From an optimization exercise on the open Yosys and OpenROAD flow, aimed at small area; shortcuts taken in it are not production practice.
Only simulation tests tie the RTL to the original design; equivalence was not proved.
Some runs may be left out. An edit can pass the tests and still lose a function that they never use.
Power and IR drop assume default switching activity.

--- run.sh ---
#!/bin/bash
# synth_recipe.tcl (not shown) runs the flow's synth.tcl, then flattens the netlist and writes it again
# the make line also repeats each setting of config.mk as NAME=value (left out here)
make -C /OpenROAD-flow-scripts/flow DESIGN_CONFIG=/design/flow/config.mk WORK_HOME=/design/flow/orfs CLKGATE_MAP_FILE= SYNTH_SCRIPT=/design/flow/synth_recipe.tcl finish
--- config.mk ---
export PLATFORM = sky130hd
export DESIGN_NAME = systolic_array
export DESIGN_NICKNAME = systolic_array
export VERILOG_FILES = /design/flow/design.v
export SDC_FILE = /design/flow/constraint.sdc
export NUM_CORES = 4
export LEC_CHECK = 0
export CAP_MARGIN = 20
export CORE_MARGIN = 2
export CORE_UTILIZATION = 40
export PLACE_DENSITY = 0.6
export SLEW_MARGIN = 20
--- constraint.sdc ---
create_clock -name core_clock -period 6.0 [get_ports {clk}]
set_input_delay 1.2000 -clock core_clock [delete_from_list [all_inputs] [get_ports {clk}]]
set_output_delay 1.2000 -clock core_clock [all_outputs]
set_load 0.01 [all_outputs]
--- design.v ---
 module systolic_array_pe #(
     parameter input_width = 8 
 )
 (
     input clk, reset,  
     input [0:input_width - 1]  in_a, in_b,
     output [0:input_width - 1] out_a, out_b, 
     output [0:2 * input_width - 1] out_c
 );
    reg [0:input_width - 1] a_r, b_r;
    reg [0:2 * input_width - 1] c_r;  
    always @(posedge clk)
    begin
        if(reset) {a_r, b_r, c_r} <= 0;
        else
        begin
            a_r <= in_a;
            b_r <= in_b;
            c_r <= in_a * in_b + c_r;
        end
    end
    assign out_a = a_r;
    assign out_b = b_r;
    assign out_c = c_r;
 endmodule
 module systolic_array #(
     parameter m = 8,  
     parameter n = 8,  
     parameter  input_width = 8
 )
 (
     input clk, reset,
     input [0:m * input_width - 1] in_row,  
     input [0:n * input_width - 1] in_col,  
     output [0:m * n * 2 * input_width - 1] out
 );
    wire [0:n * input_width - 1] col_wire [0:m];
    wire [0:m * input_width - 1] row_wire [0:n];
    assign col_wire[0] = in_col;
    assign row_wire[0] = in_row;
    genvar i, j;
    generate
    begin
        for(i = 0; i < m; i = i + 1)
        begin : for_row
            for(j = 0; j < n; j = j + 1)
            begin : for_col
                systolic_array_pe #(
                    .input_width(input_width)
                )
                pe
                (
                    .clk(clk),
                    .reset(reset),
                    .in_a( row_wire[j][ (i * input_width)+:input_width ] ),
                    .in_b( col_wire[i][ (j * input_width)+:input_width ] ),
                    .out_a( row_wire[j + 1][ (i * input_width)+:input_width ] ),
                    .out_b( col_wire[i + 1][ (j * input_width)+:input_width ] ),
                    .out_c( out[ ((i * n + j) * 2 * input_width)+:2 * input_width] )
                );
            end
        end
    end
    endgenerate
 endmodule
Fig. 1: run 1, the metal 1 layer
Supply wires on this layer in grey. Cells faint in the background.
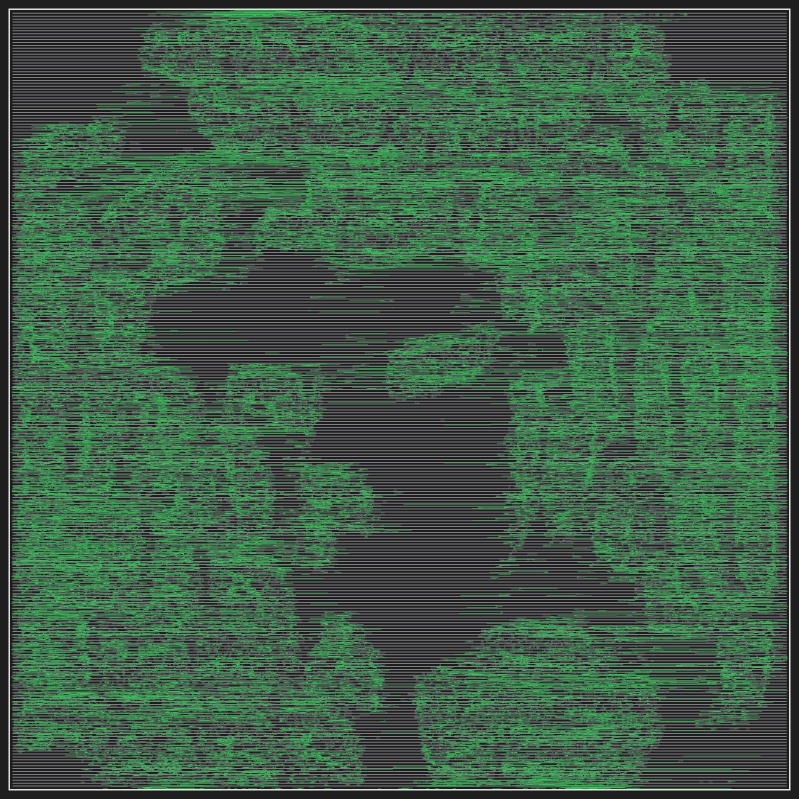
nets with wire on the layer = 28146
main direction = horizontal
longest straight run = 110 um
wire length on this layer = 253 mm
share of all routed wire = 41%

Fig. 2: run 1, M2 wires
The bar under the picture is 200 um long. Cells faint in the background.
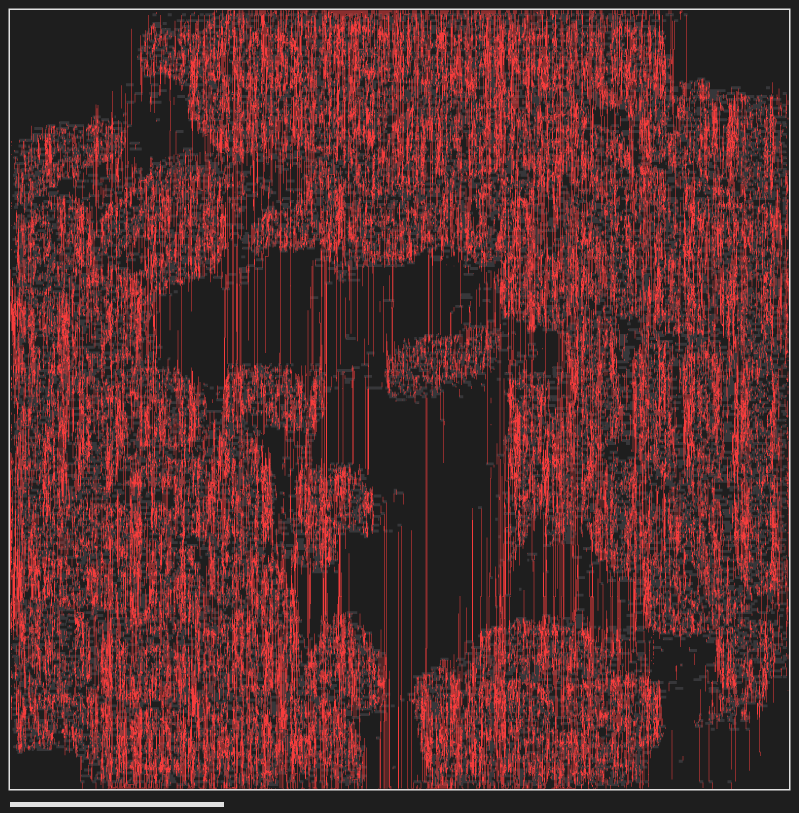
share of all routed wire = 47%
wire length on this layer = 287 mm
nets with wire on the layer = 25278

Fig. 3: run 1, signal wires on met3
Cells faint in the background.
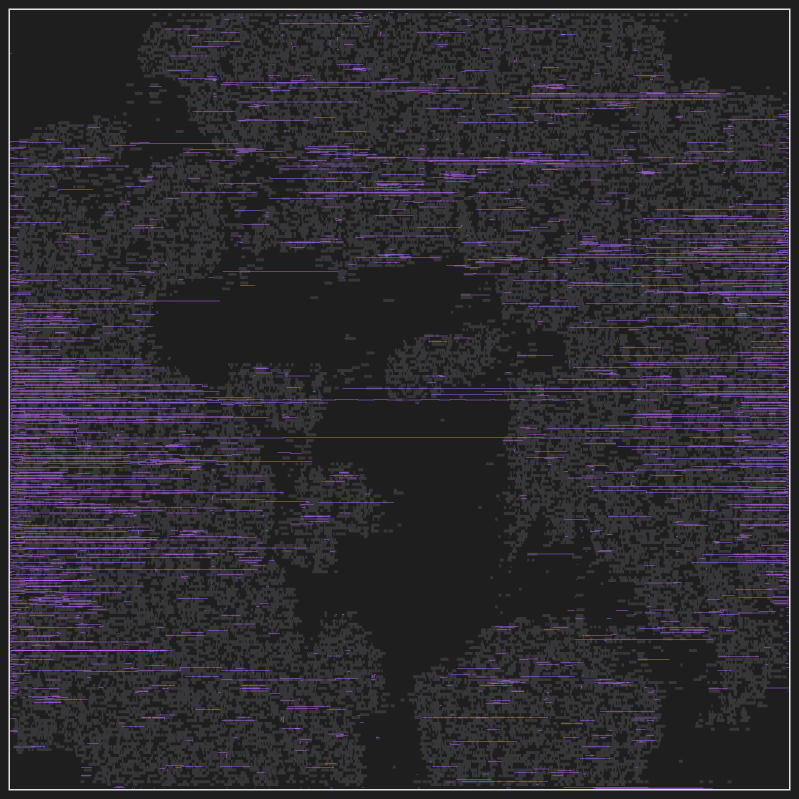
longest straight run = 283 um
wire length on this layer = 43.6 mm
nets with wire on the layer = 1501
main direction = horizontal
share of all routed wire = 7.1%

==> run 1: area by class of cell <==
cell class                 instances  area, um^2
timing repair buffer            1237       12300
clock buffer                     349        7550
tap                             6942        8690
antenna                          136         340
fill                           50733      283000
inverter                        6142       23100
clock inverter                   129        1750
sequential                      1920       38400
multi-input combinational      14868      145000
==> run 1: metal layers <==
| layer | vias to the layer above | track usage | wire length [um] |
|---|---|---|---|
| li1 | 71631 | - | - |
| met1 | 76104 | 0.288 | 253000 |
| met2 | 3204 | 0.391 | 287000 |
| met3 | 840 | 0.0564 | 43600 |
| met4 | 20 | 0.0969 | 29400 |
| met5 | - | 0 | 153 |
==> run 1: state kept, by name, summed over array words and instances, names as in the netlist <==
| register | count |
|---|---|
| genblk0.for_row.for_col.pe.c_r | 1024 |
| genblk0.for_row.for_col.pe.b_r | 448 |
| genblk0.for_row.for_col.pe.a_r | 448 |
==> run 1: worst reg2reg max path: stages, from the launching register on <==
cell and delay (ps):
dfxtp_1 790, nand2_1 170, fa_1 540, inv_1 50
fa_1 490, inv_1 50, fa_1 500, fa_1 500
inv_1 40, ha_1 340, a21o_1 210, a211oi_2 280
a21oi_1 180, a311oi_1 340, mux2_1 360
==> run 1: how the worst min path moves through the flow <==
stage	start	endpoint	cells after the start
finish	genblk0.for_row[5].for_col[4].pe.c_r[15]	genblk0.for_row[5].for_col[4].pe.c_r[15]	2
global route	genblk0.for_row[1].for_col[3].pe.c_r[15]	genblk0.for_row[1].for_col[3].pe.c_r[15]	2
CTS	genblk0.for_row[3].for_col[4].pe.a_r[7]	genblk0.for_row[3].for_col[5].pe.a_r[7]	1
detailed placement	genblk0.for_row[5].for_col[4].pe.c_r[15]	genblk0.for_row[5].for_col[4].pe.c_r[15]	2
global placement	genblk0.for_row[6].for_col[6].pe.c_r[15]	genblk0.for_row[6].for_col[6].pe.c_r[15]	2
floorplan	genblk0.for_row[2].for_col[0].pe.b_r[0]	genblk0.for_row[3].for_col[0].pe.b_r[0]	1
==> run 1: per-stage QoR <==
step | total power [mW] | util | std cells
floorplan | 19.2 | - | 23496
global placement | 21.9 | 0.437 | 31109
detailed placement | 22.0 | 0.437 | 31109
CTS | 39.5 | 0.455 | 31587
global route | 41.1 | 0.456 | 31712
finish | 38.9 | 0.456 | 31723
==> run 1: power by group through the flow <==
stage | logic [mW] | registers, mW | clock network [mW]
detailed placement | 7.68 | 14.4 | 0
global placement | 7.56 | 14.4 | 0
finish | 7.68 | 14.1 | 17.2
floorplan | 5.15 | 14.0 | 0
global route | 8.79 | 14.1 | 18.1
CTS | 7.76 | 14.1 | 17.7
==> run 1: cell usage in the layout, fill, tap and decap left out, types with 75 or more instances in the layout <==
cell type	count
nor2_1	881
nor2b_1	1340
nand2_1	2287
o21ai_0	379
o21a_1	203
a211oi_1	195
nand3_1	76
and2_1	2055
fa_1	3200
buf_4	75
a21oi_1	310
clkdlybuf4s50_1	1152
inv_1	6141
ha_1	2240
xor2_1	257
clkbuf_16	275
dfxtp_1	1920
a21o_1	209
diode_2	136
xnor2_1	332
nor3_1	197
==> run 1: kinds of logic after synthesis <==
| kind of cell | count (synthesis) | share of synthesized area |
|---|---|---|
| AND/OR/NAND/NOR | 7078 | 0.173 |
| XOR/XNOR | 589 | 0.0247 |
| flip-flops | 1920 | 0.184 |
| adder cells (fa/ha/maj) | 5440 | 0.441 |
| buffers and inverters | 6708 | 0.121 |
| AO/OA/AOI/OAI | 1714 | 0.0542 |
| multiplexers | 47 | 0.00252 |
==> flow_metrics.env, run 1 <==
export IMPL_status="complete, no violations"
export IMPL_placementRows=265
export IMPL_arrival_ps=5920
export IMPL_r2r_start="genblk0.for_row[3].for_col[1].pe.b_r[7]"
export IMPL_cts_sinks=1920
export IMPL_maxCapViolCount=0
export IMPL_syn_area_um2=209000
export IMPL_ir_drop_mv=0.230
export IMPL_first_global_vias=159779
export IMPL_critPathSlowestCell="clkdlybuf4s50_1"
export IMPL_worstMarginPinSlew_ps=1170
export IMPL_worst_setup_path_type="in -> reg"
export IMPL_yosysWarnings=2
export IMPL_ys_seq_area_frac=0.184
export IMPL_cp_num_cells=16
export IMPL_synth_most_common_cell="inv_1"
export IMPL_post_cts_setup_buffers=0
export IMPL_fmax_mhz=196
export IMPL_syn_avg_cell_area_um2=8.89
export IMPL_fp_dieW_um=727
export IMPL_pre_cts_ws_ps=17.2
export IMPL_reg2regPathDepth=14
export IMPL_p_clk_frac=0.441
export IMPL_htree_levels=5
export IMPL_seqPwrFrac=0.362
export IMPL_switchingPower_mw=12.1
export IMPL_setup_viol=0
export IMPL_slew_headroom=0.216
export IMPL_synth_area_leaders="fa_1 31%, dfxtp_1 18%, ha_1 13%"
export IMPL_synth_edff_count=0
export IMPL_worstPathRequired_ps=6820
export IMPL_cts_made_buffers=268
export IMPL_dpl_cell_area_um2=228000
export IMPL_crit_family="adder cells"
export IMPL_start_util=0.401
export IMPL_cpMostUsedCell="fa_1"
==> run 2: a larger rewrite; changed files in full <==
==> design.v <==
module sa_fa (input a, b, c, output s, co);
    assign s = a ^ b ^ c;
    assign co = (a & b) | (a & c) | (b & c);
endmodule
module sa_ha (input a, b, output s, co);
    assign s = a ^ b;
    assign co = a & b;
endmodule
module systolic_array #(
    parameter m = 8,
    parameter n = 8,
    parameter input_width = 8
)
(
    input clk, reset,
    input [0:m * input_width - 1] in_row,
    input [0:n * input_width - 1] in_col,
    output [0:m * n * 2 * input_width - 1] out
);
    wire [7:0] an [0:7][0:7];
    wire [7:0] bn [0:7][0:7];
    reg [7:0] ar [0:7][0:6];
    reg [7:0] br [0:6][0:7];
    reg [15:0] acc [0:7][0:7];
    reg [6:0] r;
    always @(posedge clk)
        r <= {r[5:0], 1'b0} | {7{reset}};
    genvar i, j, k;
    generate
        for (i = 0; i < 8; i = i + 1) begin : g_in
            for (k = 0; k < 8; k = k + 1) begin : g_bit
                assign an[i][0][k] = ~in_row[8 * i + 7 - k];
                assign bn[0][i][k] = ~in_col[8 * i + 7 - k];
            end
        end
        for (i = 0; i < 8; i = i + 1) begin : g_row
            for (j = 0; j < 8; j = j + 1) begin : g_col
                if (j < 7) begin : g_a
                    always @(posedge clk) ar[i][j] <= an[i][j];
                    assign an[i][j + 1] = ar[i][j];
                end
                if (i < 7) begin : g_b
                    always @(posedge clk) br[i][j] <= bn[i][j];
                    assign bn[i + 1][j] = br[i][j];
                end
                wire mk = (i > j ? i : j) == 0 ? 1'b0 : r[(i > j ? i : j) - 1];
                wire [7:0] am = an[i][j] | {8{mk}};
                wire [7:0] bm = bn[i][j];
                wire [15:0] c = acc[i][j];
                wire [15:0] sum;
                wire [63:0] pp;
                for (k = 0; k < 64; k = k + 1) begin : g_pp
                    assign pp[k] = ~(am[k / 8] | bm[k % 8]);
                end
                wire s0, k0;
                sa_ha u0 (c[0], pp[0], s0, k0);
                wire s1, k1;
                sa_fa u1 (c[1], pp[1], pp[8], s1, k1);
                wire s2, k2;
                sa_ha u2 (k0, s1, s2, k2);
                wire s3, k3;
                sa_fa u3 (c[2], pp[16], pp[2], s3, k3);
                wire s4, k4;
                sa_fa u4 (pp[9], k1, s3, s4, k4);
                wire s5, k5;
                sa_ha u5 (k2, s4, s5, k5);
                wire s6, k6;
                sa_fa u6 (c[3], pp[10], pp[17], s6, k6);
                wire s7, k7;
                sa_fa u7 (pp[24], pp[3], k3, s7, k7);
                wire s8, k8;
                sa_fa u8 (s6, k4, s7, s8, k8);
                wire s9, k9;
                sa_ha u9 (k5, s8, s9, k9);
                wire s10, k10;
                sa_fa u10 (c[4], pp[11], pp[18], s10, k10);
                wire s11, k11;
                sa_fa u11 (pp[25], pp[32], pp[4], s11, k11);
                wire s12, k12;
                sa_fa u12 (k6, s10, s11, s12, k12);
                wire s13, k13;
                sa_fa u13 (k7, s12, k8, s13, k13);
                wire s14, k14;
                sa_ha u14 (k9, s13, s14, k14);
                wire s15, k15;
                sa_fa u15 (c[5], pp[12], pp[19], s15, k15);
                wire s16, k16;
                sa_fa u16 (pp[26], pp[33], pp[40], s16, k16);
                wire s17, k17;
                sa_fa u17 (pp[5], k10, k11, s17, k17);
                wire s18, k18;
                sa_fa u18 (s15, s16, k12, s18, k18);
                wire s19, k19;
                sa_fa u19 (s17, s18, k13, s19, k19);
                wire s20, k20;
                sa_ha u20 (k14, s19, s20, k20);
                wire s21, k21;
                sa_fa u21 (c[6], pp[13], pp[20], s21, k21);
                wire s22, k22;
                sa_fa u22 (pp[27], pp[34], pp[41], s22, k22);
                wire s23, k23;
                sa_fa u23 (pp[48], pp[6], k15, s23, k23);
                wire s24, k24;
                sa_fa u24 (k16, s21, s22, s24, k24);
                wire s25, k25;
                sa_fa u25 (k17, s23, s24, s25, k25);
                wire s26, k26;
                sa_fa u26 (k18, s25, k19, s26, k26);
                wire s27, k27;
                sa_ha u27 (k20, s26, s27, k27);
                wire s28, k28;
                sa_fa u28 (c[7], pp[14], pp[21], s28, k28);
                wire s29, k29;
                sa_fa u29 (pp[28], pp[35], pp[42], s29, k29);
                wire s30, k30;
                sa_fa u30 (pp[49], pp[56], pp[7], s30, k30);
                wire s31, k31;
                sa_fa u31 (k21, k22, s28, s31, k31);
                wire s32, k32;
                sa_fa u32 (s29, s30, k23, s32, k32);
                wire s33, k33;
                sa_fa u33 (k24, s31, s32, s33, k33);
                wire s34, k34;
                sa_fa u34 (k25, s33, k26, s34, k34);
                wire s35, k35;
                sa_ha u35 (k27, s34, s35, k35);
                wire s36, k36;
                sa_fa u36 (c[8], pp[15], pp[22], s36, k36);
                wire s37, k37;
                sa_fa u37 (pp[29], pp[36], pp[43], s37, k37);
                wire s38, k38;
                sa_fa u38 (pp[50], pp[57], k28, s38, k38);
                wire s39, k39;
                sa_fa u39 (k29, k30, s36, s39, k39);
                wire s40, k40;
                sa_fa u40 (s37, k31, s38, s40, k40);
                wire s41, k41;
                sa_fa u41 (s39, k32, s40, s41, k41);
                wire s42, k42;
                sa_fa u42 (k33, s41, k34, s42, k42);
                wire s43, k43;
                sa_ha u43 (k35, s42, s43, k43);
                wire s44, k44;
                sa_fa u44 (c[9], pp[23], pp[30], s44, k44);
                wire s45, k45;
                sa_fa u45 (pp[37], pp[44], pp[51], s45, k45);
                wire s46, k46;
                sa_fa u46 (pp[58], k36, k37, s46, k46);
                wire s47, k47;
                sa_fa u47 (s44, s45, k38, s47, k47);
                wire s48, k48;
                sa_fa u48 (k39, s46, k40, s48, k48);
                wire s49, k49;
                sa_fa u49 (s47, k41, s48, s49, k49);
                wire s50, k50;
                sa_fa u50 (s49, k42, k43, s50, k50);
                wire s51, k51;
                sa_fa u51 (c[10], pp[31], pp[38], s51, k51);
                wire s52, k52;
                sa_fa u52 (pp[45], pp[52], pp[59], s52, k52);
                wire s53, k53;
                sa_fa u53 (k44, k45, s51, s53, k53);
                wire s54, k54;
                sa_fa u54 (s52, k46, s53, s54, k54);
                wire s55, k55;
                sa_fa u55 (k47, s54, k48, s55, k55);
                wire s56, k56;
                sa_fa u56 (s55, k49, k50, s56, k56);
                wire s57, k57;
                sa_fa u57 (c[11], pp[39], pp[46], s57, k57);
                wire s58, k58;
                sa_fa u58 (pp[53], pp[60], k51, s58, k58);
                wire s59, k59;
                sa_fa u59 (k52, s57, k53, s59, k59);
                wire s60, k60;
                sa_fa u60 (s58, k54, s59, s60, k60);
                wire s61, k61;
                sa_fa u61 (s60, k55, k56, s61, k61);
                wire s62, k62;
                sa_fa u62 (c[12], pp[47], pp[54], s62, k62);
                wire s63, k63;
                sa_fa u63 (pp[61], k57, s62, s63, k63);
                wire s64, k64;
                sa_fa u64 (k58, s63, k59, s64, k64);
                wire s65, k65;
                sa_fa u65 (k60, s64, k61, s65, k65);
                wire s66, k66;
                sa_fa u66 (c[13], pp[55], pp[62], s66, k66);
                wire s67, k67;
                sa_fa u67 (k62, s66, k63, s67, k67);
                wire s68, k68;
                sa_fa u68 (s67, k64, k65, s68, k68);
                wire s69, k69;
                sa_fa u69 (c[14], pp[63], k66, s69, k69);
                wire s70, k70;
                sa_fa u70 (s69, k67, k68, s70, k70);
                wire x71 = c[15] ^ k69;
                wire x72 = x71 ^ k70;
                assign sum = {x72, s70, s68, s65, s61, s56, s50, s43, s35, s27, s20, s14, s9, s5, s2, s0};
                always @(posedge clk)
                    acc[i][j] <= reset ? 16'd0 : sum;
                for (k = 0; k < 16; k = k + 1) begin : g_out
                    assign out[16 * (8 * i + j) + k] = acc[i][j][15 - k];
                end
            end
        end
    endgenerate
endmodule
==> config.mk <==
export PLATFORM = sky130hd
export DESIGN_NAME = systolic_array
export DESIGN_NICKNAME = systolic_array
export VERILOG_FILES = /design/flow/design.v
export SDC_FILE = /design/flow/constraint.sdc
export NUM_CORES = 4
export LEC_CHECK = 0
export CAP_MARGIN = 20
export CORE_MARGIN = 2
export CORE_UTILIZATION = 40
export PLACE_DENSITY = 0.6
export SLEW_MARGIN = 20
export SYNTH_HIERARCHICAL = 1
export SYNTH_MINIMUM_KEEP_SIZE = 0
Fig. 4: run 2, the metal 1 layer
Supply wires on this layer in grey. Cells faint in the background.
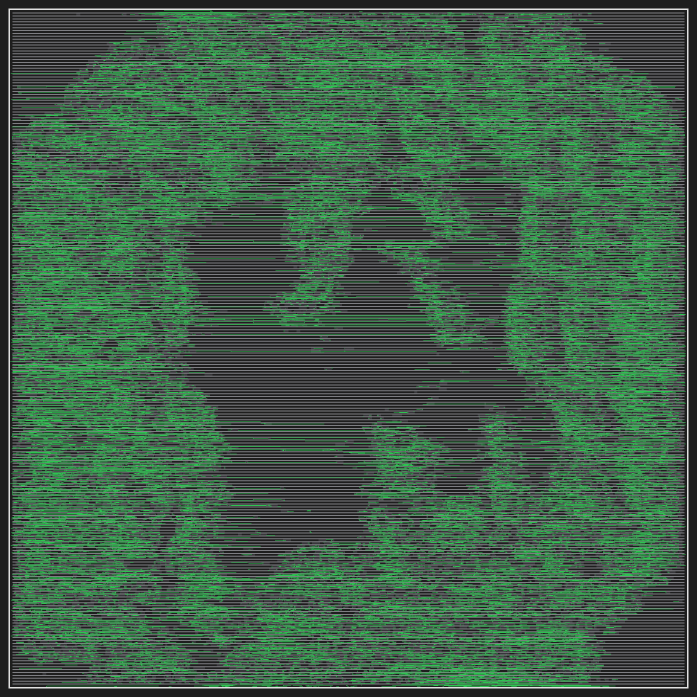
longest straight run = 211 um
main direction = horizontal
wire length on this layer = 199 mm
share of all routed wire = 39%
nets with wire on the layer = 18170

Fig. 5: run 2, signal wires on met3
Cells faint in the background.
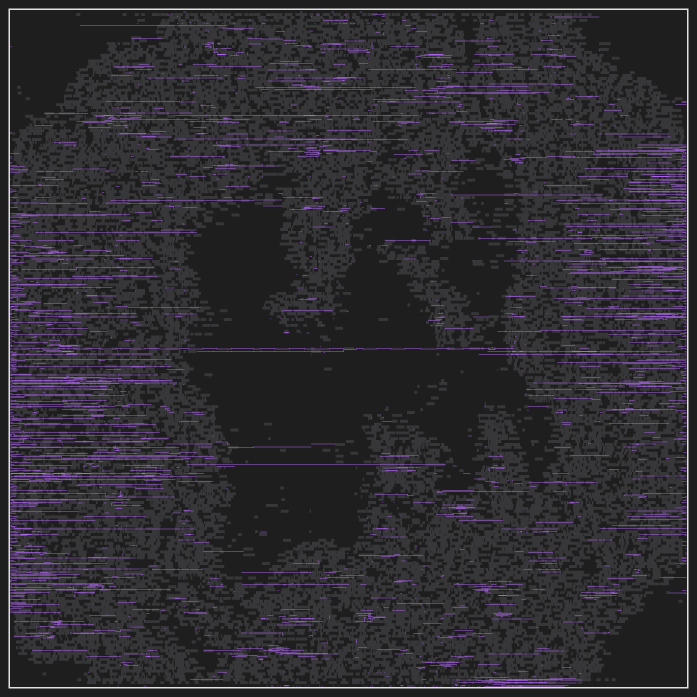
longest straight run = 242 um
wire length on this layer = 34.0 mm

==> run 2 against run 1 <==
Effect of this change:
- the layout now fails its checks (negative setup slack)
- global-route usage rose by 2.7 points
- utilization is 5.2 points higher
- final area is 15% lower
- first-iteration DRC count is 11% lower
- critical path depth rose by 5
- sequential share of layout area grew 3.0 points
- final cell count shrank 33%
- count of clock-buffer cells in the layout is 52 lower
- die area shrank 24%
- critical endpoint is now acc[36][15]
==> flow_metrics.env, run 2 <==
export IMPL_cts_made_buffers=242
export IMPL_fp_dieW_um=634
export IMPL_slew_headroom=0.415
export IMPL_worst_setup_path_type="reg -> reg"
export IMPL_switchingPower_mw=12.5
export IMPL_arrival_ps=7660
export IMPL_synthSimpleGateAreaFrac=0.165
export IMPL_synth_area_leaders="fa_1 50%, dfxtp_1 24%, nor2_1 8.9%"
export IMPL_grt_overflow_total=0
export IMPL_drive_above_1_share=0.273
export IMPL_cts_sinks=1927
export IMPL_first_global_vias=116878
export IMPL_drv_slew=0
export IMPL_synth_most_common_cell="fa_1"
export IMPL_io_pin_count=1154
export IMPL_htree_levels=4
export IMPL_layout_commonest_cell="nor2_1"
export IMPL_synth_edff_count=0
export IMPL_synth_xor_area_frac=0.00908
export IMPL_ir_drop_mv=0.272
export IMPL_p_clk_frac=0.396
export IMPL_worstMarginPinSlew_ps=878
export IMPL_top_register="acc"
export IMPL_worstPathRequired_ps=6850
export IMPL_syn_avg_cell_area_um2=11.7
export IMPL_ys_seq_area_frac=0.243
export IMPL_status="finished with violations"
export IMPL_setup_viol=214
export IMPL_multi_input_area_um2=118000
export IMPL_area_growth_pct=26.5
export IMPL_globalplace_congestion=0.964
export IMPL_synth_compound_area_frac=0
export IMPL_cts_tree="built"
export IMPL_synth_adder_area_share=0.546
export IMPL_viasPerCell=4.85
export IMPL_largestRegisters="acc x1024, ar x448, br x448"
export IMPL_muxShareOfSynthArea=0
export IMPL_syn_area_um2=159000
export IMPL_seqPwrFrac=0.368
export IMPL_yosysWarnings=10
export IMPL_setup_slack_ps=-807
export IMPL_final_seq_area_um2=38600
export IMPL_final_cell_mix="3499 x nor2_1, 3121 x fa_1, 1920 x dfxtp_1"
export IMPL_placementRows=231
export IMPL_synth_top_area_share=0.500
export IMPL_violations="negative setup slack"
export IMPL_synth_top_family_by_area="adder cells"
export IMPL_largest_reg_flops=1024
export IMPL_synthTopCellsByCount="3968 x fa_1, 3750 x nor2_1, 1927 x dfxtp_1"
export IMPL_start_util=0.401
Fig. 6: run 2, M4 wires
The bar under the picture is 200 um long. Supply wires on this layer in grey. Cells faint in the background.
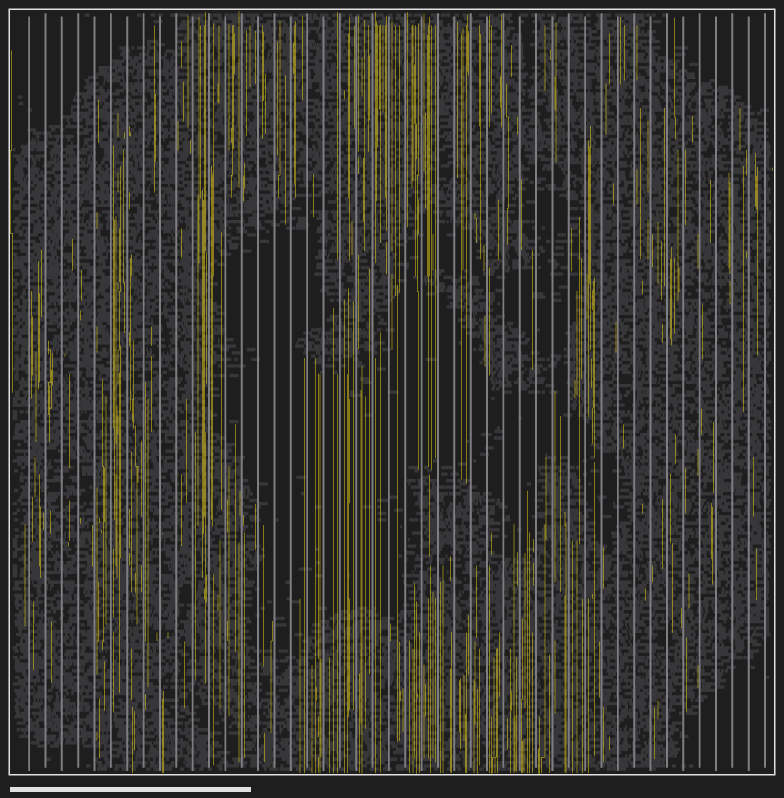
nets with wire on the layer = 304
share of all routed wire = 7.7%

## run 2: cell count changes after synthesis, sizes merged, moves of 257 or more
cell / previous run / this run
nor2: 881 / 4156
or2: 31 / 447
xor2: 257 / 0
and2: 2055 / 0
nand2: 2287 / 0
o21ai: 401 / 0
ha: 2240 / 576
inv: 6142 / 112
xnor2: 332 / 0
nor2b: 1340 / 960
clkbuf: 512 / 252
buf: 54 / 927
a21oi: 310 / 0
fa: 3200 / 3968
## run 2: power groups by stage
stage | clock network [mW] | logic (mW) | registers (mW)
finish | 16.0 | 9.53 | 14.9
CTS | 16.4 | 9.62 | 14.9
global placement | 0 | 9.35 | 15.2
floorplan | 0 | 5.21 | 14.8
detailed placement | 0 | 9.45 | 15.2
global route | 16.9 | 10.6 | 15.0
## run 2: layout make-up
cell class / count / area share
tap: 5242 / 0.0327
timing repair buffer: 3118 / 0.138
clock inverter: 154 / 0.0103
clock buffer: 297 / 0.0329
sequential: 1927 / 0.192
multi-input combinational: 10287 / 0.590
inverter: 128 / 0.00269
antenna: 116 / 0.00145
## run 2: timing repair
item                                    in CTS  in global routing
endpoints found under the hold margin        0                  0
buffers inserted                            20                 21
pin swaps                                   90                 94
gates cloned                                 6                  9
resized for setup                          203                230
endpoints found under the setup margin     237                256
## run 2: path summary, 6_finish.rpt
check,start,to,depth (start not counted)
worst max-delay path,r[3],acc[36][15],21
worst min register to register,br[5][7],br[13][7],0
worst max register to register,r[3],acc[36][15],21
worst min-delay path,br[5][7],br[13][7],0
## run 2: worst max-delay path, cell delays in order (launching register included)
cell	delay, ps
dfxtp_4	410
buf_4	160
buf_12	150
or2_4	280
nor2_4	120
fa_1	460
fa_2	380
fa_2	350
fa_2	360
fa_2	350
fa_2	340
fa_2	340
fa_1	450
ha_2	190
fa_2	340
fa_2	350
fa_2	350
fa_2	350
fa_2	350
fa_2	340
xnor3_1	210
nor2_1	40
## run 2: logic make-up (layout without fill, tap and decap cells)
logic type / Yosys count / in the layout
other cells: 0 / 116
fa+ha+maj: 4544 / 4544
buf+inv: 1307 / 3697
simple gates: 5679 / 5679
xor+xnor: 64 / 64
flops: 1927 / 1927
## run 2: routing by layer
| layer | up-vias | wire length, um | track usage |
|---|---|---|---|
| met2 | 3272 | 241000 | 0.417 |
| met4 | 12 | 39300 | 0.164 |
| met1 | 54085 | 199000 | 0.324 |
| li1 | 44906 | - | - |
| met5 | - | 76 | 0 |
| met3 | 881 | 34000 | 0.0539 |
## run 2: modules after synthesis, one instance, submodules excluded
| module | flip-flops and latches | cells inside | area [um^2] | times used |
|---|---|---|---|---|
| systolic_array | 1927 | 8977 | 72100 | 1 |
| sa_ha | 0 | 1 | 12.5 | 576 |
| sa_fa | 0 | 1 | 20.0 | 3968 |
## run 2: per-stage QoR
| step | util | power, mW | std cells | worst slack [ps] | area [um^2] |
|---|---|---|---|---|---|
| after floorplan | - | 20.1 | 13521 | -957 | 163000 |
| after global placement | 0.480 | 24.5 | 20649 | -1820 | 190000 |
| after detailed placement | 0.480 | 24.6 | 20649 | -1850 | 190000 |
| after CTS | 0.504 | 41.0 | 21126 | -858 | 199000 |
| after global routing | 0.508 | 42.5 | 21256 | -981 | 201000 |
| final | 0.508 | 40.4 | 21269 | -807 | 201000 |
## Run 3: files that changed since run 2, shown whole
==> design.v <==
module sa_fa (input a, b, c, output s, co);
    assign s = a ^ b ^ c;
    assign co = (a & b) | (a & c) | (b & c);
endmodule
module sa_ha (input a, b, output s, co);
    assign s = a ^ b;
    assign co = a & b;
endmodule
module sa_xor (input a, b, output y);
    assign y = a ^ b;
endmodule
module sa_xnor (input a, b, output y);
    assign y = ~(a ^ b);
endmodule
module sa_nand (input a, b, output y);
    assign y = ~(a & b);
endmodule
module sa_andn (input a, bn, output y);
    assign y = a & ~bn;
endmodule
module sa_and (input a, b, output y);
    assign y = a & b;
endmodule
module sa_aoi (input p, c, g, output y);
    assign y = ~((p & c) | g);
endmodule
module sa_oai (input pn, cn, gn, output y);
    assign y = ~((pn | cn) & gn);
endmodule
module systolic_array #(
    parameter m = 8,
    parameter n = 8,
    parameter input_width = 8
)
(
    input clk, reset,
    input [0:m * input_width - 1] in_row,
    input [0:n * input_width - 1] in_col,
    output [0:m * n * 2 * input_width - 1] out
);
    wire [7:0] an [0:7][0:7];
    wire [7:0] bn [0:7][0:7];
    reg [7:0] ar [0:7][0:6];
    reg [7:0] br [0:6][0:7];
    reg [15:0] acc [0:7][0:7];
    genvar i, j, k;
    generate
        for (i = 0; i < 8; i = i + 1) begin : g_in
            for (k = 0; k < 8; k = k + 1) begin : g_bit
                assign an[i][0][k] = ~in_row[8 * i + 7 - k];
                assign bn[0][i][k] = ~in_col[8 * i + 7 - k];
            end
        end
        for (i = 0; i < 8; i = i + 1) begin : g_row
            for (j = 0; j < 8; j = j + 1) begin : g_col
                if (j < 7) begin : g_a
                    always @(posedge clk) ar[i][j] <= an[i][j] | {8{reset}};
                    assign an[i][j + 1] = ar[i][j];
                end
                if (i < 7) begin : g_b
                    always @(posedge clk) br[i][j] <= bn[i][j] | {8{reset}};
                    assign bn[i + 1][j] = br[i][j];
                end
                wire [63:0] pp;
                for (k = 0; k < 64; k = k + 1) begin : g_pp
                    assign pp[k] = ~(an[i][j][k / 8] | bn[i][j][k % 8]);
                end
                wire [15:0] c = acc[i][j];
                wire [15:0] sum;
                if (i == 0 || j == 0) begin : g_port
                    wire s1, k2;
                    sa_ha u2 (c[0], pp[0], s1, k2);
                    wire s3, k4;
                    sa_ha u4 (c[1], pp[1], s3, k4);
                    wire s5, k6;
                    sa_fa u6 (pp[8], k2, s3, s5, k6);
                    wire s7, k8;
                    sa_ha u8 (c[2], pp[16], s7, k8);
                    wire s9, k10;
                    sa_fa u10 (pp[2], pp[9], k4, s9, k10);
                    wire s11, k12;
                    sa_fa u12 (s7, k6, s9, s11, k12);
                    wire s13, k14;
                    sa_ha u14 (c[3], pp[10], s13, k14);
                    wire s15, k16;
                    sa_fa u16 (pp[17], pp[24], pp[3], s15, k16);
                    wire s17, k18;
                    sa_fa u18 (k8, s13, s15, s17, k18);
                    wire s19, k20;
                    sa_fa u20 (k10, s17, k12, s19, k20);
                    wire s21, k22;
                    sa_ha u22 (c[4], pp[11], s21, k22);
                    wire s23, k24;
                    sa_fa u24 (pp[18], pp[25], pp[32], s23, k24);
                    wire s25, k26;
                    sa_fa u26 (pp[4], k14, s21, s25, k26);
                    wire s27, k28;
                    sa_fa u28 (k16, s23, s25, s27, k28);
                    wire s29, k30;
                    sa_fa u30 (k18, s27, k20, s29, k30);
                    wire s31, k32;
                    sa_fa u32 (c[5], pp[12], pp[19], s31, k32);
                    wire s33, k34;
                    sa_fa u34 (pp[26], pp[33], pp[40], s33, k34);
                    wire s35, k36;
                    sa_fa u36 (pp[5], k22, k24, s35, k36);
                    wire s37, k38;
                    sa_fa u38 (s31, s33, k26, s37, k38);
                    wire s39, k40;
                    sa_fa u40 (s35, k28, s37, s39, k40);
                    wire s41, k42;
                    sa_ha u42 (s39, k30, s41, k42);
                    wire s43, k44;
                    sa_ha u44 (c[6], pp[13], s43, k44);
                    wire s45, k46;
                    sa_fa u46 (pp[20], pp[27], pp[34], s45, k46);
                    wire s47, k48;
                    sa_fa u48 (pp[41], pp[48], pp[6], s47, k48);
                    wire s49, k50;
                    sa_fa u50 (s43, k32, k34, s49, k50);
                    wire s51, k52;
                    sa_fa u52 (s45, s47, k36, s51, k52);
                    wire s53, k54;
                    sa_fa u54 (s49, k38, s51, s53, k54);
                    wire s55, k56;
                    sa_fa u56 (k40, s53, k42, s55, k56);
                    wire s57, k58;
                    sa_fa u58 (c[7], pp[14], pp[21], s57, k58);
                    wire s59, k60;
                    sa_fa u60 (pp[28], pp[35], pp[42], s59, k60);
                    wire s61, k62;
                    sa_fa u62 (pp[49], pp[56], pp[7], s61, k62);
                    wire s63, k64;
                    sa_fa u64 (k44, k46, k48, s63, k64);
                    wire s65, k66;
                    sa_fa u66 (s57, s59, s61, s65, k66);
                    wire s67, k68;
                    sa_fa u68 (k50, s63, s65, s67, k68);
                    wire s69, k70;
                    sa_fa u70 (k52, s67, k54, s69, k70);
                    wire s71, k72;
                    sa_ha u72 (s69, k56, s71, k72);
                    wire s73, k74;
                    sa_fa u74 (c[8], pp[15], pp[22], s73, k74);
                    wire s75, k76;
                    sa_fa u76 (pp[29], pp[36], pp[43], s75, k76);
                    wire s77, k78;
                    sa_fa u78 (pp[50], pp[57], k58, s77, k78);
                    wire s79, k80;
                    sa_fa u80 (k60, k62, s73, s79, k80);
                    wire s81, k82;
                    sa_fa u82 (s75, k64, s77, s81, k82);
                    wire s83, k84;
                    sa_fa u84 (k66, s79, k68, s83, k84);
                    wire s85, k86;
                    sa_fa u86 (s81, s83, k70, s85, k86);
                    wire s87, k88;
                    sa_fa u88 (c[9], pp[23], pp[30], s87, k88);
                    wire s89, k90;
                    sa_fa u90 (pp[37], pp[44], pp[51], s89, k90);
                    wire s91, k92;
                    sa_fa u92 (pp[58], k74, k76, s91, k92);
                    wire s93, k94;
                    sa_fa u94 (s87, s89, k78, s93, k94);
                    wire s95, k96;
                    sa_fa u96 (k80, s91, s93, s95, k96);
                    wire s97, k98;
                    sa_fa u98 (k82, k84, s95, s97, k98);
                    wire s99, k100;
                    sa_fa u100 (c[10], pp[31], pp[38], s99, k100);
                    wire s101, k102;
                    sa_fa u102 (pp[45], pp[52], pp[59], s101, k102);
                    wire s103, k104;
                    sa_fa u104 (k88, k90, s101, s103, k104);
                    wire s105, k106;
                    sa_fa u106 (s99, k92, s103, s105, k106);
                    wire s107, k108;
                    sa_fa u108 (k94, s105, k96, s107, k108);
                    wire s109, k110;
                    sa_fa u110 (c[11], pp[39], pp[46], s109, k110);
                    wire s111, k112;
                    sa_fa u112 (pp[53], pp[60], k100, s111, k112);
                    wire s113, k114;
                    sa_fa u114 (k102, s109, k104, s113, k114);
                    wire s115, k116;
                    sa_fa u116 (s111, k106, s113, s115, k116);
                    wire s117, k118;
                    sa_fa u118 (c[12], pp[47], pp[54], s117, k118);
                    wire s119, k120;
                    sa_fa u120 (pp[61], k110, s117, s119, k120);
                    wire s121, k122;
                    sa_fa u122 (k112, s119, k114, s121, k122);
                    wire s123, k124;
                    sa_fa u124 (c[13], pp[55], pp[62], s123, k124);
                    wire s125, k126;
                    sa_fa u126 (k118, s123, k120, s125, k126);
                    wire s127, k128;
                    sa_fa u128 (c[14], pp[63], k124, s127, k128);
                    wire w129;
                    sa_xor u129 (s85, k72, w129);
                    wire w130;
                    sa_nand u130 (s85, k72, w130);
                    wire w131;
                    sa_xnor u131 (s97, k86, w131);
                    wire w132;
                    sa_nand u132 (s97, k86, w132);
                    wire w133;
                    sa_xor u133 (w131, w130, w133);
                    wire w134;
                    sa_oai u134 (w131, w130, w132, w134);
                    wire w135;
                    sa_xor u135 (s107, k98, w135);
                    wire w136;
                    sa_and u136 (s107, k98, w136);
                    wire w137;
                    sa_xor u137 (w135, w134, w137);
                    wire w138;
                    sa_aoi u138 (w135, w134, w136, w138);
                    wire w139;
                    sa_xnor u139 (s115, k108, w139);
                    wire w140;
                    sa_nand u140 (s115, k108, w140);
                    wire w141;
                    sa_xor u141 (w139, w138, w141);
                    wire w142;
                    sa_oai u142 (w139, w138, w140, w142);
                    wire w143;
                    sa_xor u143 (s121, k116, w143);
                    wire w144;
                    sa_and u144 (s121, k116, w144);
                    wire w145;
                    sa_xor u145 (w143, w142, w145);
                    wire w146;
                    sa_aoi u146 (w143, w142, w144, w146);
                    wire w147;
                    sa_xnor u147 (s125, k122, w147);
                    wire w148;
                    sa_nand u148 (s125, k122, w148);
                    wire w149;
                    sa_xor u149 (w147, w146, w149);
                    wire w150;
                    sa_oai u150 (w147, w146, w148, w150);
                    wire w151;
                    sa_xor u151 (s127, k126, w151);
                    wire w152;
                    sa_and u152 (s127, k126, w152);
                    wire w153;
                    sa_xor u153 (w151, w150, w153);
                    wire w154;
                    sa_aoi u154 (w151, w150, w152, w154);
                    wire w155 = ~(c[15] ^ k128 ^ w154);
                    assign sum = {w155, w153, w149, w145, w141, w137, w133, w129, s71, s55, s41, s29, s19, s11, s5, s1};
                end else begin : g_reg
                    wire s1, k2;
                    sa_ha u2 (c[0], pp[0], s1, k2);
                    wire s3, k4;
                    sa_ha u4 (c[1], pp[1], s3, k4);
                    wire s5, k6;
                    sa_fa u6 (pp[8], k2, s3, s5, k6);
                    wire s7, k8;
                    sa_ha u8 (c[2], pp[16], s7, k8);
                    wire s9, k10;
                    sa_fa u10 (pp[2], pp[9], k4, s9, k10);
                    wire s11, k12;
                    sa_fa u12 (s7, k6, s9, s11, k12);
                    wire s13, k14;
                    sa_ha u14 (c[3], pp[10], s13, k14);
                    wire s15, k16;
                    sa_fa u16 (pp[17], pp[24], pp[3], s15, k16);
                    wire s17, k18;
                    sa_fa u18 (k8, s13, s15, s17, k18);
                    wire s19, k20;
                    sa_fa u20 (k10, s17, k12, s19, k20);
                    wire s21, k22;
                    sa_ha u22 (c[4], pp[11], s21, k22);
                    wire s23, k24;
                    sa_fa u24 (pp[18], pp[25], pp[32], s23, k24);
                    wire s25, k26;
                    sa_fa u26 (pp[4], k14, s21, s25, k26);
                    wire s27, k28;
                    sa_fa u28 (k16, s23, s25, s27, k28);
                    wire s29, k30;
                    sa_fa u30 (k18, s27, k20, s29, k30);
                    wire s31, k32;
                    sa_fa u32 (c[5], pp[12], pp[19], s31, k32);
                    wire s33, k34;
                    sa_fa u34 (pp[26], pp[33], pp[40], s33, k34);
                    wire s35, k36;
                    sa_fa u36 (pp[5], k22, k24, s35, k36);
                    wire s37, k38;
                    sa_fa u38 (s31, s33, k26, s37, k38);
                    wire s39, k40;
                    sa_fa u40 (s35, k28, s37, s39, k40);
                    wire s41, k42;
                    sa_ha u42 (s39, k30, s41, k42);
                    wire s43, k44;
                    sa_ha u44 (c[6], pp[13], s43, k44);
                    wire s45, k46;
                    sa_fa u46 (pp[20], pp[27], pp[34], s45, k46);
                    wire s47, k48;
                    sa_fa u48 (pp[41], pp[48], pp[6], s47, k48);
                    wire s49, k50;
                    sa_fa u50 (s43, k32, k34, s49, k50);
                    wire s51, k52;
                    sa_fa u52 (s45, s47, k36, s51, k52);
                    wire s53, k54;
                    sa_fa u54 (s49, k38, s51, s53, k54);
                    wire s55, k56;
                    sa_fa u56 (k40, s53, k42, s55, k56);
                    wire s57, k58;
                    sa_fa u58 (c[7], pp[14], pp[21], s57, k58);
                    wire s59, k60;
                    sa_fa u60 (pp[28], pp[35], pp[42], s59, k60);
                    wire s61, k62;
                    sa_fa u62 (pp[49], pp[56], pp[7], s61, k62);
                    wire s63, k64;
                    sa_fa u64 (k44, k46, k48, s63, k64);
                    wire s65, k66;
                    sa_fa u66 (s57, s59, s61, s65, k66);
                    wire s67, k68;
                    sa_fa u68 (k50, s63, s65, s67, k68);
                    wire s69, k70;
                    sa_fa u70 (k52, s67, k54, s69, k70);
                    wire s71, k72;
                    sa_ha u72 (s69, k56, s71, k72);
                    wire s73, k74;
                    sa_fa u74 (c[8], pp[15], pp[22], s73, k74);
                    wire s75, k76;
                    sa_fa u76 (pp[29], pp[36], pp[43], s75, k76);
                    wire s77, k78;
                    sa_fa u78 (pp[50], pp[57], k58, s77, k78);
                    wire s79, k80;
                    sa_fa u80 (k60, k62, s73, s79, k80);
                    wire s81, k82;
                    sa_fa u82 (s75, k64, s77, s81, k82);
                    wire s83, k84;
                    sa_fa u84 (k66, s79, k68, s83, k84);
                    wire s85, k86;
                    sa_fa u86 (s81, s83, k70, s85, k86);
                    wire s87, k88;
                    sa_ha u88 (s85, k72, s87, k88);
                    wire s89, k90;
                    sa_fa u90 (c[9], pp[23], pp[30], s89, k90);
                    wire s91, k92;
                    sa_fa u92 (pp[37], pp[44], pp[51], s91, k92);
                    wire s93, k94;
                    sa_fa u94 (pp[58], k74, k76, s93, k94);
                    wire s95, k96;
                    sa_fa u96 (s89, s91, k78, s95, k96);
                    wire s97, k98;
                    sa_fa u98 (k80, s93, s95, s97, k98);
                    wire s99, k100;
                    sa_fa u100 (k82, k84, s97, s99, k100);
                    wire s101, k102;
                    sa_fa u102 (s99, k86, k88, s101, k102);
                    wire s103, k104;
                    sa_fa u104 (c[10], pp[31], pp[38], s103, k104);
                    wire s105, k106;
                    sa_fa u106 (pp[45], pp[52], pp[59], s105, k106);
                    wire s107, k108;
                    sa_fa u108 (k90, k92, s103, s107, k108);
                    wire s109, k110;
                    sa_fa u110 (s105, k94, s107, s109, k110);
                    wire s111, k112;
                    sa_fa u112 (k96, s109, k98, s111, k112);
                    wire s113, k114;
                    sa_fa u114 (s111, k100, k102, s113, k114);
                    wire s115, k116;
                    sa_fa u116 (c[11], pp[39], pp[46], s115, k116);
                    wire s117, k118;
                    sa_fa u118 (pp[53], pp[60], k104, s117, k118);
                    wire s119, k120;
                    sa_fa u120 (k106, s115, k108, s119, k120);
                    wire s121, k122;
                    sa_fa u122 (s117, k110, s119, s121, k122);
                    wire s123, k124;
                    sa_fa u124 (s121, k112, k114, s123, k124);
                    wire s125, k126;
                    sa_fa u126 (c[12], pp[47], pp[54], s125, k126);
                    wire s127, k128;
                    sa_fa u128 (pp[61], k116, s125, s127, k128);
                    wire s129, k130;
                    sa_fa u130 (k118, s127, k120, s129, k130);
                    wire s131, k132;
                    sa_fa u132 (c[13], pp[55], pp[62], s131, k132);
                    wire s133, k134;
                    sa_fa u134 (k126, s131, k128, s133, k134);
                    wire s135, k136;
                    sa_fa u136 (c[14], pp[63], k132, s135, k136);
                    wire w137;
                    sa_xor u137 (s129, k122, w137);
                    wire w138;
                    sa_and u138 (s129, k122, w138);
                    wire w139;
                    sa_xor u139 (w137, k124, w139);
                    wire w140;
                    sa_aoi u140 (w137, k124, w138, w140);
                    wire w141;
                    sa_xnor u141 (s133, k130, w141);
                    wire w142;
                    sa_nand u142 (s133, k130, w142);
                    wire w143;
                    sa_xor u143 (w141, w140, w143);
                    wire w144;
                    sa_oai u144 (w141, w140, w142, w144);
                    wire w145;
                    sa_xor u145 (s135, k134, w145);
                    wire w146;
                    sa_and u146 (s135, k134, w146);
                    wire w147;
                    sa_xor u147 (w145, w144, w147);
                    wire w148;
                    sa_aoi u148 (w145, w144, w146, w148);
                    wire w149 = ~(c[15] ^ k136 ^ w148);
                    assign sum = {w149, w147, w143, w139, s123, s113, s101, s87, s71, s55, s41, s29, s19, s11, s5, s1};
                end
                always @(posedge clk)
                    acc[i][j] <= reset ? 16'd0 : sum;
                for (k = 0; k < 16; k = k + 1) begin : g_out
                    assign out[16 * (8 * i + j) + k] = acc[i][j][15 - k];
                end
            end
        end
    endgenerate
endmodule
Fig. 7: run 3, M2 wires
The bar under the picture is 200 um long. Cells faint in the background.
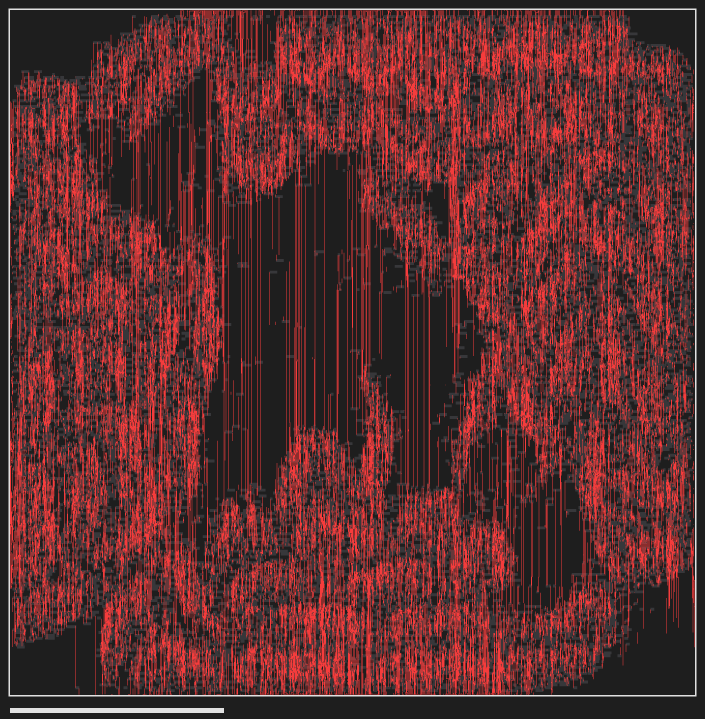
grt met2 use: 0.406
via count: 102404
aggregate routed wire length: 484 mm

Fig. 8: run 3, M4 wires
The bar under the picture is 200 um long. Supply wires on this layer in grey. Cells faint in the background.
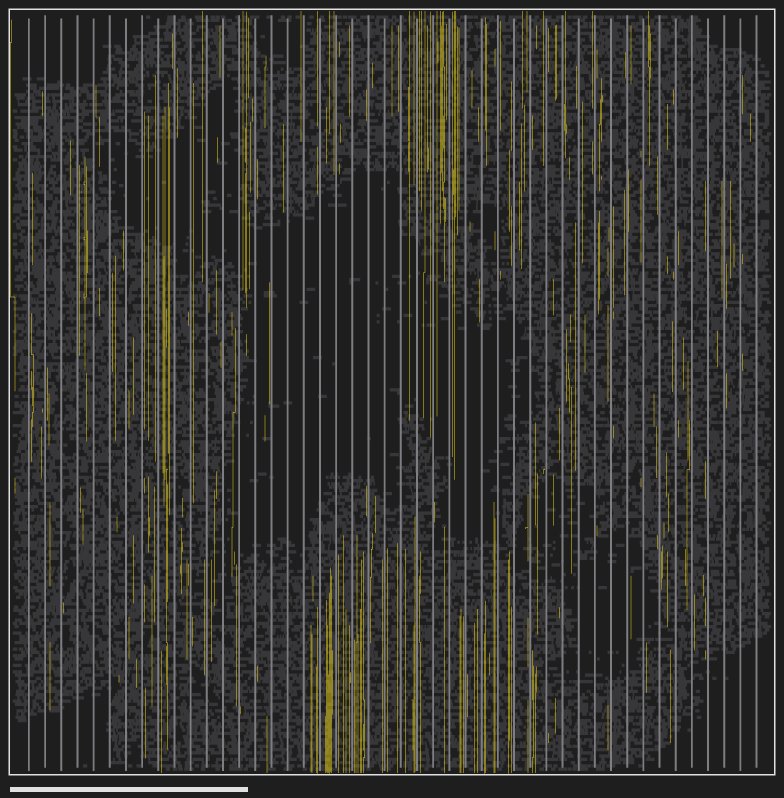

==> run 3 against run 2 <==
Effect of this change:
- now clean on timing, DRC and antenna
- utilization decreased by 3.9 points
- synthesized cell count rose by 5.5%
- die area grew 2.3%
- largest cell class unchanged
==> flow_metrics.env, run 3 <==
export IMPL_fp_dieW_um=641
export IMPL_status="complete, no violations"
export IMPL_switchingPower_mw=10.4
export IMPL_placementRows=233
export IMPL_slew_headroom=0.337
export IMPL_setup_viol=0
export IMPL_first_global_vias=115701
export IMPL_cts_made_buffers=244
export IMPL_top_register="acc"
export IMPL_seqPwrFrac=0.385
export IMPL_start_util=0.402
export IMPL_synth_area_leaders="fa_1 46%, dfxtp_1 24%, nor2_1 7.4%"
export IMPL_synth_top_area_share=0.460
export IMPL_maxCapViolCount=0
export IMPL_globalplace_congestion=0.903
export IMPL_min_from="acc[48][0]"
export IMPL_dpl_cell_area_um2=180000
export IMPL_post_cts_setup_buffers=0
export IMPL_ir_drop_mv=0.245
export IMPL_grt_overflow_total=0
export IMPL_crit_path_start="ar[12][0]"
export IMPL_r2r_start="ar[12][0]"
export IMPL_min_path_cells=2
export IMPL_multi_input_area_um2=120000
export IMPL_reg2reg_to="acc[14][15]"
export IMPL_synth_most_common_cell="fa_1"
export IMPL_worst_setup_path_type="reg -> reg"
export IMPL_viasPerCell=4.93
export IMPL_ys_seq_area_frac=0.237
export IMPL_fmax_mhz=174
export IMPL_syn_avg_cell_area_um2=11.4
export IMPL_min_to="acc[48][0]"
export IMPL_htree_levels=4
export IMPL_area_growth_pct=16.4
export IMPL_final_seq_area_um2=38400
export IMPL_final_cell_mix="3731 x fa_1, 3200 x nor2_1, 1920 x dfxtp_1"
export IMPL_setup_slack_ps=259
export IMPL_drive_above_1_share=0.114
export IMPL_syn_area_um2=162000
export IMPL_cts_sinks=1920
export IMPL_n_fill_cell=37053
export IMPL_pre_cts_ws_ps=-59.3
export IMPL_p_clk_frac=0.444
export IMPL_synth_edff_count=0
export IMPL_final_cell_area_um2=189000
export IMPL_synthTopCellsByCount="3731 x fa_1, 3200 x nor2_1, 1920 x dfxtp_1"
export IMPL_postCtsResizedCells=0
export IMPL_cts_tree="built"
export IMPL_reg2regPathDepth=18
Fig. 9: run 3, the routed nets
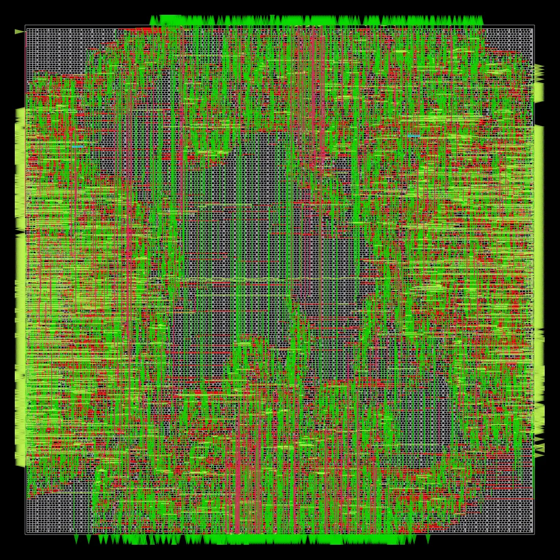
top sig layer: met5
WL/cell: 23.3 um
overall routing resource usage: 0.240
WL met3: 35.4 mm
M1 wire length: 186 mm

## run 3: per-module statistics from Yosys, one instance, submodules excluded
module	cell area, um^2	cells	times used
sa_xnor	8.76	1	94
sa_and	6.26	1	143
sa_oai	5.00	1	94
sa_fa	20.0	1	3731
sa_ha	12.5	1	561
sa_nand	3.75	1	109
systolic_array	73400	8997	1
sa_xor	8.76	1	395
sa_aoi	8.76	1	143
## run 3: logic make-up (layout without fill, tap and decap cells)
logic type,Yosys count,count (layout),synth area share
buffers and inverters,997,2010,0.0232
xor gates and xnor gates,553,553,0.0357
AOI/OAI and AO/OA,237,237,0.0106
and+or+nand+nor,6268,6268,0.190
DFF,1920,1920,0.237
adders and majority gates,4292,4292,0.503
other,0,82,0
## run 3: worst max-delay path by stage
stage | to | slack [ps] | cells after the start
floorplan | acc[10][15] | 760 | 19
global placement | acc[48][15] | -30 | 19
detailed placement | acc[4][15] | -60 | 17
CTS | acc[23][15] | 280 | 18
global route | acc[11][15] | 30 | 18
finish | acc[14][15] | 260 | 18
## run 3: stage by stage
step / setup TNS (ps) / instances / utilization / total power, mW
3_5_place_dp: -212 / 20230 / 0.446 / 20.7
5_1_grt: 0 / 20762 / 0.468 / 38.4
4_1_cts: 0 / 20685 / 0.468 / 37.2
3_3_place_gp: -64.1 / 20230 / 0.446 / 20.6
2_1_floorplan: 0 / 14267 / - / 18.0
6_report: 0 / 20767 / 0.468 / 36.6
## run 3: critical path, cell delays in order (launching register included)
cell	delay, ps
dfxtp_1	590
nor2_1	80
ha_1	310
fa_1	420
fa_1	430
fa_1	410
fa_1	390
ha_1	210
fa_1	390
ha_1	200
ha_1	190
fa_1	380
fa_1	380
fa_1	430
a21oi_2	190
o21ai_1	150
a21oi_2	160
xor3_1	220
nor2_1	80
## run 3: power groups by stage
stage          combinational [mW]  clock, mW  sequential (mW)
2_1_floorplan                3.97          0             14.0
6_report                     6.27       16.2             14.1
4_1_cts                      6.36       16.7             14.1
3_3_place_gp                 6.25          0             14.4
3_5_place_dp                 6.29          0             14.4
5_1_grt                      7.03       17.2             14.2
## run 3: routing by layer
layer / vias up / GRT usage
li1: 44840 / -
met1: 54056 / 0.291
met2: 2809 / 0.406
met3: 695 / 0.0595
met4: 4 / 0.107
met5: - / 0
## run 3: final cells by class
type | instances | share of cell area
Sequential cell | 1920 | 0.203
Multi-Input combinational cell | 11350 | 0.636
Timing Repair Buffer | 1555 | 0.0777
Antenna cell | 82 | 0.00109
Tap cell | 5405 | 0.0358
Clock inverter | 146 | 0.0108
Clock buffer | 309 | 0.0354
--- run 4 (diff from run 3) ---
--- a/design.v
+++ b/design.v
@@ -12,6 +12,9 @@
 module sa_xnor (input a, b, output y);
     assign y = ~(a ^ b);
 endmodule
+module sa_inv (input a, output y);
+    assign y = ~a;
+endmodule
 module sa_nand (input a, b, output y);
     assign y = ~(a & b);
 endmodule
@@ -47,17 +50,28 @@
     generate
         for (i = 0; i < 8; i = i + 1) begin : g_in
             for (k = 0; k < 8; k = k + 1) begin : g_bit
-                assign an[i][0][k] = ~in_row[8 * i + 7 - k];
-                assign bn[0][i][k] = ~in_col[8 * i + 7 - k];
+                sa_inv u_a (in_row[8 * i + 7 - k], an[i][0][k]);
+                sa_inv u_b (in_col[8 * i + 7 - k], bn[0][i][k]);
             end
         end
         for (i = 0; i < 8; i = i + 1) begin : g_row
             for (j = 0; j < 8; j = j + 1) begin : g_col
-                if (j < 7) begin : g_a
+                wire [7:0] ain, bin;
+                for (k = 0; k < 8; k = k + 1) begin : g_op
+                    assign ain[k] = in_row[8 * i + 7 - k];
+                    assign bin[k] = in_col[8 * j + 7 - k];
+                end
+                if (j == 0) begin : g_a0
+                    always @(posedge clk) ar[i][j] <= ~(ain & {8{~reset}});
+                    assign an[i][j + 1] = ar[i][j];
+                end else if (j < 7) begin : g_a
                     always @(posedge clk) ar[i][j] <= an[i][j] | {8{reset}};
                     assign an[i][j + 1] = ar[i][j];
                 end
-                if (i < 7) begin : g_b
+                if (i == 0) begin : g_b0
+                    always @(posedge clk) br[i][j] <= ~(bin & {8{~reset}});
+                    assign bn[i + 1][j] = br[i][j];
+                end else if (i < 7) begin : g_b
                     always @(posedge clk) br[i][j] <= bn[i][j] | {8{reset}};
                     assign bn[i + 1][j] = br[i][j];
                 end
@@ -66,7 +80,7 @@
                     assign pp[k] = ~(an[i][j][k / 8] | bn[i][j][k % 8]);
                 end
                 wire [15:0] c = acc[i][j];
-                wire [15:0] sum;
+                wire [15:0] sum, sum_n;
                 if (i == 0 || j == 0) begin : g_port
                     wire s1, k2;
                     sa_ha u2 (c[0], pp[0], s1, k2);
@@ -197,7 +211,7 @@
                     wire s127, k128;
                     sa_fa u128 (c[14], pp[63], k124, s127, k128);
                     wire w129;
-                    sa_xor u129 (s85, k72, w129);
+                    sa_xnor u129 (s85, k72, w129);
                     wire w130;
                     sa_nand u130 (s85, k72, w130);
                     wire w131;
@@ -205,7 +219,7 @@
                     wire w132;
                     sa_nand u132 (s97, k86, w132);
                     wire w133;
-                    sa_xor u133 (w131, w130, w133);
+                    sa_xnor u133 (w131, w130, w133);
                     wire w134;
                     sa_oai u134 (w131, w130, w132, w134);
                     wire w135;
@@ -213,7 +227,7 @@
                     wire w136;
                     sa_and u136 (s107, k98, w136);
                     wire w137;
-                    sa_xor u137 (w135, w134, w137);
+                    sa_xnor u137 (w135, w134, w137);
                     wire w138;
                     sa_aoi u138 (w135, w134, w136, w138);
                     wire w139;
@@ -221,7 +235,7 @@
                     wire w140;
                     sa_nand u140 (s115, k108, w140);
                     wire w141;
-                    sa_xor u141 (w139, w138, w141);
+                    sa_xnor u141 (w139, w138, w141);
                     wire w142;
                     sa_oai u142 (w139, w138, w140, w142);
                     wire w143;
@@ -229,7 +243,7 @@
                     wire w144;
                     sa_and u144 (s121, k116, w144);
                     wire w145;
-                    sa_xor u145 (w143, w142, w145);
+                    sa_xnor u145 (w143, w142, w145);
                     wire w146;
                     sa_aoi u146 (w143, w142, w144, w146);
                     wire w147;
@@ -237,7 +251,7 @@
                     wire w148;
                     sa_nand u148 (s125, k122, w148);
                     wire w149;
-                    sa_xor u149 (w147, w146, w149);
+                    sa_xnor u149 (w147, w146, w149);
                     wire w150;
                     sa_oai u150 (w147, w146, w148, w150);
                     wire w151;
@@ -245,11 +259,12 @@
                     wire w152;
                     sa_and u152 (s127, k126, w152);
                     wire w153;
-                    sa_xor u153 (w151, w150, w153);
+                    sa_xnor u153 (w151, w150, w153);
                     wire w154;
                     sa_aoi u154 (w151, w150, w152, w154);
-                    wire w155 = ~(c[15] ^ k128 ^ w154);
+                    wire w155 = c[15] ^ k128 ^ w154;
                     assign sum = {w155, w153, w149, w145, w141, w137, w133, w129, s71, s55, s41, s29, s19, s11, s5, s1};
+                    assign sum_n = 16'b1111111100000000;
                 end else begin : g_reg
                     wire s1, k2;
                     sa_ha u2 (c[0], pp[0], s1, k2);
@@ -392,7 +407,7 @@
                     wire w138;
                     sa_and u138 (s129, k122, w138);
                     wire w139;
-                    sa_xor u139 (w137, k124, w139);
+                    sa_xnor u139 (w137, k124, w139);
                     wire w140;
                     sa_aoi u140 (w137, k124, w138, w140);
                     wire w141;
@@ -400,7 +415,7 @@
                     wire w142;
                     sa_nand u142 (s133, k130, w142);
                     wire w143;
-                    sa_xor u143 (w141, w140, w143);
+                    sa_xnor u143 (w141, w140, w143);
                     wire w144;
                     sa_oai u144 (w141, w140, w142, w144);
                     wire w145;
@@ -408,14 +423,15 @@
                     wire w146;
                     sa_and u146 (s135, k134, w146);
                     wire w147;
-                    sa_xor u147 (w145, w144, w147);
+                    sa_xnor u147 (w145, w144, w147);
                     wire w148;
                     sa_aoi u148 (w145, w144, w146, w148);
-                    wire w149 = ~(c[15] ^ k136 ^ w148);
+                    wire w149 = c[15] ^ k136 ^ w148;
                     assign sum = {w149, w147, w143, w139, s123, s113, s101, s87, s71, s55, s41, s29, s19, s11, s5, s1};
+                    assign sum_n = 16'b1111000000000000;
                 end
                 always @(posedge clk)
-                    acc[i][j] <= reset ? 16'd0 : sum;
+                    acc[i][j] <= reset ? 16'd0 : sum ^ sum_n;
                 for (k = 0; k < 16; k = k + 1) begin : g_out
                     assign out[16 * (8 * i + j) + k] = acc[i][j][15 - k];
                 end
==> flow/run.sh (new file) <==
#!/bin/bash
# The standard layout (standard.sh, unchanged synthesis), with the port
# buffers made as the smallest buffer cell rather than a delay buffer.
set -euo pipefail
export BUFFER_PORTS_ARGS="-buffer_cell sky130_fd_sc_hd__buf_1"
bash standard.sh > standard.log 2>&1
==> standard.sh (new file) <==
#!/bin/bash
# synth_recipe.tcl (not shown) runs the flow's synth.tcl, then flattens the netlist and writes it again
# the make line also repeats each setting of config.mk as NAME=value (left out here)
make -C /OpenROAD-flow-scripts/flow DESIGN_CONFIG=/design/flow/config.mk WORK_HOME=/design/flow/orfs CLKGATE_MAP_FILE= SYNTH_SCRIPT=/design/flow/synth_recipe.tcl "${@:-finish}"
removed: run.sh
Fig. 10: run 4, M4 wires
The bar under the picture is 200 um long. Supply wires on this layer in grey. Cells faint in the background.
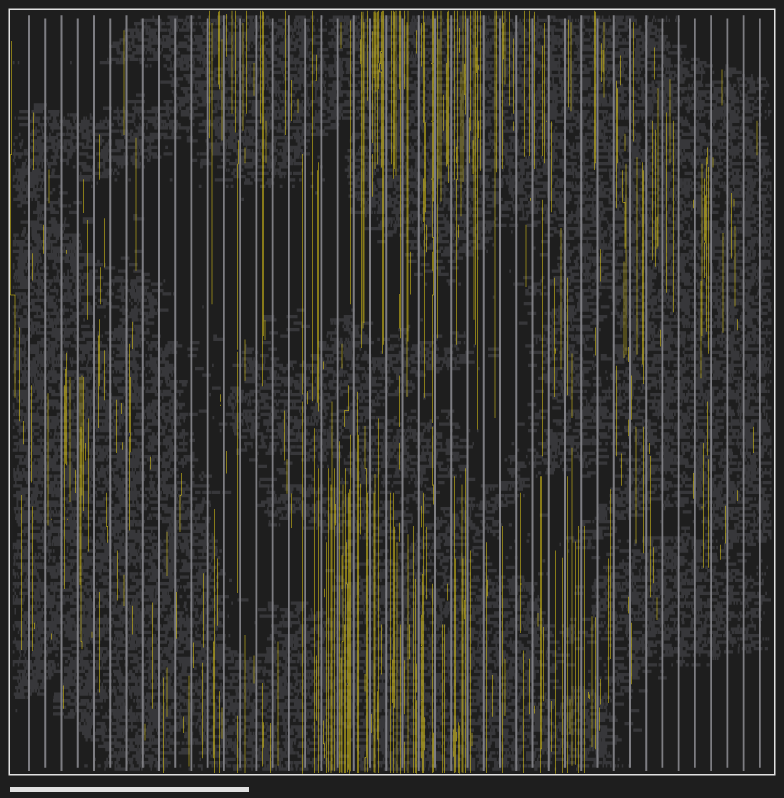
via count: 102659
aggregate routed wire length: 485 mm

Fig. 11: run 4, the routed nets
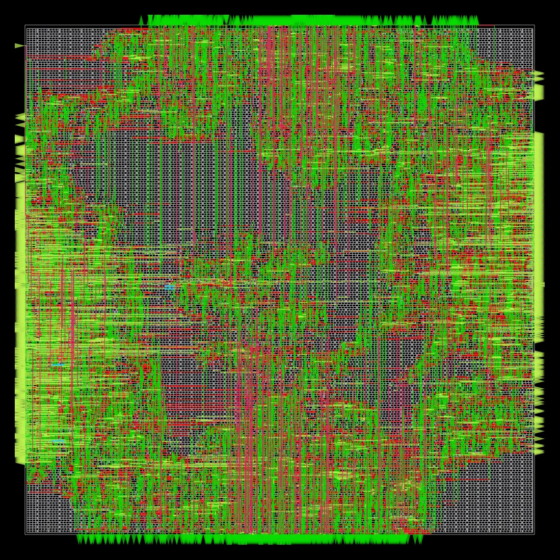
WL met3: 34.7 mm
M1 wire length: 184 mm

==> run 4 against run 3 <==
Effect of this change:
- combinational power decreased by 11%
- largest power group unchanged
- first-iteration DRC count increased by 15%
- setup slack got worse by 32 ps
- die area fell by 0.88%
- synthesized cell count rose by 2.6%
- power shrank 3.7%
- critical path depth unchanged
- critical endpoint is now acc[21][15]
- final cell count is 0.97% lower
- routed wire length rose by 0.11%
- hold slack worse by 170 ps
==> flow_metrics.env, run 4 <==
export IMPL_grt_overflow_total=0
export IMPL_first_global_vias=114269
export IMPL_largest_reg_flops=1024
export IMPL_cts_made_buffers=239
export IMPL_slew_headroom=0.391
export IMPL_htree_levels=4
export IMPL_synthTopCellsByCount="4412 x nor2_1, 3731 x fa_1, 1920 x dfxtp_1"
export IMPL_finalSetupTns_ps=0
export IMPL_synth_edff_count=0
export IMPL_syn_avg_cell_area_um2=11.0
export IMPL_syn_area_um2=161000
export IMPL_worst_setup_path_type="reg -> reg"
export IMPL_drv_slew=0
export IMPL_dp_cells=20103
export IMPL_slowest_delay_ps=620
export IMPL_viasPerCell=4.99
export IMPL_utilization=0.445
export IMPL_cp_cell_sequence="nor2_1 > ha_1 > fa_1 > fa_1 > fa_1 > fa_1 > ha_1 > fa_1 > ha_1 > ha_1 > fa_1 > fa_1 > fa_1 > a21oi_2 > o21ai_1 > a21oi_2 > xor3_1 > nor2_1"
export IMPL_cts_tree="built"
export IMPL_status="complete, no violations"
export IMPL_top_register="acc"
export IMPL_yosysWarnings=13
export IMPL_placementRows=232
export IMPL_drive_above_1_share=0.105
export IMPL_n_fill_cell=37634
export IMPL_synth_top_area_share=0.464
export IMPL_final_cell_area_um2=178000
export IMPL_largestRegisters="acc x1024, ar x448, br x448"
export IMPL_fmax_mhz=173
export IMPL_fp_dieW_um=638
export IMPL_worstPathRequired_ps=6910
export IMPL_ir_drop_mv=0.343
export IMPL_final_cells=20566
export IMPL_setup_slack_ps=228
export IMPL_cts_sinks=1920
export IMPL_area_growth_pct=10.5
export IMPL_worstMarginPinSlew_ps=913
export IMPL_critPathSlowestCell="dfxtp_1"
export IMPL_grtUsageTotal=0.241
export IMPL_cpMostUsedCell="fa_1"
Fig. 12: run 4, the metal 1 layer
Supply wires on this layer in grey. Cells faint in the background.
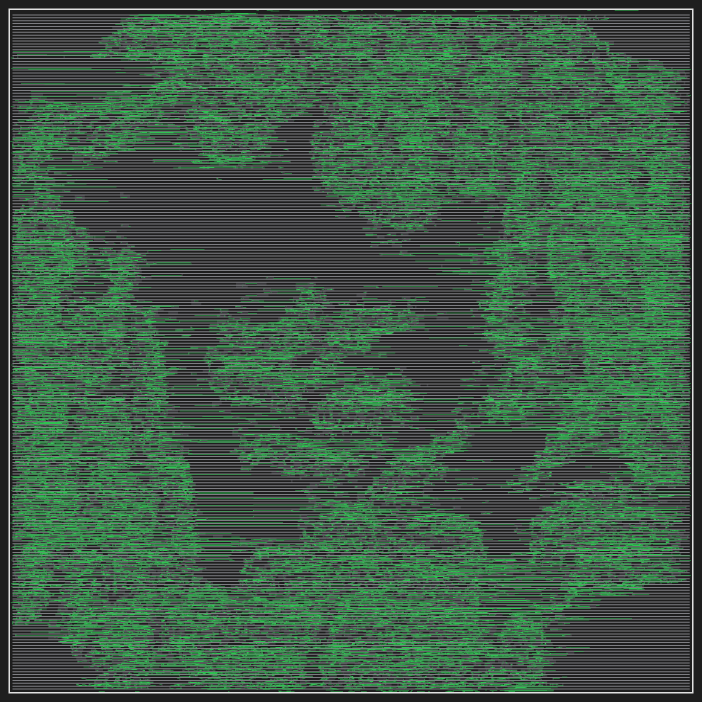
wire length on this layer = 184 mm
nets with wire on the layer = 17398

==> run 4: layout make-up <==
| cell class | count | area, um^2 | share of cell area |
|---|---|---|---|
| diodes | 22 | 55.1 | 0.000310 |
| clock buffers | 324 | 6910 | 0.0388 |
| clock inverters | 117 | 1520 | 0.00853 |
| inverters | 128 | 480 | 0.00270 |
| multi-input cells | 11350 | 117000 | 0.659 |
| flip-flops and latches | 1920 | 38400 | 0.216 |
| well taps | 5265 | 6590 | 0.0370 |
| repair buffers | 1440 | 6700 | 0.0377 |
==> run 4: logic make-up after synthesis <==
family	after synthesis	share of synthesized area
DFF	1920	0.239
xor gates and xnor gates	553	0.0361
AOI/OAI and AO/OA	237	0.0107
and+or+nand+nor	6268	0.173
adders and majority gates	4292	0.508
buffers and inverters	1365	0.0334
==> run 4: path summary, 6_finish.rpt <==
path,startpoint,endpoint,slack [ps],cells past startpoint
worst min-delay path,in_row[47],ar[35][0],430,2
worst max-delay path,br[13][1],acc[21][15],230,18
worst max register to register,br[13][1],acc[21][15],230,18
worst min register to register,br[33][2],br[41][2],580,1
==> run 4: repair_timing <==
item	in CTS	in global routing
buffers inserted	0	0
hold buffers	0	0
gates resized for setup	0	1
setup endpoints to repair	0	1
==> run 4: Yosys stat by module, one instance, submodules excluded <==
module,copies in the design,flip-flops and latches,area [um^2],cells
sa_oai,94,0,5.00,1
sa_ha,561,0,12.5,1
sa_aoi,143,0,8.76,1
sa_fa,3731,0,20.0,1
sa_xnor,346,0,8.76,1
sa_inv,128,0,3.75,1
sa_nand,109,0,3.75,1
sa_xor,143,0,8.76,1
sa_and,143,0,6.26,1
systolic_array,1,1920,71400,9237
==> run 4: power breakdown <==
| part | internal [mW] | leakage, nW | switching, mW |
|---|---|---|---|
| clock | 9.26 | 4.10 | 6.33 |
| sequential | 13.3 | 15.6 | 0.793 |
| combinational | 2.41 | 65.1 | 3.20 |
==> run 4: routing by layer <==
| layer | GRT usage | vias to the layer above | part of all wire |
|---|---|---|---|
| met5 | 0 | - | 0.000097 |
| met4 | 0.151 | 8 | 0.076 |
| met3 | 0.0560 | 848 | 0.072 |
| met2 | 0.390 | 3198 | 0.47 |
| met1 | 0.292 | 53834 | 0.38 |
| li1 | - | 44771 | - |
--- run 5 (diff from run 4) ---
==> flow/run.sh (replaced) <==
#!/bin/bash
# The standard layout (standard.sh, unchanged synthesis), with the port
# buffers made as the smallest buffer cell rather than a delay buffer, and a
# clock tree of smaller buffers without dummy loads.
set -euo pipefail
export BUFFER_PORTS_ARGS="-buffer_cell sky130_fd_sc_hd__buf_1"
export CTS_ARGS="-sink_clustering_enable -repair_clock_nets -dont_use_dummy_load -buf_list {sky130_fd_sc_hd__clkbuf_4 sky130_fd_sc_hd__clkbuf_8}"
bash standard.sh > standard.log 2>&1
Fig. 13: run 5, the routed nets
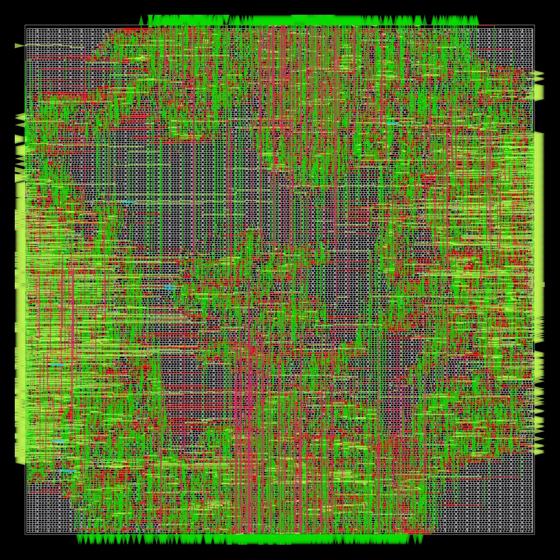
WL/cell: 23.7 um
via count: 102986
met2 routed WL: 228 mm

Fig. 14: run 5, the metal 1 layer
Supply wires on this layer in grey. Cells faint in the background.
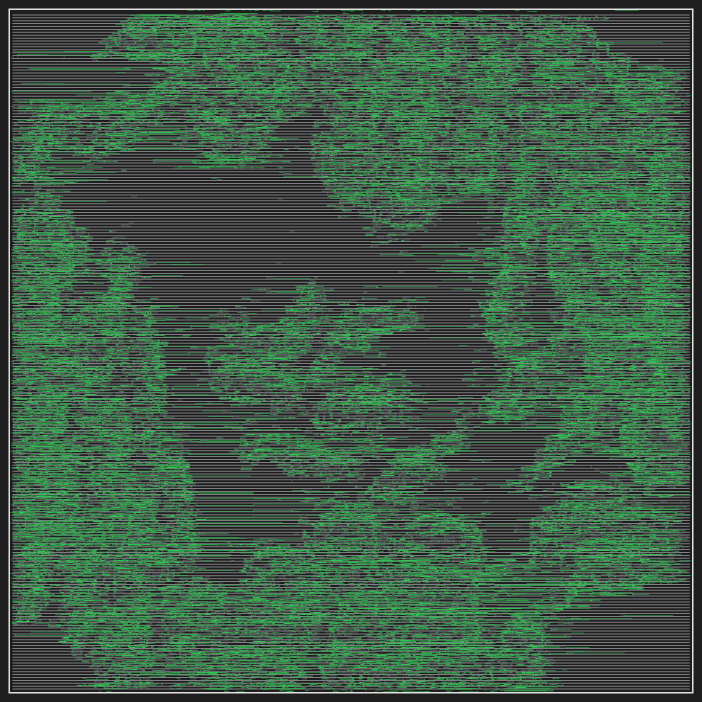
main direction = horizontal
nets with wire on the layer = 17491
wire length on this layer = 183 mm

==> run 5 against run 4 <==
Effect of this change:
- sequential share of layout area up 0.39 points
- via count up 0.32%
- first-iteration DRC count down 3.4%
- highest routed layer unchanged
==> flow_metrics.env, run 5 <==
export IMPL_ir_drop_mv=0.209
export IMPL_placementRows=232
export IMPL_worst_setup_path_type="reg -> reg"
export IMPL_maxCapViolCount=0
export IMPL_worstMarginPinSlew_ps=923
export IMPL_grt_overflow_total=0
export IMPL_largest_reg_flops=1024
export IMPL_min_from="in_row[30]"
export IMPL_finalSetupTns_ps=0
export IMPL_fmax_mhz=175
export IMPL_layout_commonest_cell="nor2_1"
export IMPL_power_mw=30.8
export IMPL_worstPathRequired_ps=7010
export IMPL_synth_most_common_cell="nor2_1"
export IMPL_synth_edff_count=0
export IMPL_yosysWarnings=13
export IMPL_arrival_ps=6740
export IMPL_cts_made_buffers=380
export IMPL_final_cell_area_um2=175000
export IMPL_dpl_cell_area_um2=169000
export IMPL_globalplace_congestion=0.942
export IMPL_first_global_vias=114875
export IMPL_routed_wl_met3_mm=37.4
export IMPL_finalCriticalPeriod_ps=5730
export IMPL_grtUsageTotal=0.242
export IMPL_slew_headroom=0.385
export IMPL_status="complete, no violations"
export IMPL_fp_dieW_um=638
export IMPL_start_util=0.402
export IMPL_synth_area_leaders="fa_1 46%, dfxtp_1 24%, nor2_1 10%"
export IMPL_pre_cts_ws_ps=51.4
export IMPL_htree_levels=5
export IMPL_final_nets=19642
export IMPL_drt_wl_total_mm=485
export IMPL_synth_top_area_share=0.464
export IMPL_cts_tree="built"
export IMPL_p_comb_frac=0.182
export IMPL_syn_area_um2=161000
export IMPL_switching_share=0.310
export IMPL_met1_length_mm=183
export IMPL_crit_path_start="br[46][1]"
export IMPL_cts_sinks=1920
export IMPL_dp_cells=20103
export IMPL_p_leak_nw=83.4
export IMPL_viasPerCell=5.02
export IMPL_top_layer="met5"
export IMPL_drv_slew=0
export IMPL_syn_avg_cell_area_um2=11.0
export IMPL_finalHoldViolCount=0
export IMPL_p_int_mw=21.2
export IMPL_ys_seq_area_frac=0.239
export IMPL_p_clk_frac=0.360
export IMPL_largestRegisters="acc x1024, ar x448, br x448"
export IMPL_post_cts_setup_buffers=0
export IMPL_io_pin_count=1154
export IMPL_setup_slack_ps=274
export IMPL_final_cell_mix="4412 x nor2_1, 3731 x fa_1, 1919 x dfxtp_1"
export IMPL_synthTopCellsByCount="4412 x nor2_1, 3731 x fa_1, 1920 x dfxtp_1"
export IMPL_top_register="acc"
Fig. 15: run 5, signal wires on met3
Cells faint in the background.
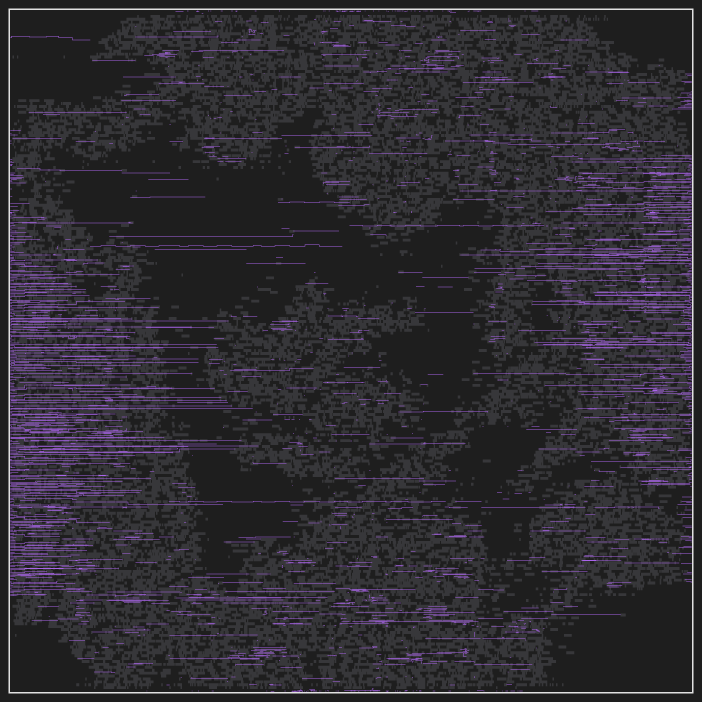
share of all routed wire = 7.7%
longest straight run = 227 um
nets with wire on the layer = 1505

run 5: cell types whose count changed in the layout (fill, tap and decap cells not counted), sizes merged:
cell	before	now
clkbuf	325	381
clkinv	56	0
bufinv	28	0
clkinvlp	23	0
diode	22	35
inv	138	128
run 5: critical path: stages, from the launching register on:
cell	delay (ps)
dfxtp_1	700
nor2_1	120
ha_1	320
fa_1	390
fa_1	410
fa_1	390
fa_1	370
ha_1	200
fa_1	360
ha_1	210
ha_1	190
fa_1	380
fa_1	390
fa_1	430
a21oi_2	190
o21ai_1	140
a21oi_2	150
xor3_1	220
nor2_1	80
run 5: kinds of logic (layout without fill, tap and decap cells):
logic type,count (synthesis),after routing,synth area share
flip-flops,1920,1920,0.239
XOR/XNOR,553,553,0.0361
AND/OR/NAND/NOR,6268,6268,0.173
buffers and inverters,1365,1948,0.0334
AO/OA/AOI/OAI,237,237,0.0107
other,0,35,0
adder cells (fa/ha/maj),4292,4292,0.508
run 5: power groups by stage:
| stage | sequential [mW] | clock (mW) | combinational, mW |
|---|---|---|---|
| 6_report | 14.1 | 11.1 | 5.60 |
| 5_1_grt | 14.2 | 12.1 | 6.34 |
| 4_1_cts | 14.1 | 11.6 | 5.69 |
| 3_5_place_dp | 14.4 | 0 | 5.63 |
| 3_3_place_gp | 14.4 | 0 | 5.58 |
| 2_1_floorplan | 14.0 | 0 | 4.08 |
run 5: repair_timing:
item / in CTS / in global routing
gates resized for setup: 0 / 1
hold buffers: 0 / 0
endpoints found under the setup margin: 0 / 1
run 5: worst paths after layout:
kind                               endpoint  slack [ps]  cells after the start
worst min register to register    br[41][2]         530                      1
worst max-delay path            acc[54][15]         270                     18
worst min-delay path              ar[21][1]         300                      2
worst max register to register  acc[54][15]         270                     18
run 5: layer usage:
layer,track usage,up-vias
met3,0.0620,961
met2,0.388,3412
met4,0.152,14
li1,-,44808
met5,0,-
met1,0.290,53791
run 5: area by class of cell:
type	instances	area, um^2
fill	37948	225000
multi-input combinational	11350	117000
sequential	1920	38400
timing repair buffer	1440	6700
tap	5265	6590
clock buffer	380	5230
inverter	128	480
antenna	35	87.6
run 5: per-module statistics from Yosys (local to each module, per instance):
module | copies in the design | area [um^2] | cells
sa_nand | 109 | 3.75 | 1
sa_xnor | 346 | 8.76 | 1
sa_fa | 3731 | 20.0 | 1
sa_inv | 128 | 3.75 | 1
systolic_array | 1 | 71400 | 9237
sa_aoi | 143 | 8.76 | 1
sa_and | 143 | 6.26 | 1
sa_oai | 94 | 5.00 | 1
sa_xor | 143 | 8.76 | 1
sa_ha | 561 | 12.5 | 1
run 5: metrics by stage:
stage	util	hold WS, ps
3_5_place_dp	0.423	581
3_3_place_gp	0.423	571
4_1_cts	0.436	139
2_1_floorplan	-	629
5_1_grt	0.437	198
6_report	0.437	303
--- run 6 (diff from run 5) ---
--- a/design.v
+++ b/design.v
@@ -46,6 +46,8 @@
     reg [7:0] ar [0:7][0:6];
     reg [7:0] br [0:6][0:7];
     reg [15:0] acc [0:7][0:7];
+    wire reset_n;
+    sa_inv u_rn (reset, reset_n);
     genvar i, j, k;
     generate
         for (i = 0; i < 8; i = i + 1) begin : g_in
@@ -62,14 +64,22 @@
                     assign bin[k] = in_col[8 * j + 7 - k];
                 end
                 if (j == 0) begin : g_a0
-                    always @(posedge clk) ar[i][j] <= ~(ain & {8{~reset}});
+                    wire [7:0] d;
+                    for (k = 0; k < 8; k = k + 1) begin : g_d
+                        sa_nand u (ain[k], reset_n, d[k]);
+                    end
+                    always @(posedge clk) ar[i][j] <= d;
                     assign an[i][j + 1] = ar[i][j];
                 end else if (j < 7) begin : g_a
                     always @(posedge clk) ar[i][j] <= an[i][j] | {8{reset}};
                     assign an[i][j + 1] = ar[i][j];
                 end
                 if (i == 0) begin : g_b0
-                    always @(posedge clk) br[i][j] <= ~(bin & {8{~reset}});
+                    wire [7:0] d;
+                    for (k = 0; k < 8; k = k + 1) begin : g_d
+                        sa_nand u (bin[k], reset_n, d[k]);
+                    end
+                    always @(posedge clk) br[i][j] <= d;
                     assign bn[i + 1][j] = br[i][j];
                 end else if (i < 7) begin : g_b
                     always @(posedge clk) br[i][j] <= bn[i][j] | {8{reset}};
@@ -169,102 +179,94 @@
                     wire s85, k86;
                     sa_fa u86 (s81, s83, k70, s85, k86);
                     wire s87, k88;
-                    sa_fa u88 (c[9], pp[23], pp[30], s87, k88);
+                    sa_ha u88 (s85, k72, s87, k88);
                     wire s89, k90;
-                    sa_fa u90 (pp[37], pp[44], pp[51], s89, k90);
+                    sa_fa u90 (c[9], pp[23], pp[30], s89, k90);
                     wire s91, k92;
-                    sa_fa u92 (pp[58], k74, k76, s91, k92);
+                    sa_fa u92 (pp[37], pp[44], pp[51], s91, k92);
                     wire s93, k94;
-                    sa_fa u94 (s87, s89, k78, s93, k94);
+                    sa_fa u94 (pp[58], k74, k76, s93, k94);
                     wire s95, k96;
-                    sa_fa u96 (k80, s91, s93, s95, k96);
+                    sa_fa u96 (s89, s91, k78, s95, k96);
                     wire s97, k98;
-                    sa_fa u98 (k82, k84, s95, s97, k98);
+                    sa_fa u98 (k80, s93, s95, s97, k98);
                     wire s99, k100;
-                    sa_fa u100 (c[10], pp[31], pp[38], s99, k100);
+                    sa_fa u100 (k82, k84, s97, s99, k100);
                     wire s101, k102;
-                    sa_fa u102 (pp[45], pp[52], pp[59], s101, k102);
+                    sa_fa u102 (s99, k86, k88, s101, k102);
                     wire s103, k104;
-                    sa_fa u104 (k88, k90, s101, s103, k104);
+                    sa_fa u104 (c[10], pp[31], pp[38], s103, k104);
                     wire s105, k106;
-                    sa_fa u106 (s99, k92, s103, s105, k106);
+                    sa_fa u106 (pp[45], pp[52], pp[59], s105, k106);
                     wire s107, k108;
-                    sa_fa u108 (k94, s105, k96, s107, k108);
+                    sa_fa u108 (k90, k92, s103, s107, k108);
                     wire s109, k110;
-                    sa_fa u110 (c[11], pp[39], pp[46], s109, k110);
+                    sa_fa u110 (s105, k94, s107, s109, k110);
                     wire s111, k112;
-                    sa_fa u112 (pp[53], pp[60], k100, s111, k112);
+                    sa_fa u112 (k96, s109, k98, s111, k112);
                     wire s113, k114;
-                    sa_fa u114 (k102, s109, k104, s113, k114);
+                    sa_fa u114 (c[11], pp[39], pp[46], s113, k114);
                     wire s115, k116;
-                    sa_fa u116 (s111, k106, s113, s115, k116);
+                    sa_fa u116 (pp[53], pp[60], k104, s115, k116);
                     wire s117, k118;
-                    sa_fa u118 (c[12], pp[47], pp[54], s117, k118);
+                    sa_fa u118 (k106, s113, k108, s117, k118);
                     wire s119, k120;
-                    sa_fa u120 (pp[61], k110, s117, s119, k120);
+                    sa_fa u120 (s115, k110, s117, s119, k120);
                     wire s121, k122;
-                    sa_fa u122 (k112, s119, k114, s121, k122);
+                    sa_fa u122 (c[12], pp[47], pp[54], s121, k122);
                     wire s123, k124;
-                    sa_fa u124 (c[13], pp[55], pp[62], s123, k124);
+                    sa_fa u124 (pp[61], k114, s121, s123, k124);
                     wire s125, k126;
-                    sa_fa u126 (k118, s123, k120, s125, k126);
+                    sa_fa u126 (k116, s123, k118, s125, k126);
                     wire s127, k128;
-                    sa_fa u128 (c[14], pp[63], k124, s127, k128);
-                    wire w129;
-                    sa_xnor u129 (s85, k72, w129);
-                    wire w130;
-                    sa_nand u130 (s85, k72, w130);
-                    wire w131;
-                    sa_xnor u131 (s97, k86, w131);
-                    wire w132;
-                    sa_nand u132 (s97, k86, w132);
+                    sa_fa u128 (c[13], pp[55], pp[62], s127, k128);
+                    wire s129, k130;
+                    sa_fa u130 (k122, s127, k124, s129, k130);
+                    wire s131, k132;
+                    sa_fa u132 (c[14], pp[63], k128, s131, k132);
                     wire w133;
-                    sa_xnor u133 (w131, w130, w133);
+                    sa_xor u133 (s111, k100, w133);
                     wire w134;
-                    sa_oai u134 (w131, w130, w132, w134);
+                    sa_and u134 (s111, k100, w134);
                     wire w135;
-                    sa_xor u135 (s107, k98, w135);
+                    sa_xnor u135 (w133, k102, w135);
                     wire w136;
-                    sa_and u136 (s107, k98, w136);
+                    sa_aoi u136 (w133, k102, w134, w136);
                     wire w137;
-                    sa_xnor u137 (w135, w134, w137);
+                    sa_xnor u137 (s119, k112, w137);
                     wire w138;
-                    sa_aoi u138 (w135, w134, w136, w138);
+                    sa_nand u138 (s119, k112, w138);
                     wire w139;
-                    sa_xnor u139 (s115, k108, w139);
+                    sa_xnor u139 (w137, w136, w139);
                     wire w140;
-                    sa_nand u140 (s115, k108, w140);
+                    sa_oai u140 (w137, w136, w138, w140);
                     wire w141;
-                    sa_xnor u141 (w139, w138, w141);
+                    sa_xor u141 (s125, k120, w141);
                     wire w142;
-                    sa_oai u142 (w139, w138, w140, w142);
+                    sa_and u142 (s125, k120, w142);
                     wire w143;
-                    sa_xor u143 (s121, k116, w143);
+                    sa_xnor u143 (w141, w140, w143);
                     wire w144;
-                    sa_and u144 (s121, k116, w144);
+                    sa_aoi u144 (w141, w140, w142, w144);
                     wire w145;
-                    sa_xnor u145 (w143, w142, w145);
+                    sa_xnor u145 (s129, k126, w145);
                     wire w146;
-                    sa_aoi u146 (w143, w142, w144, w146);
+                    sa_nand u146 (s129, k126, w146);
                     wire w147;
-                    sa_xnor u147 (s125, k122, w147);
+                    sa_xnor u147 (w145, w144, w147);
                     wire w148;
-                    sa_nand u148 (s125, k122, w148);
+                    sa_oai u148 (w145, w144, w146, w148);
                     wire w149;
-                    sa_xnor u149 (w147, w146, w149);
+                    sa_xor u149 (s131, k130, w149);
                     wire w150;
-                    sa_oai u150 (w147, w146, w148, w150);
+                    sa_and u150 (s131, k130, w150);
                     wire w151;
-                    sa_xor u151 (s127, k126, w151);
+                    sa_xnor u151 (w149, w148, w151);
                     wire w152;
-                    sa_and u152 (s127, k126, w152);
-                    wire w153;
-                    sa_xnor u153 (w151, w150, w153);
-                    wire w154;
-                    sa_aoi u154 (w151, w150, w152, w154);
-                    wire w155 = c[15] ^ k128 ^ w154;
-                    assign sum = {w155, w153, w149, w145, w141, w137, w133, w129, s71, s55, s41, s29, s19, s11, s5, s1};
-                    assign sum_n = 16'b1111111100000000;
+                    sa_aoi u152 (w149, w148, w150, w152);
+                    wire w153 = c[15] ^ k132 ^ w152;
+                    assign sum = {w153, w151, w147, w143, w139, w135, s101, s87, s71, s55, s41, s29, s19, s11, s5, s1};
+                    assign sum_n = 16'b1111110000000000;
                 end else begin : g_reg
                     wire s1, k2;
                     sa_ha u2 (c[0], pp[0], s1, k2);
==> flow/run.sh (replaced) <==
#!/bin/bash
# The standard layout (standard.sh, unchanged synthesis), with the port
# buffers made as the smallest buffer cell rather than a delay buffer, and a
# clock tree of smaller buffers without dummy loads.
set -euo pipefail
export BUFFER_PORTS_ARGS="-buffer_cell sky130_fd_sc_hd__buf_1"
export CTS_ARGS="-sink_clustering_enable -repair_clock_nets -dont_use_dummy_load -sink_clustering_size 10 -sink_clustering_max_diameter 70 -buf_list {sky130_fd_sc_hd__clkbuf_4 sky130_fd_sc_hd__clkbuf_8}"
bash standard.sh > standard.log 2>&1
--- a/config.mk
+++ b/config.mk
@@ -7,8 +7,8 @@
 export LEC_CHECK = 0
 export CAP_MARGIN = 20
 export CORE_MARGIN = 2
-export CORE_UTILIZATION = 40
-export PLACE_DENSITY = 0.6
+export CORE_UTILIZATION = 55
+export PLACE_DENSITY = 0.7
 export SLEW_MARGIN = 20
 export SYNTH_HIERARCHICAL = 1
 export SYNTH_MINIMUM_KEEP_SIZE = 0
Fig. 16: run 6, signal wires on met3
Cells faint in the background.
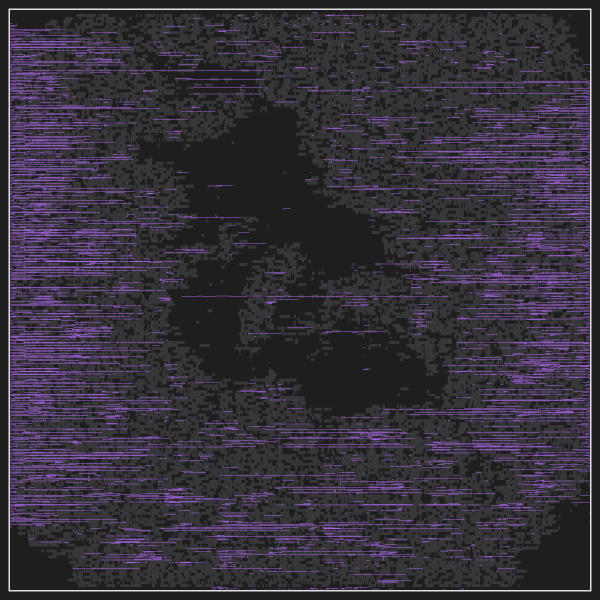
wire length on this layer = 48.4 mm
longest straight run = 180 um
share of all routed wire = 10%

Fig. 17: run 6, M4 wires
The bar under the picture is 200 um long. Supply wires on this layer in grey. Cells faint in the background.
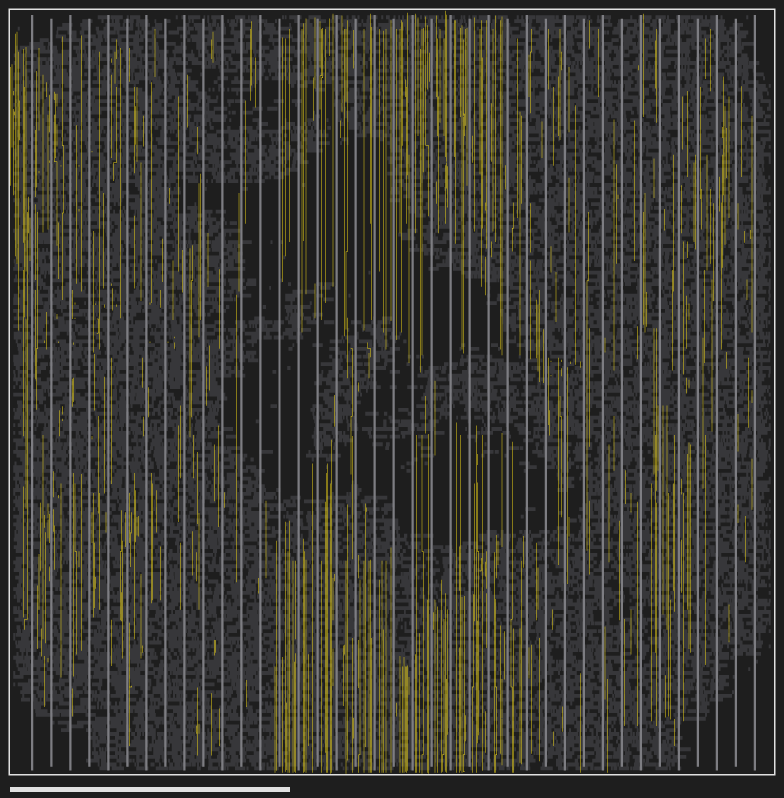
aggregate routed wire length: 465 mm
via count: 103996

==> run 6 against run 5 <==
Effect of this change:
- still clean on timing, DRC and antenna
- synthesized area hardly changed
- hold slack better by 4.7 ps
- power down 8.9%
- synthesized cell count fell by 0.50%
- via count grew 0.98%
- count of clock-buffer cells in the layout shrank 148
- sequential share of layout area is 0.40 points higher
- clock skew rose by 53 ps
- clock power fell by 25%
- critical path type unchanged
- largest cell class unchanged
- largest power group unchanged
==> flow_metrics.env, run 6 <==
export IMPL_r2r_start="br[3][1]"
export IMPL_io_pin_count=1154
export IMPL_top_register="acc"
export IMPL_placementRows=198
export IMPL_worstPathRequired_ps=6990
export IMPL_grtUsageTotal=0.321
export IMPL_cts_tree="built"
export IMPL_ir_drop_mv=0.277
export IMPL_reg2regPathDepth=18
export IMPL_worstMarginPinSlew_ps=1170
export IMPL_crit_path_start="br[3][1]"
export IMPL_first_global_vias=113734
export IMPL_syn_avg_cell_area_um2=11.1
export IMPL_maxCapViolCount=0
export IMPL_fmax_mhz=174
export IMPL_wl_per_cell_um=24.4
export IMPL_synthTopCellsByCount="4382 x nor2_1, 3746 x fa_1, 1920 x dfxtp_1"
export IMPL_post_cts_setup_buffers=0
export IMPL_ff2ff_setup_slack_ps=270
export IMPL_htree_levels=4
export IMPL_cts_made_buffers=232
export IMPL_largestRegisters="acc x1024, ar x448, br x448"
export IMPL_yosysWarnings=13
export IMPL_p_leak_nw=83.2
export IMPL_synth_top_area_share=0.466
export IMPL_n_fill_cell=24494
export IMPL_final_seq_area_um2=38400
export IMPL_largest_reg_flops=1024
export IMPL_layout_commonest_cell="nor2_1"
export IMPL_worst_setup_path_type="reg -> reg"
export IMPL_syn_area_um2=161000
export IMPL_status="complete, no violations"
export IMPL_final_nets=19582
export IMPL_cts_sinks=1920
export IMPL_grt_overflow_total=0
export IMPL_setup_viol=0
export IMPL_finalHoldViolCount=0
export IMPL_dpl_cell_area_um2=168000
export IMPL_finalSetupTns_ps=0
export IMPL_drv_slew=0
export IMPL_hold_buffers=0
Fig. 18: run 6, the metal 1 layer
Supply wires on this layer in grey. Cells faint in the background.
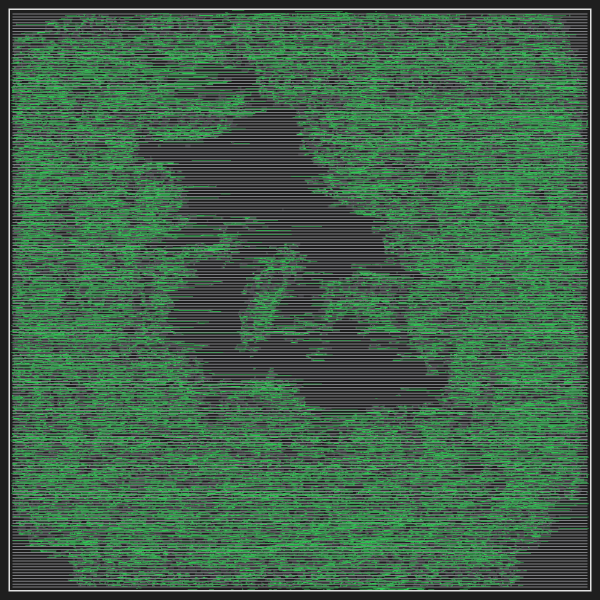
GR Layer Usage met1: 0.390

run 6: metal layers:
layer  routed length [um]  share of wire  global-route usage
met1               168000           0.36               0.390
met2               210000           0.45               0.488
met3                48400           0.10               0.105
met4                38700          0.083               0.220
met5                  263        0.00057                   0
run 6: how the worst min path moves through the flow:
stage	startpoint	endpoint	slack (ps)
2_1_floorplan	acc[13][0]	acc[13][0]	630
3_3_place_gp	ar[33][2]	ar[34][2]	560
5_1_grt	in_row[39]	ar[28][0]	270
3_5_place_dp	ar[33][2]	ar[34][2]	560
6_report	in_row[38]	ar[28][1]	310
4_1_cts	in_row[38]	ar[28][1]	200
run 6: cells by family (layout without fill, tap and decap cells):
kind of cell | Yosys count | after routing | share of synthesized area
adder cells (fa/ha/maj) | 4322 | 4322 | 0.510
AO/OA/AOI/OAI | 222 | 222 | 0.0102
flip-flops | 1920 | 1920 | 0.239
other | 0 | 32 | 0
XOR/XNOR | 508 | 508 | 0.0336
AND/OR/NAND/NOR | 6238 | 6238 | 0.172
buffers and inverters | 1352 | 1918 | 0.0354
run 6: critical path: stages (launching register included):
cell     delay [ps]
dfxtp_1         610
nor2_1          100
ha_1            300
fa_1            410
fa_1            420
fa_1            430
fa_1            420
ha_1            210
fa_1            380
ha_1            200
ha_1            200
fa_1            390
fa_1            390
fa_1            420
a21oi_2         190
o21ai_1         140
a21oi_2         150
xor3_1          220
nor2_1           80
run 6: where the power goes:
part	switching [mW]	internal, mW
clock	4.92	3.40
combinational	3.21	2.46
sequential	0.779	13.3
total	8.90	19.1
run 6: per-stage QoR:
| step | hold slack [ps] | setup slack [ps] | cells | utilization |
|---|---|---|---|---|
| 3_5_place_dp | 560 | -182 | 18796 | 0.578 |
| 2_1_floorplan | 626 | 305 | 14562 | - |
| 3_3_place_gp | 561 | -102 | 18796 | 0.578 |
| 5_1_grt | 269 | 38.3 | 19044 | 0.589 |
| 4_1_cts | 200 | 292 | 19028 | 0.589 |
| 6_report | 307 | 266 | 19060 | 0.589 |
run 6: area by class of cell:
type,count,share of cell area
Multi-Input combinational cell,11290,0.682
Sequential cell,1920,0.224
Timing Repair Buffer,1557,0.0440
Tap cell,3900,0.0285
Clock buffer,232,0.0186
Inverter,129,0.00285
Antenna cell,32,0.000467
run 6: Yosys stat by module (local to each module, per instance), a selection:
| module | times used | area, um^2 |
|---|---|---|
| sa_xor | 143 | 8.76 |
| sa_and | 143 | 6.26 |
| sa_ha | 576 | 12.5 |
| sa_aoi | 143 | 8.76 |
| systolic_array | 1 | 71100 |
| sa_oai | 79 | 5.00 |
| sa_xnor | 301 | 8.76 |
--- run 7 (diff from run 6) ---
--- a/design.v
+++ b/design.v
@@ -264,8 +264,11 @@
                     sa_xnor u151 (w149, w148, w151);
                     wire w152;
                     sa_aoi u152 (w149, w148, w150, w152);
-                    wire w153 = c[15] ^ k132 ^ w152;
-                    assign sum = {w153, w151, w147, w143, w139, w135, s101, s87, s71, s55, s41, s29, s19, s11, s5, s1};
+                    wire w153;
+                    sa_xor u153 (c[15], k132, w153);
+                    wire w154;
+                    sa_xor u154 (w153, w152, w154);
+                    assign sum = {w154, w151, w147, w143, w139, w135, s101, s87, s71, s55, s41, s29, s19, s11, s5, s1};
                     assign sum_n = 16'b1111110000000000;
                 end else begin : g_reg
                     wire s1, k2;
@@ -399,38 +402,35 @@
                     wire s129, k130;
                     sa_fa u130 (k118, s127, k120, s129, k130);
                     wire s131, k132;
-                    sa_fa u132 (c[13], pp[55], pp[62], s131, k132);
+                    sa_fa u132 (s129, k122, k124, s131, k132);
                     wire s133, k134;
-                    sa_fa u134 (k126, s131, k128, s133, k134);
+                    sa_fa u134 (c[13], pp[55], pp[62], s133, k134);
                     wire s135, k136;
-                    sa_fa u136 (c[14], pp[63], k132, s135, k136);
-                    wire w137;
-                    sa_xor u137 (s129, k122, w137);
-                    wire w138;
-                    sa_and u138 (s129, k122, w138);
+                    sa_fa u136 (k126, s133, k128, s135, k136);
+                    wire s137, k138;
+                    sa_fa u138 (c[14], pp[63], k134, s137, k138);
                     wire w139;
-                    sa_xnor u139 (w137, k124, w139);
+                    sa_xor u139 (s135, k130, w139);
                     wire w140;
-                    sa_aoi u140 (w137, k124, w138, w140);
+                    sa_and u140 (s135, k130, w140);
                     wire w141;
-                    sa_xnor u141 (s133, k130, w141);
+                    sa_xnor u141 (w139, k132, w141);
                     wire w142;
-                    sa_nand u142 (s133, k130, w142);
+                    sa_aoi u142 (w139, k132, w140, w142);
                     wire w143;
-                    sa_xnor u143 (w141, w140, w143);
+                    sa_xnor u143 (s137, k136, w143);
                     wire w144;
-                    sa_oai u144 (w141, w140, w142, w144);
+                    sa_nand u144 (s137, k136, w144);
                     wire w145;
-                    sa_xor u145 (s135, k134, w145);
+                    sa_xnor u145 (w143, w142, w145);
                     wire w146;
-                    sa_and u146 (s135, k134, w146);
+                    sa_oai u146 (w143, w142, w144, w146);
                     wire w147;
-                    sa_xnor u147 (w145, w144, w147);
+                    sa_xor u147 (c[15], k138, w147);
                     wire w148;
-                    sa_aoi u148 (w145, w144, w146, w148);
-                    wire w149 = c[15] ^ k136 ^ w148;
-                    assign sum = {w149, w147, w143, w139, s123, s113, s101, s87, s71, s55, s41, s29, s19, s11, s5, s1};
-                    assign sum_n = 16'b1111000000000000;
+                    sa_xnor u148 (w147, w146, w148);
+                    assign sum = {w148, w145, w141, s131, s123, s113, s101, s87, s71, s55, s41, s29, s19, s11, s5, s1};
+                    assign sum_n = 16'b1110000000000000;
                 end
                 always @(posedge clk)
                     acc[i][j] <= reset ? 16'd0 : sum ^ sum_n;
--- a/config.mk
+++ b/config.mk
@@ -7,8 +7,8 @@
 export LEC_CHECK = 0
 export CAP_MARGIN = 20
 export CORE_MARGIN = 2
-export CORE_UTILIZATION = 55
-export PLACE_DENSITY = 0.7
+export CORE_UTILIZATION = 65
+export PLACE_DENSITY = 0.75
 export SLEW_MARGIN = 20
 export SYNTH_HIERARCHICAL = 1
 export SYNTH_MINIMUM_KEEP_SIZE = 0
Fig. 19: run 7, the routed nets
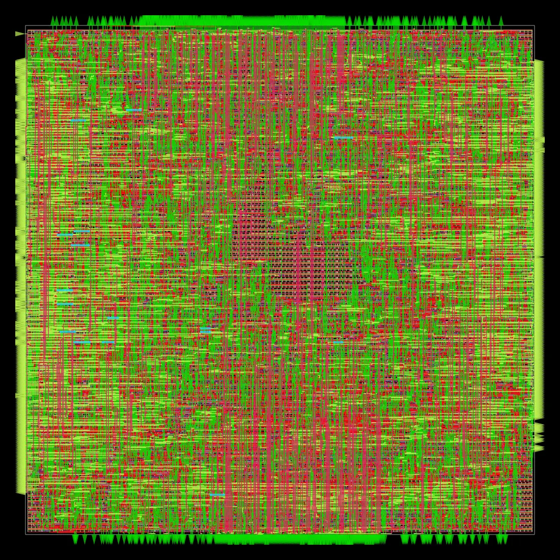
via count: 105900
WL/cell: 25.7 um

Fig. 20: run 7, signal wires on met3
Cells faint in the background.
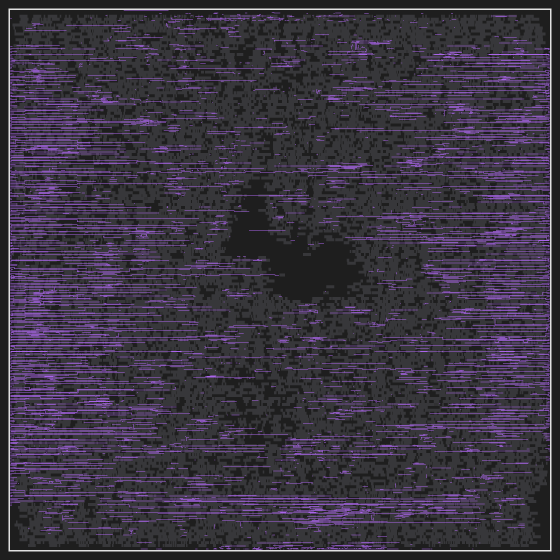
share of all routed wire = 11%
longest straight run = 179 um

==> run 7 against run 6 <==
Effect of this change:
- still clean on timing, DRC and antenna
- die area is 16% lower
- via count is 1.8% higher
- sequential cell count stayed put
- register-to-register slack worse by 120 ps
- highest routed layer unchanged
==> flow_metrics.env, run 7 <==
export IMPL_status="complete, no violations"
export IMPL_gr_usage_met2=0.582
export IMPL_slowest_delay_ps=590
export IMPL_htree_levels=4
export IMPL_synth_compound_area_frac=0.00764
export IMPL_ir_drop_mv=0.243
export IMPL_grt_overflow_total=0
export IMPL_final_nets=19593
export IMPL_viasPerCell=5.78
export IMPL_post_cts_setup_buffers=0
export IMPL_critPathSlowestCell="dfxtp_1"
export IMPL_maxCapViolCount=0
export IMPL_cpMostUsedCell="fa_1"
export IMPL_crit_buf_inv=0
export IMPL_synth_most_common_cell="nor2_1"
export IMPL_synth_xor_area_frac=0.0260
export IMPL_finalHoldViolCount=0
export IMPL_cts_tree="built"
export IMPL_top_usage_layer="met2"
export IMPL_fp_dieW_um=499
export IMPL_synth_top_family_by_area="adder cells"
export IMPL_yosysWarnings=13
export IMPL_largestRegisters="acc x1024, ar x448, br x448"
export IMPL_met3_usage=0.134
export IMPL_fmax_mhz=171
export IMPL_area_growth_pct=6.57
export IMPL_grtUsageTotal=0.391
export IMPL_setup_slack_ps=150
export IMPL_holdWs_ps=335
export IMPL_drive_above_1_share=0.0666
export IMPL_arrival_ps=6730
export IMPL_worstPathRequired_ps=6880
export IMPL_synth_edff_count=0
export IMPL_layout_commonest_cell="nor2_1"
export IMPL_top_register="acc"
export IMPL_final_cell_mix="4333 x nor2_1, 3795 x fa_1, 1835 x dfxtp_1"
export IMPL_start_util=0.655
export IMPL_setup_viol=0
export IMPL_pre_cts_ws_ps=-165
export IMPL_synth_adder_area_share=0.521
export IMPL_muxShareOfSynthArea=0
export IMPL_slew_headroom=0.339
Fig. 21: run 7, M4 wires
The bar under the picture is 100 um long. Supply wires on this layer in grey. Cells faint in the background.
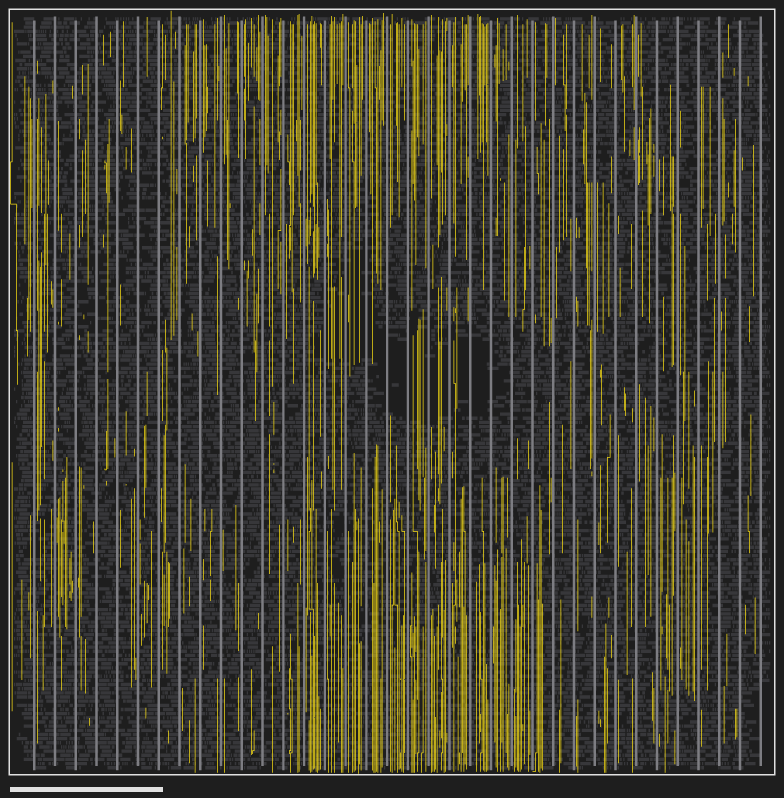
aggregate routed wire length: 471 mm

[run 7: changes by cell type after synthesis, sizes merged, moves of 30 or more]
cell   before   now
nor2b     658   787
and2b      80     0
xor3       64     0
a21oi     143    94
and2      143    94
fa       3746  3795
nor2     4382  4333
xor2      143   173
[run 7: where the power goes]
group	switching (mW)	internal [mW]	leakage (nW)	total, mW
Combinational	3.32	2.46	65.8	5.78
Clock	4.77	3.22	1.58	7.99
Sequential	0.725	13.3	15.6	14.0
[run 7: logic make-up after synthesis]
logic type	Yosys count
fa+ha+maj	4371
buf+inv	1352
compound gates	173
flops	1920
simple gates	6189
xor+xnor	474
[run 7: area by class of cell]
type	count	area (um^2)
timing repair buffer	1614	7970
tap	3202	4010
fill	18088	73600
inverter	129	489
antenna	45	113
sequential	1920	38500
clock buffer	220	3030
multi-input combinational	11207	116000
[run 7: worst reg2reg max path, delay by kind of cell (launching register included)]
kind	cells	cell delay, ps
fa+ha+maj	11	4400
flops	1	590
compound gates	2	320
simple gates	2	190
xor+xnor	1	180
[run 7: Yosys stat by module (local to each module, per instance)]
module,area (um^2),flip-flops and latches,cells inside
sa_xnor,8.76,0,1
sa_nand,3.75,0,1
sa_and,6.26,0,1
systolic_array,69200,1920,9031
sa_inv,3.75,0,1
sa_ha,12.5,0,1
sa_xor,8.76,0,1
sa_aoi,8.76,0,1
sa_fa,20.0,0,1
sa_oai,5.00,0,1
[run 7: timing repair]
action,CTS,global route
endpoints found under the setup margin,0,38
hold buffers,0,0
resized for setup,0,86
[run 7: path summary, 6_finish.rpt]
check / start / end / slack (ps)
setup reg to reg: ar[30][2] / acc[35][15] / 150
hold / removal: in_row[26] / ar[21][5] / 330
setup / recovery: ar[30][2] / acc[35][15] / 150
hold reg to reg: ar[21][0] / ar[22][0] / 510
[run 7: per-stage QoR]
| stage | cell area [um^2] | std cells | util |
|---|---|---|---|
| after floorplan | 160000 | 14479 | - |
| after global placement | 167000 | 18072 | 0.685 |
| after detailed placement | 167000 | 18072 | 0.685 |
| after CTS | 170000 | 18292 | 0.697 |
| after global routing | 170000 | 18323 | 0.698 |
| final | 170000 | 18337 | 0.698 |
[run 7: layer usage]
layer	routed length, um	vias up
li1	-	44296
met1	162000	54900
met2	211000	5265
met3	52500	1407
met4	45300	32
met5	198	-
--- run 8 (diff from run 7) ---
--- a/flow/run.sh
+++ b/flow/run.sh
@@ -4,5 +4,6 @@
 # clock tree of smaller buffers without dummy loads.
 set -euo pipefail
 export BUFFER_PORTS_ARGS="-buffer_cell sky130_fd_sc_hd__buf_1"
+export GPL_KEEP_OVERFLOW=0
 export CTS_ARGS="-sink_clustering_enable -repair_clock_nets -dont_use_dummy_load -sink_clustering_size 10 -sink_clustering_max_diameter 70 -buf_list {sky130_fd_sc_hd__clkbuf_4 sky130_fd_sc_hd__clkbuf_8}"
 bash standard.sh > standard.log 2>&1
Fig. 22: run 8, the metal 1 layer
Supply wires on this layer in grey. Cells faint in the background.
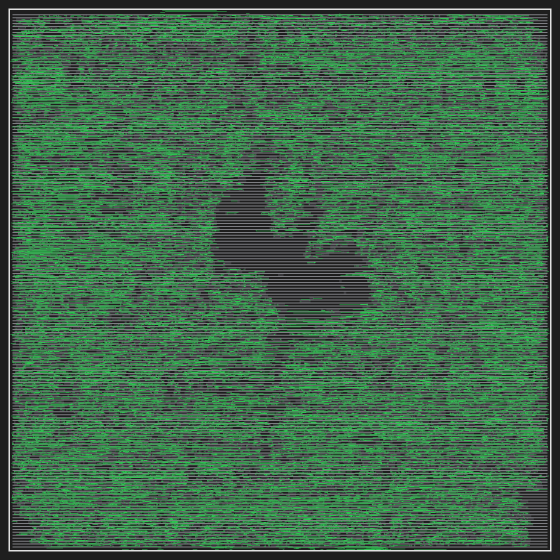
share of all routed wire = 34%
main direction = horizontal

Fig. 23: run 8, M4 wires
The bar under the picture is 100 um long. Supply wires on this layer in grey. Cells faint in the background.
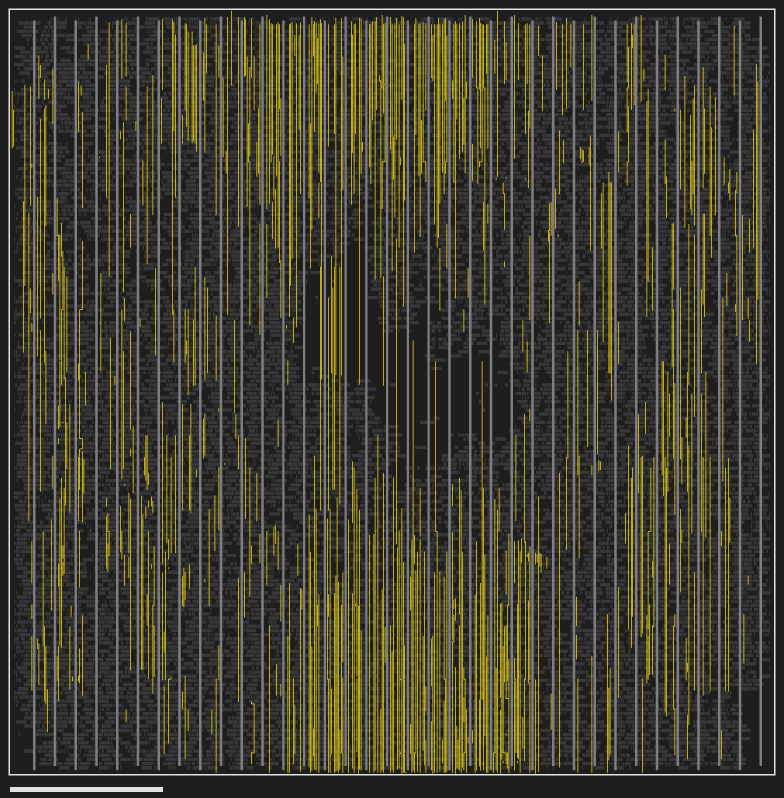
main direction = vertical
share of all routed wire = 9.3%
wire length on this layer = 42.6 mm

==> run 8 against run 7 <==
Effect of this change:
- die area unchanged
- utilization decreased by 1.1 points
- register-to-register slack gained 20 ps
- critical path type unchanged
- non-clock buffer count shrank 416
- sequential power is essentially flat
==> flow_metrics.env, run 8 <==
export IMPL_hold_buffers=0
export IMPL_switchingPower_mw=8.71
export IMPL_htree_levels=4
export IMPL_slew_headroom=0.449
export IMPL_grtUsageTotal=0.378
export IMPL_viasPerCell=5.81
export IMPL_synth_most_common_cell="nor2_1"
export IMPL_finalHoldViolCount=0
export IMPL_drv_slew=0
export IMPL_pre_cts_ws_ps=-343
export IMPL_finalCriticalPeriod_ps=5830
export IMPL_drive_above_1_share=0.0407
export IMPL_fmax_mhz=172
export IMPL_setup_slack_ps=170
export IMPL_synth_edff_count=0
export IMPL_synth_top_area_share=0.476
export IMPL_p_comb_frac=0.198
export IMPL_final_cell_mix="4333 x nor2_1, 3795 x fa_1, 1830 x dfxtp_1"
export IMPL_worst_setup_path_type="reg -> reg"
export IMPL_final_cell_area_um2=167000
export IMPL_final_nets=19180
export IMPL_placementRows=181
export IMPL_wl_per_cell_um=25.5
export IMPL_syn_avg_cell_area_um2=11.0
export IMPL_grt_overflow_total=0
export IMPL_switching_share=0.316
export IMPL_largest_reg_flops=1024
export IMPL_io_pin_count=1154
export IMPL_yosysWarnings=13
export IMPL_syn_area_um2=160000
export IMPL_worstPathRequired_ps=6890
export IMPL_p_clk_frac=0.291
export IMPL_largestRegisters="acc x1024, ar x448, br x448"
export IMPL_status="complete, no violations"
export IMPL_top_register="acc"
export IMPL_arrival_ps=6720
export IMPL_first_global_vias=116506
export IMPL_cts_made_buffers=223
export IMPL_drt_wl_total_mm=458
export IMPL_ys_seq_area_frac=0.241
export IMPL_area_growth_pct=4.92
export IMPL_synth_area_leaders="fa_1 48%, dfxtp_1 24%, nor2_1 10%"
export IMPL_layout_commonest_cell="nor2_1"
export IMPL_worstMarginPinSlew_ps=830
export IMPL_globalplace_congestion=1.01
export IMPL_synthTopCellsByCount="4333 x nor2_1, 3795 x fa_1, 1920 x dfxtp_1"
export IMPL_start_util=0.655
export IMPL_cts_sinks=1920
export IMPL_dpl_cell_area_um2=164000
export IMPL_cts_tree="built"
export IMPL_p_int_mw=18.8
export IMPL_fp_dieW_um=499
export IMPL_maxCapViolCount=0
export IMPL_n_fill_cell=18127
export IMPL_setup_viol=0
export IMPL_ir_drop_mv=0.243
Fig. 24: run 8, signal wires on met3
Cells faint in the background.
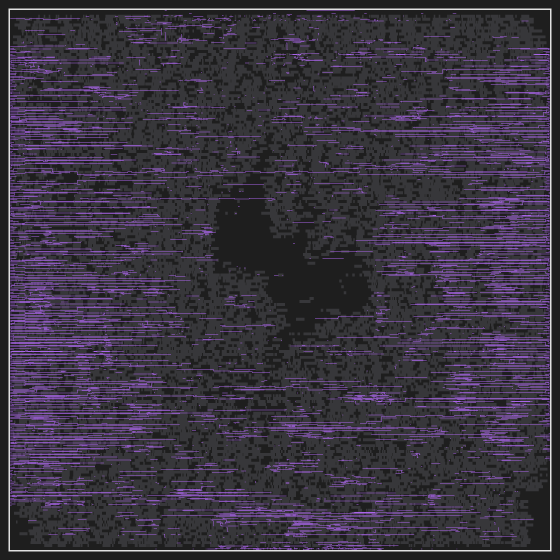
main direction = horizontal
longest straight run = 174 um
share of all routed wire = 11%
wire length on this layer = 49.7 mm
nets with wire on the layer = 2176

run 8: cell counts after synthesis:
Identical to the previous run, type by type.
run 8: kinds of logic (layout without fill, tap and decap cells):
logic type	count (synthesis)	count (layout)	share of synthesized area
DFF	1920	1920	0.241
adders and majority gates	4371	4371	0.521
buffers and inverters	1352	1550	0.0328
and+or+nand+nor	6189	6189	0.171
xor gates and xnor gates	474	474	0.0260
AOI/OAI and AO/OA	173	173	0.00764
other	0	54	0
run 8: what timing repair did:
item / CTS / global route
buffers inserted: 0 / 0
setup endpoints to repair: 0 / 39
gates resized for setup: 0 / 90
run 8: worst paths after layout:
kind                    from     endpoint  slack [ps]  cells past startpoint
hold / removal    in_row[63]    ar[49][0]         360                      2
hold reg to reg    ar[43][0]    ar[44][0]         580                      1
setup reg to reg   ar[32][0]  acc[37][15]         170                     18
setup / recovery   ar[32][0]  acc[37][15]         170                     18
run 8: power groups by stage:
stage                     sequential [mW]  clock [mW]  combinational [mW]
after global placement               14.4           0                5.30
after detailed placement             14.3           0                5.43
after floorplan                      14.0           0                3.85
final                                14.1        8.00                5.46
after CTS                            14.1        8.17                5.48
after global routing                 14.1        8.64                6.11
run 8: per-layer routing:
layer	global-route usage	up-vias	routed length, um
met5	0	-	196
met4	0.286	30	42600
met3	0.128	1378	49700
met2	0.567	5071	207000
met1	0.455	54340	158000
li1	-	43448	-
run 8: modules after synthesis (local to each module, per instance), excerpt:
module	flops+latches	area [um^2]	cells	times used
sa_oai	0	5.00	1	79
sa_xor	0	8.76	1	173
sa_aoi	0	8.76	1	94
sa_ha	0	12.5	1	576
sa_and	0	6.26	1	94
sa_inv	0	3.75	1	129
sa_nand	0	3.75	1	207
sa_xnor	0	8.76	1	301
run 8: metrics by stage:
stage / utilization / cells / hold WS [ps] / power (mW) / TNS [ps]
floorplan: - / 14479 / 629 / 17.8 / 0
global placement: 0.670 / 17611 / 568 / 19.7 / -
detailed placement: 0.673 / 17656 / 575 / 19.8 / -1410
CTS: 0.686 / 17879 / 291 / 27.7 / 0
global route: 0.687 / 17921 / 302 / 28.9 / -13.4
finish: 0.687 / 17933 / 365 / 27.5 / 0
run 8: area by class of cell:
cell class / instances / area, um^2 / area share
timing repair buffer: 1198 / 5270 / 0.0315
inverter: 129 / 492 / 0.00294
sequential: 1920 / 38500 / 0.230
multi-input combinational: 11207 / 116000 / 0.692
tap: 3202 / 4010 / 0.0239
clock buffer: 223 / 3070 / 0.0183
antenna: 54 / 135 / 0.000807
run 8: critical path: stages, from the launching register on:
cell and delay (ps):
dfxtp_1 550, nor2_1 80, ha_1 300, fa_1 410
fa_1 420, fa_1 410, fa_1 380, ha_1 200
fa_1 390, ha_1 210, ha_1 200, fa_1 400
fa_1 420, fa_1 400, fa_1 420, a21oi_2 200
o21ai_1 110, xnor2_1 170, nor2_1 50

==> gallery <==
M2 wires.
image #1
The bar under the picture is 200 um long. Cells faint in the background.
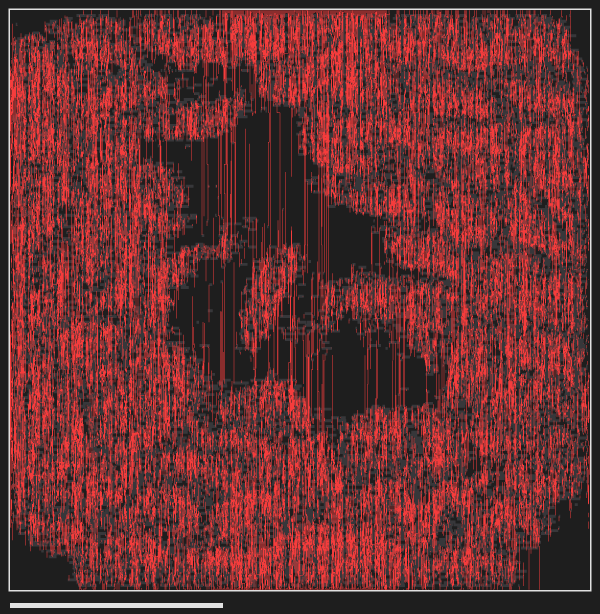
image #2
The bar under the picture is 100 um long. Cells faint in the background.
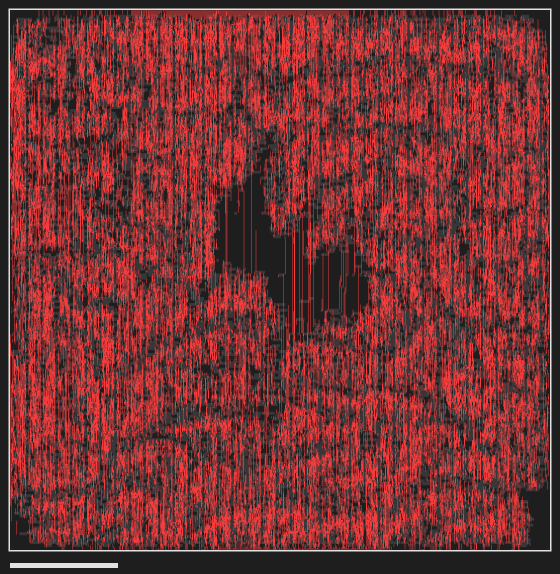
image #3
The bar under the picture is 200 um long. Cells faint in the background.
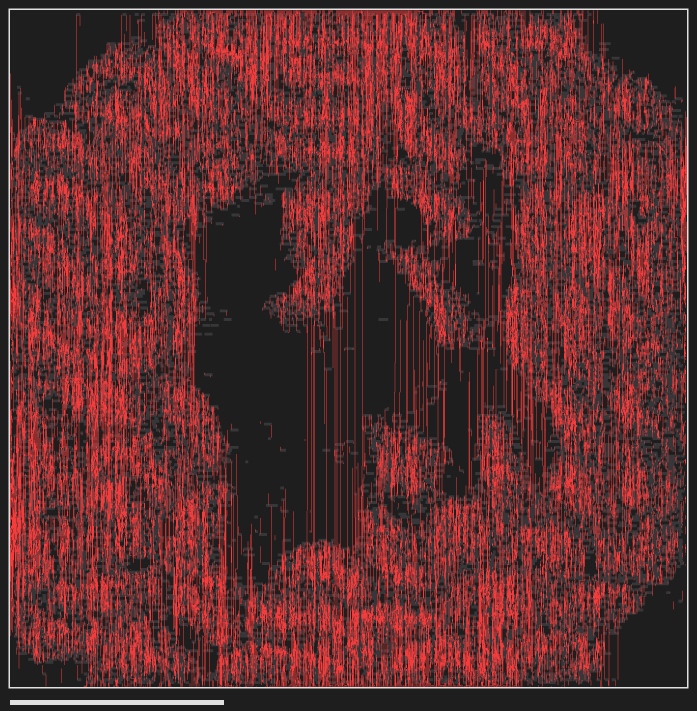
image #4
The bar under the picture is 200 um long. Cells faint in the background.
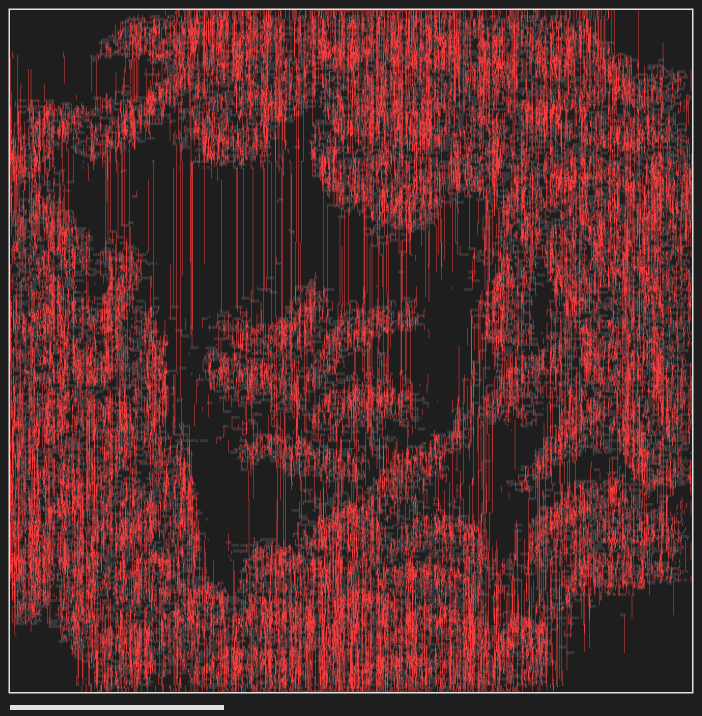
| from | picture |
|---|---|
| run 6 | image #1 |
| run 2 | image #3 |
| run 8 | image #2 |
| run 5 | image #4 |
- smallest die: image #2


==> layout pictures side by side <==
The routed nets.
Plate I
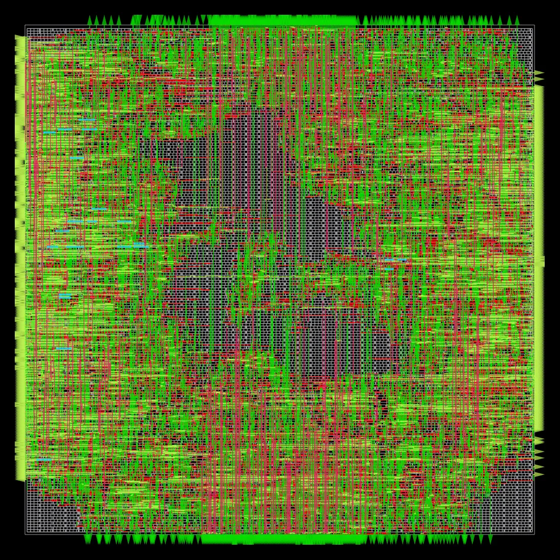
Plate II
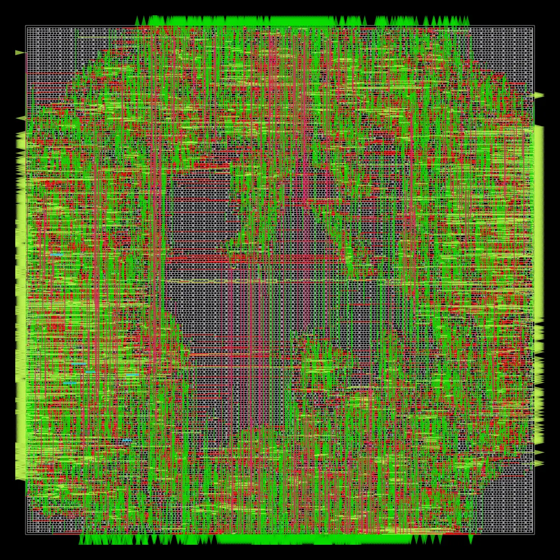
Plate III
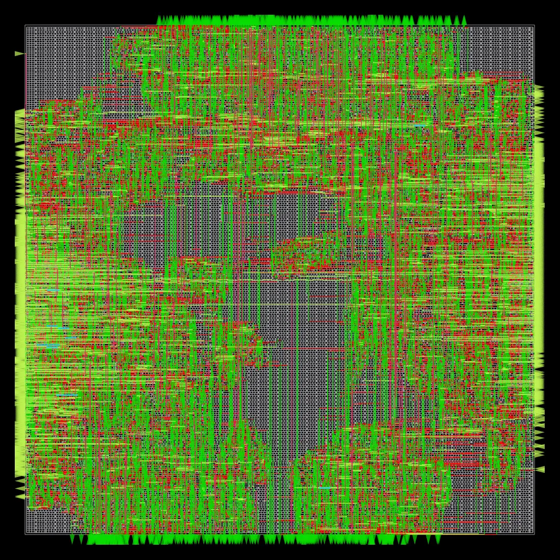
Plate IV
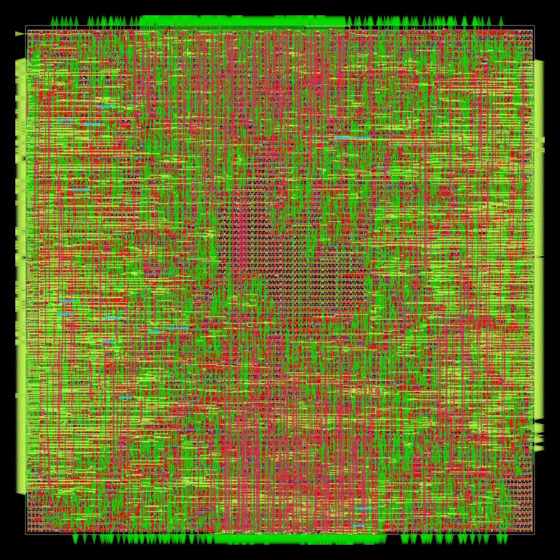
- Plate III = run 1
- Plate IV = run 8
- Plate II = run 2
- Plate I = run 6
The one with the least wire per cell is Plate III.
The one with the highest track usage is Plate IV.

static timing again, ports no longer ideal:
No port has a modelled driver above. Below, the same layouts with a new extraction and two added sets of constraints.
Step 1 sets driving cells, clkbuf_16 on the clock port and buf_2 on the other inputs (assumed; they add their load-dependent delay and slew).
Step 2 adds t to the input delays and takes it off the output delays; t is the mean of the earliest and latest rising clock arrival at the registers after step 1. Input paths then give back, and output paths get back, about the clock's delay inside the block.
a / b / c = ideal ports / drivers / drivers and shift; a / b = the first two.
| run | shift t [ns] | setup WS [ns] | worst hold slack (ns) |
|---|---|---|---|
| run 1 | 1.035 | 0.902 / 0.985 / -0.050 | 0.590 / 0.590 / 0.590 |
| run 2 | 1.069 | -0.807 / -0.910 / -1.979 | 0.354 / 0.354 / 0.354 |
| run 3 | 1.047 | 0.259 / 0.259 / -0.149 | 0.595 / 0.595 / 0.595 |
| run 4 | 1.040 | 0.228 / 0.228 / -0.011 | 0.427 / 0.333 / 0.582 |
| run 5 | 1.155 | 0.274 / 0.274 / 0.003 | 0.303 / 0.230 / 0.527 |
| run 6 | 1.108 | 0.266 / 0.266 / -0.129 | 0.307 / 0.278 / 0.551 |
| run 7 | 1.125 | 0.150 / 0.150 / -0.197 | 0.335 / 0.255 / 0.510 |
| run 8 | 1.068 | 0.170 / 0.170 / -0.425 | 0.365 / 0.316 / 0.577 |
With both steps, setup timing fails in 6 of these runs, where it was met with ideal ports. The setup slack of run 2, which loses most, moves by -0.103 ns with the drivers and by -1.172 ns with both steps.
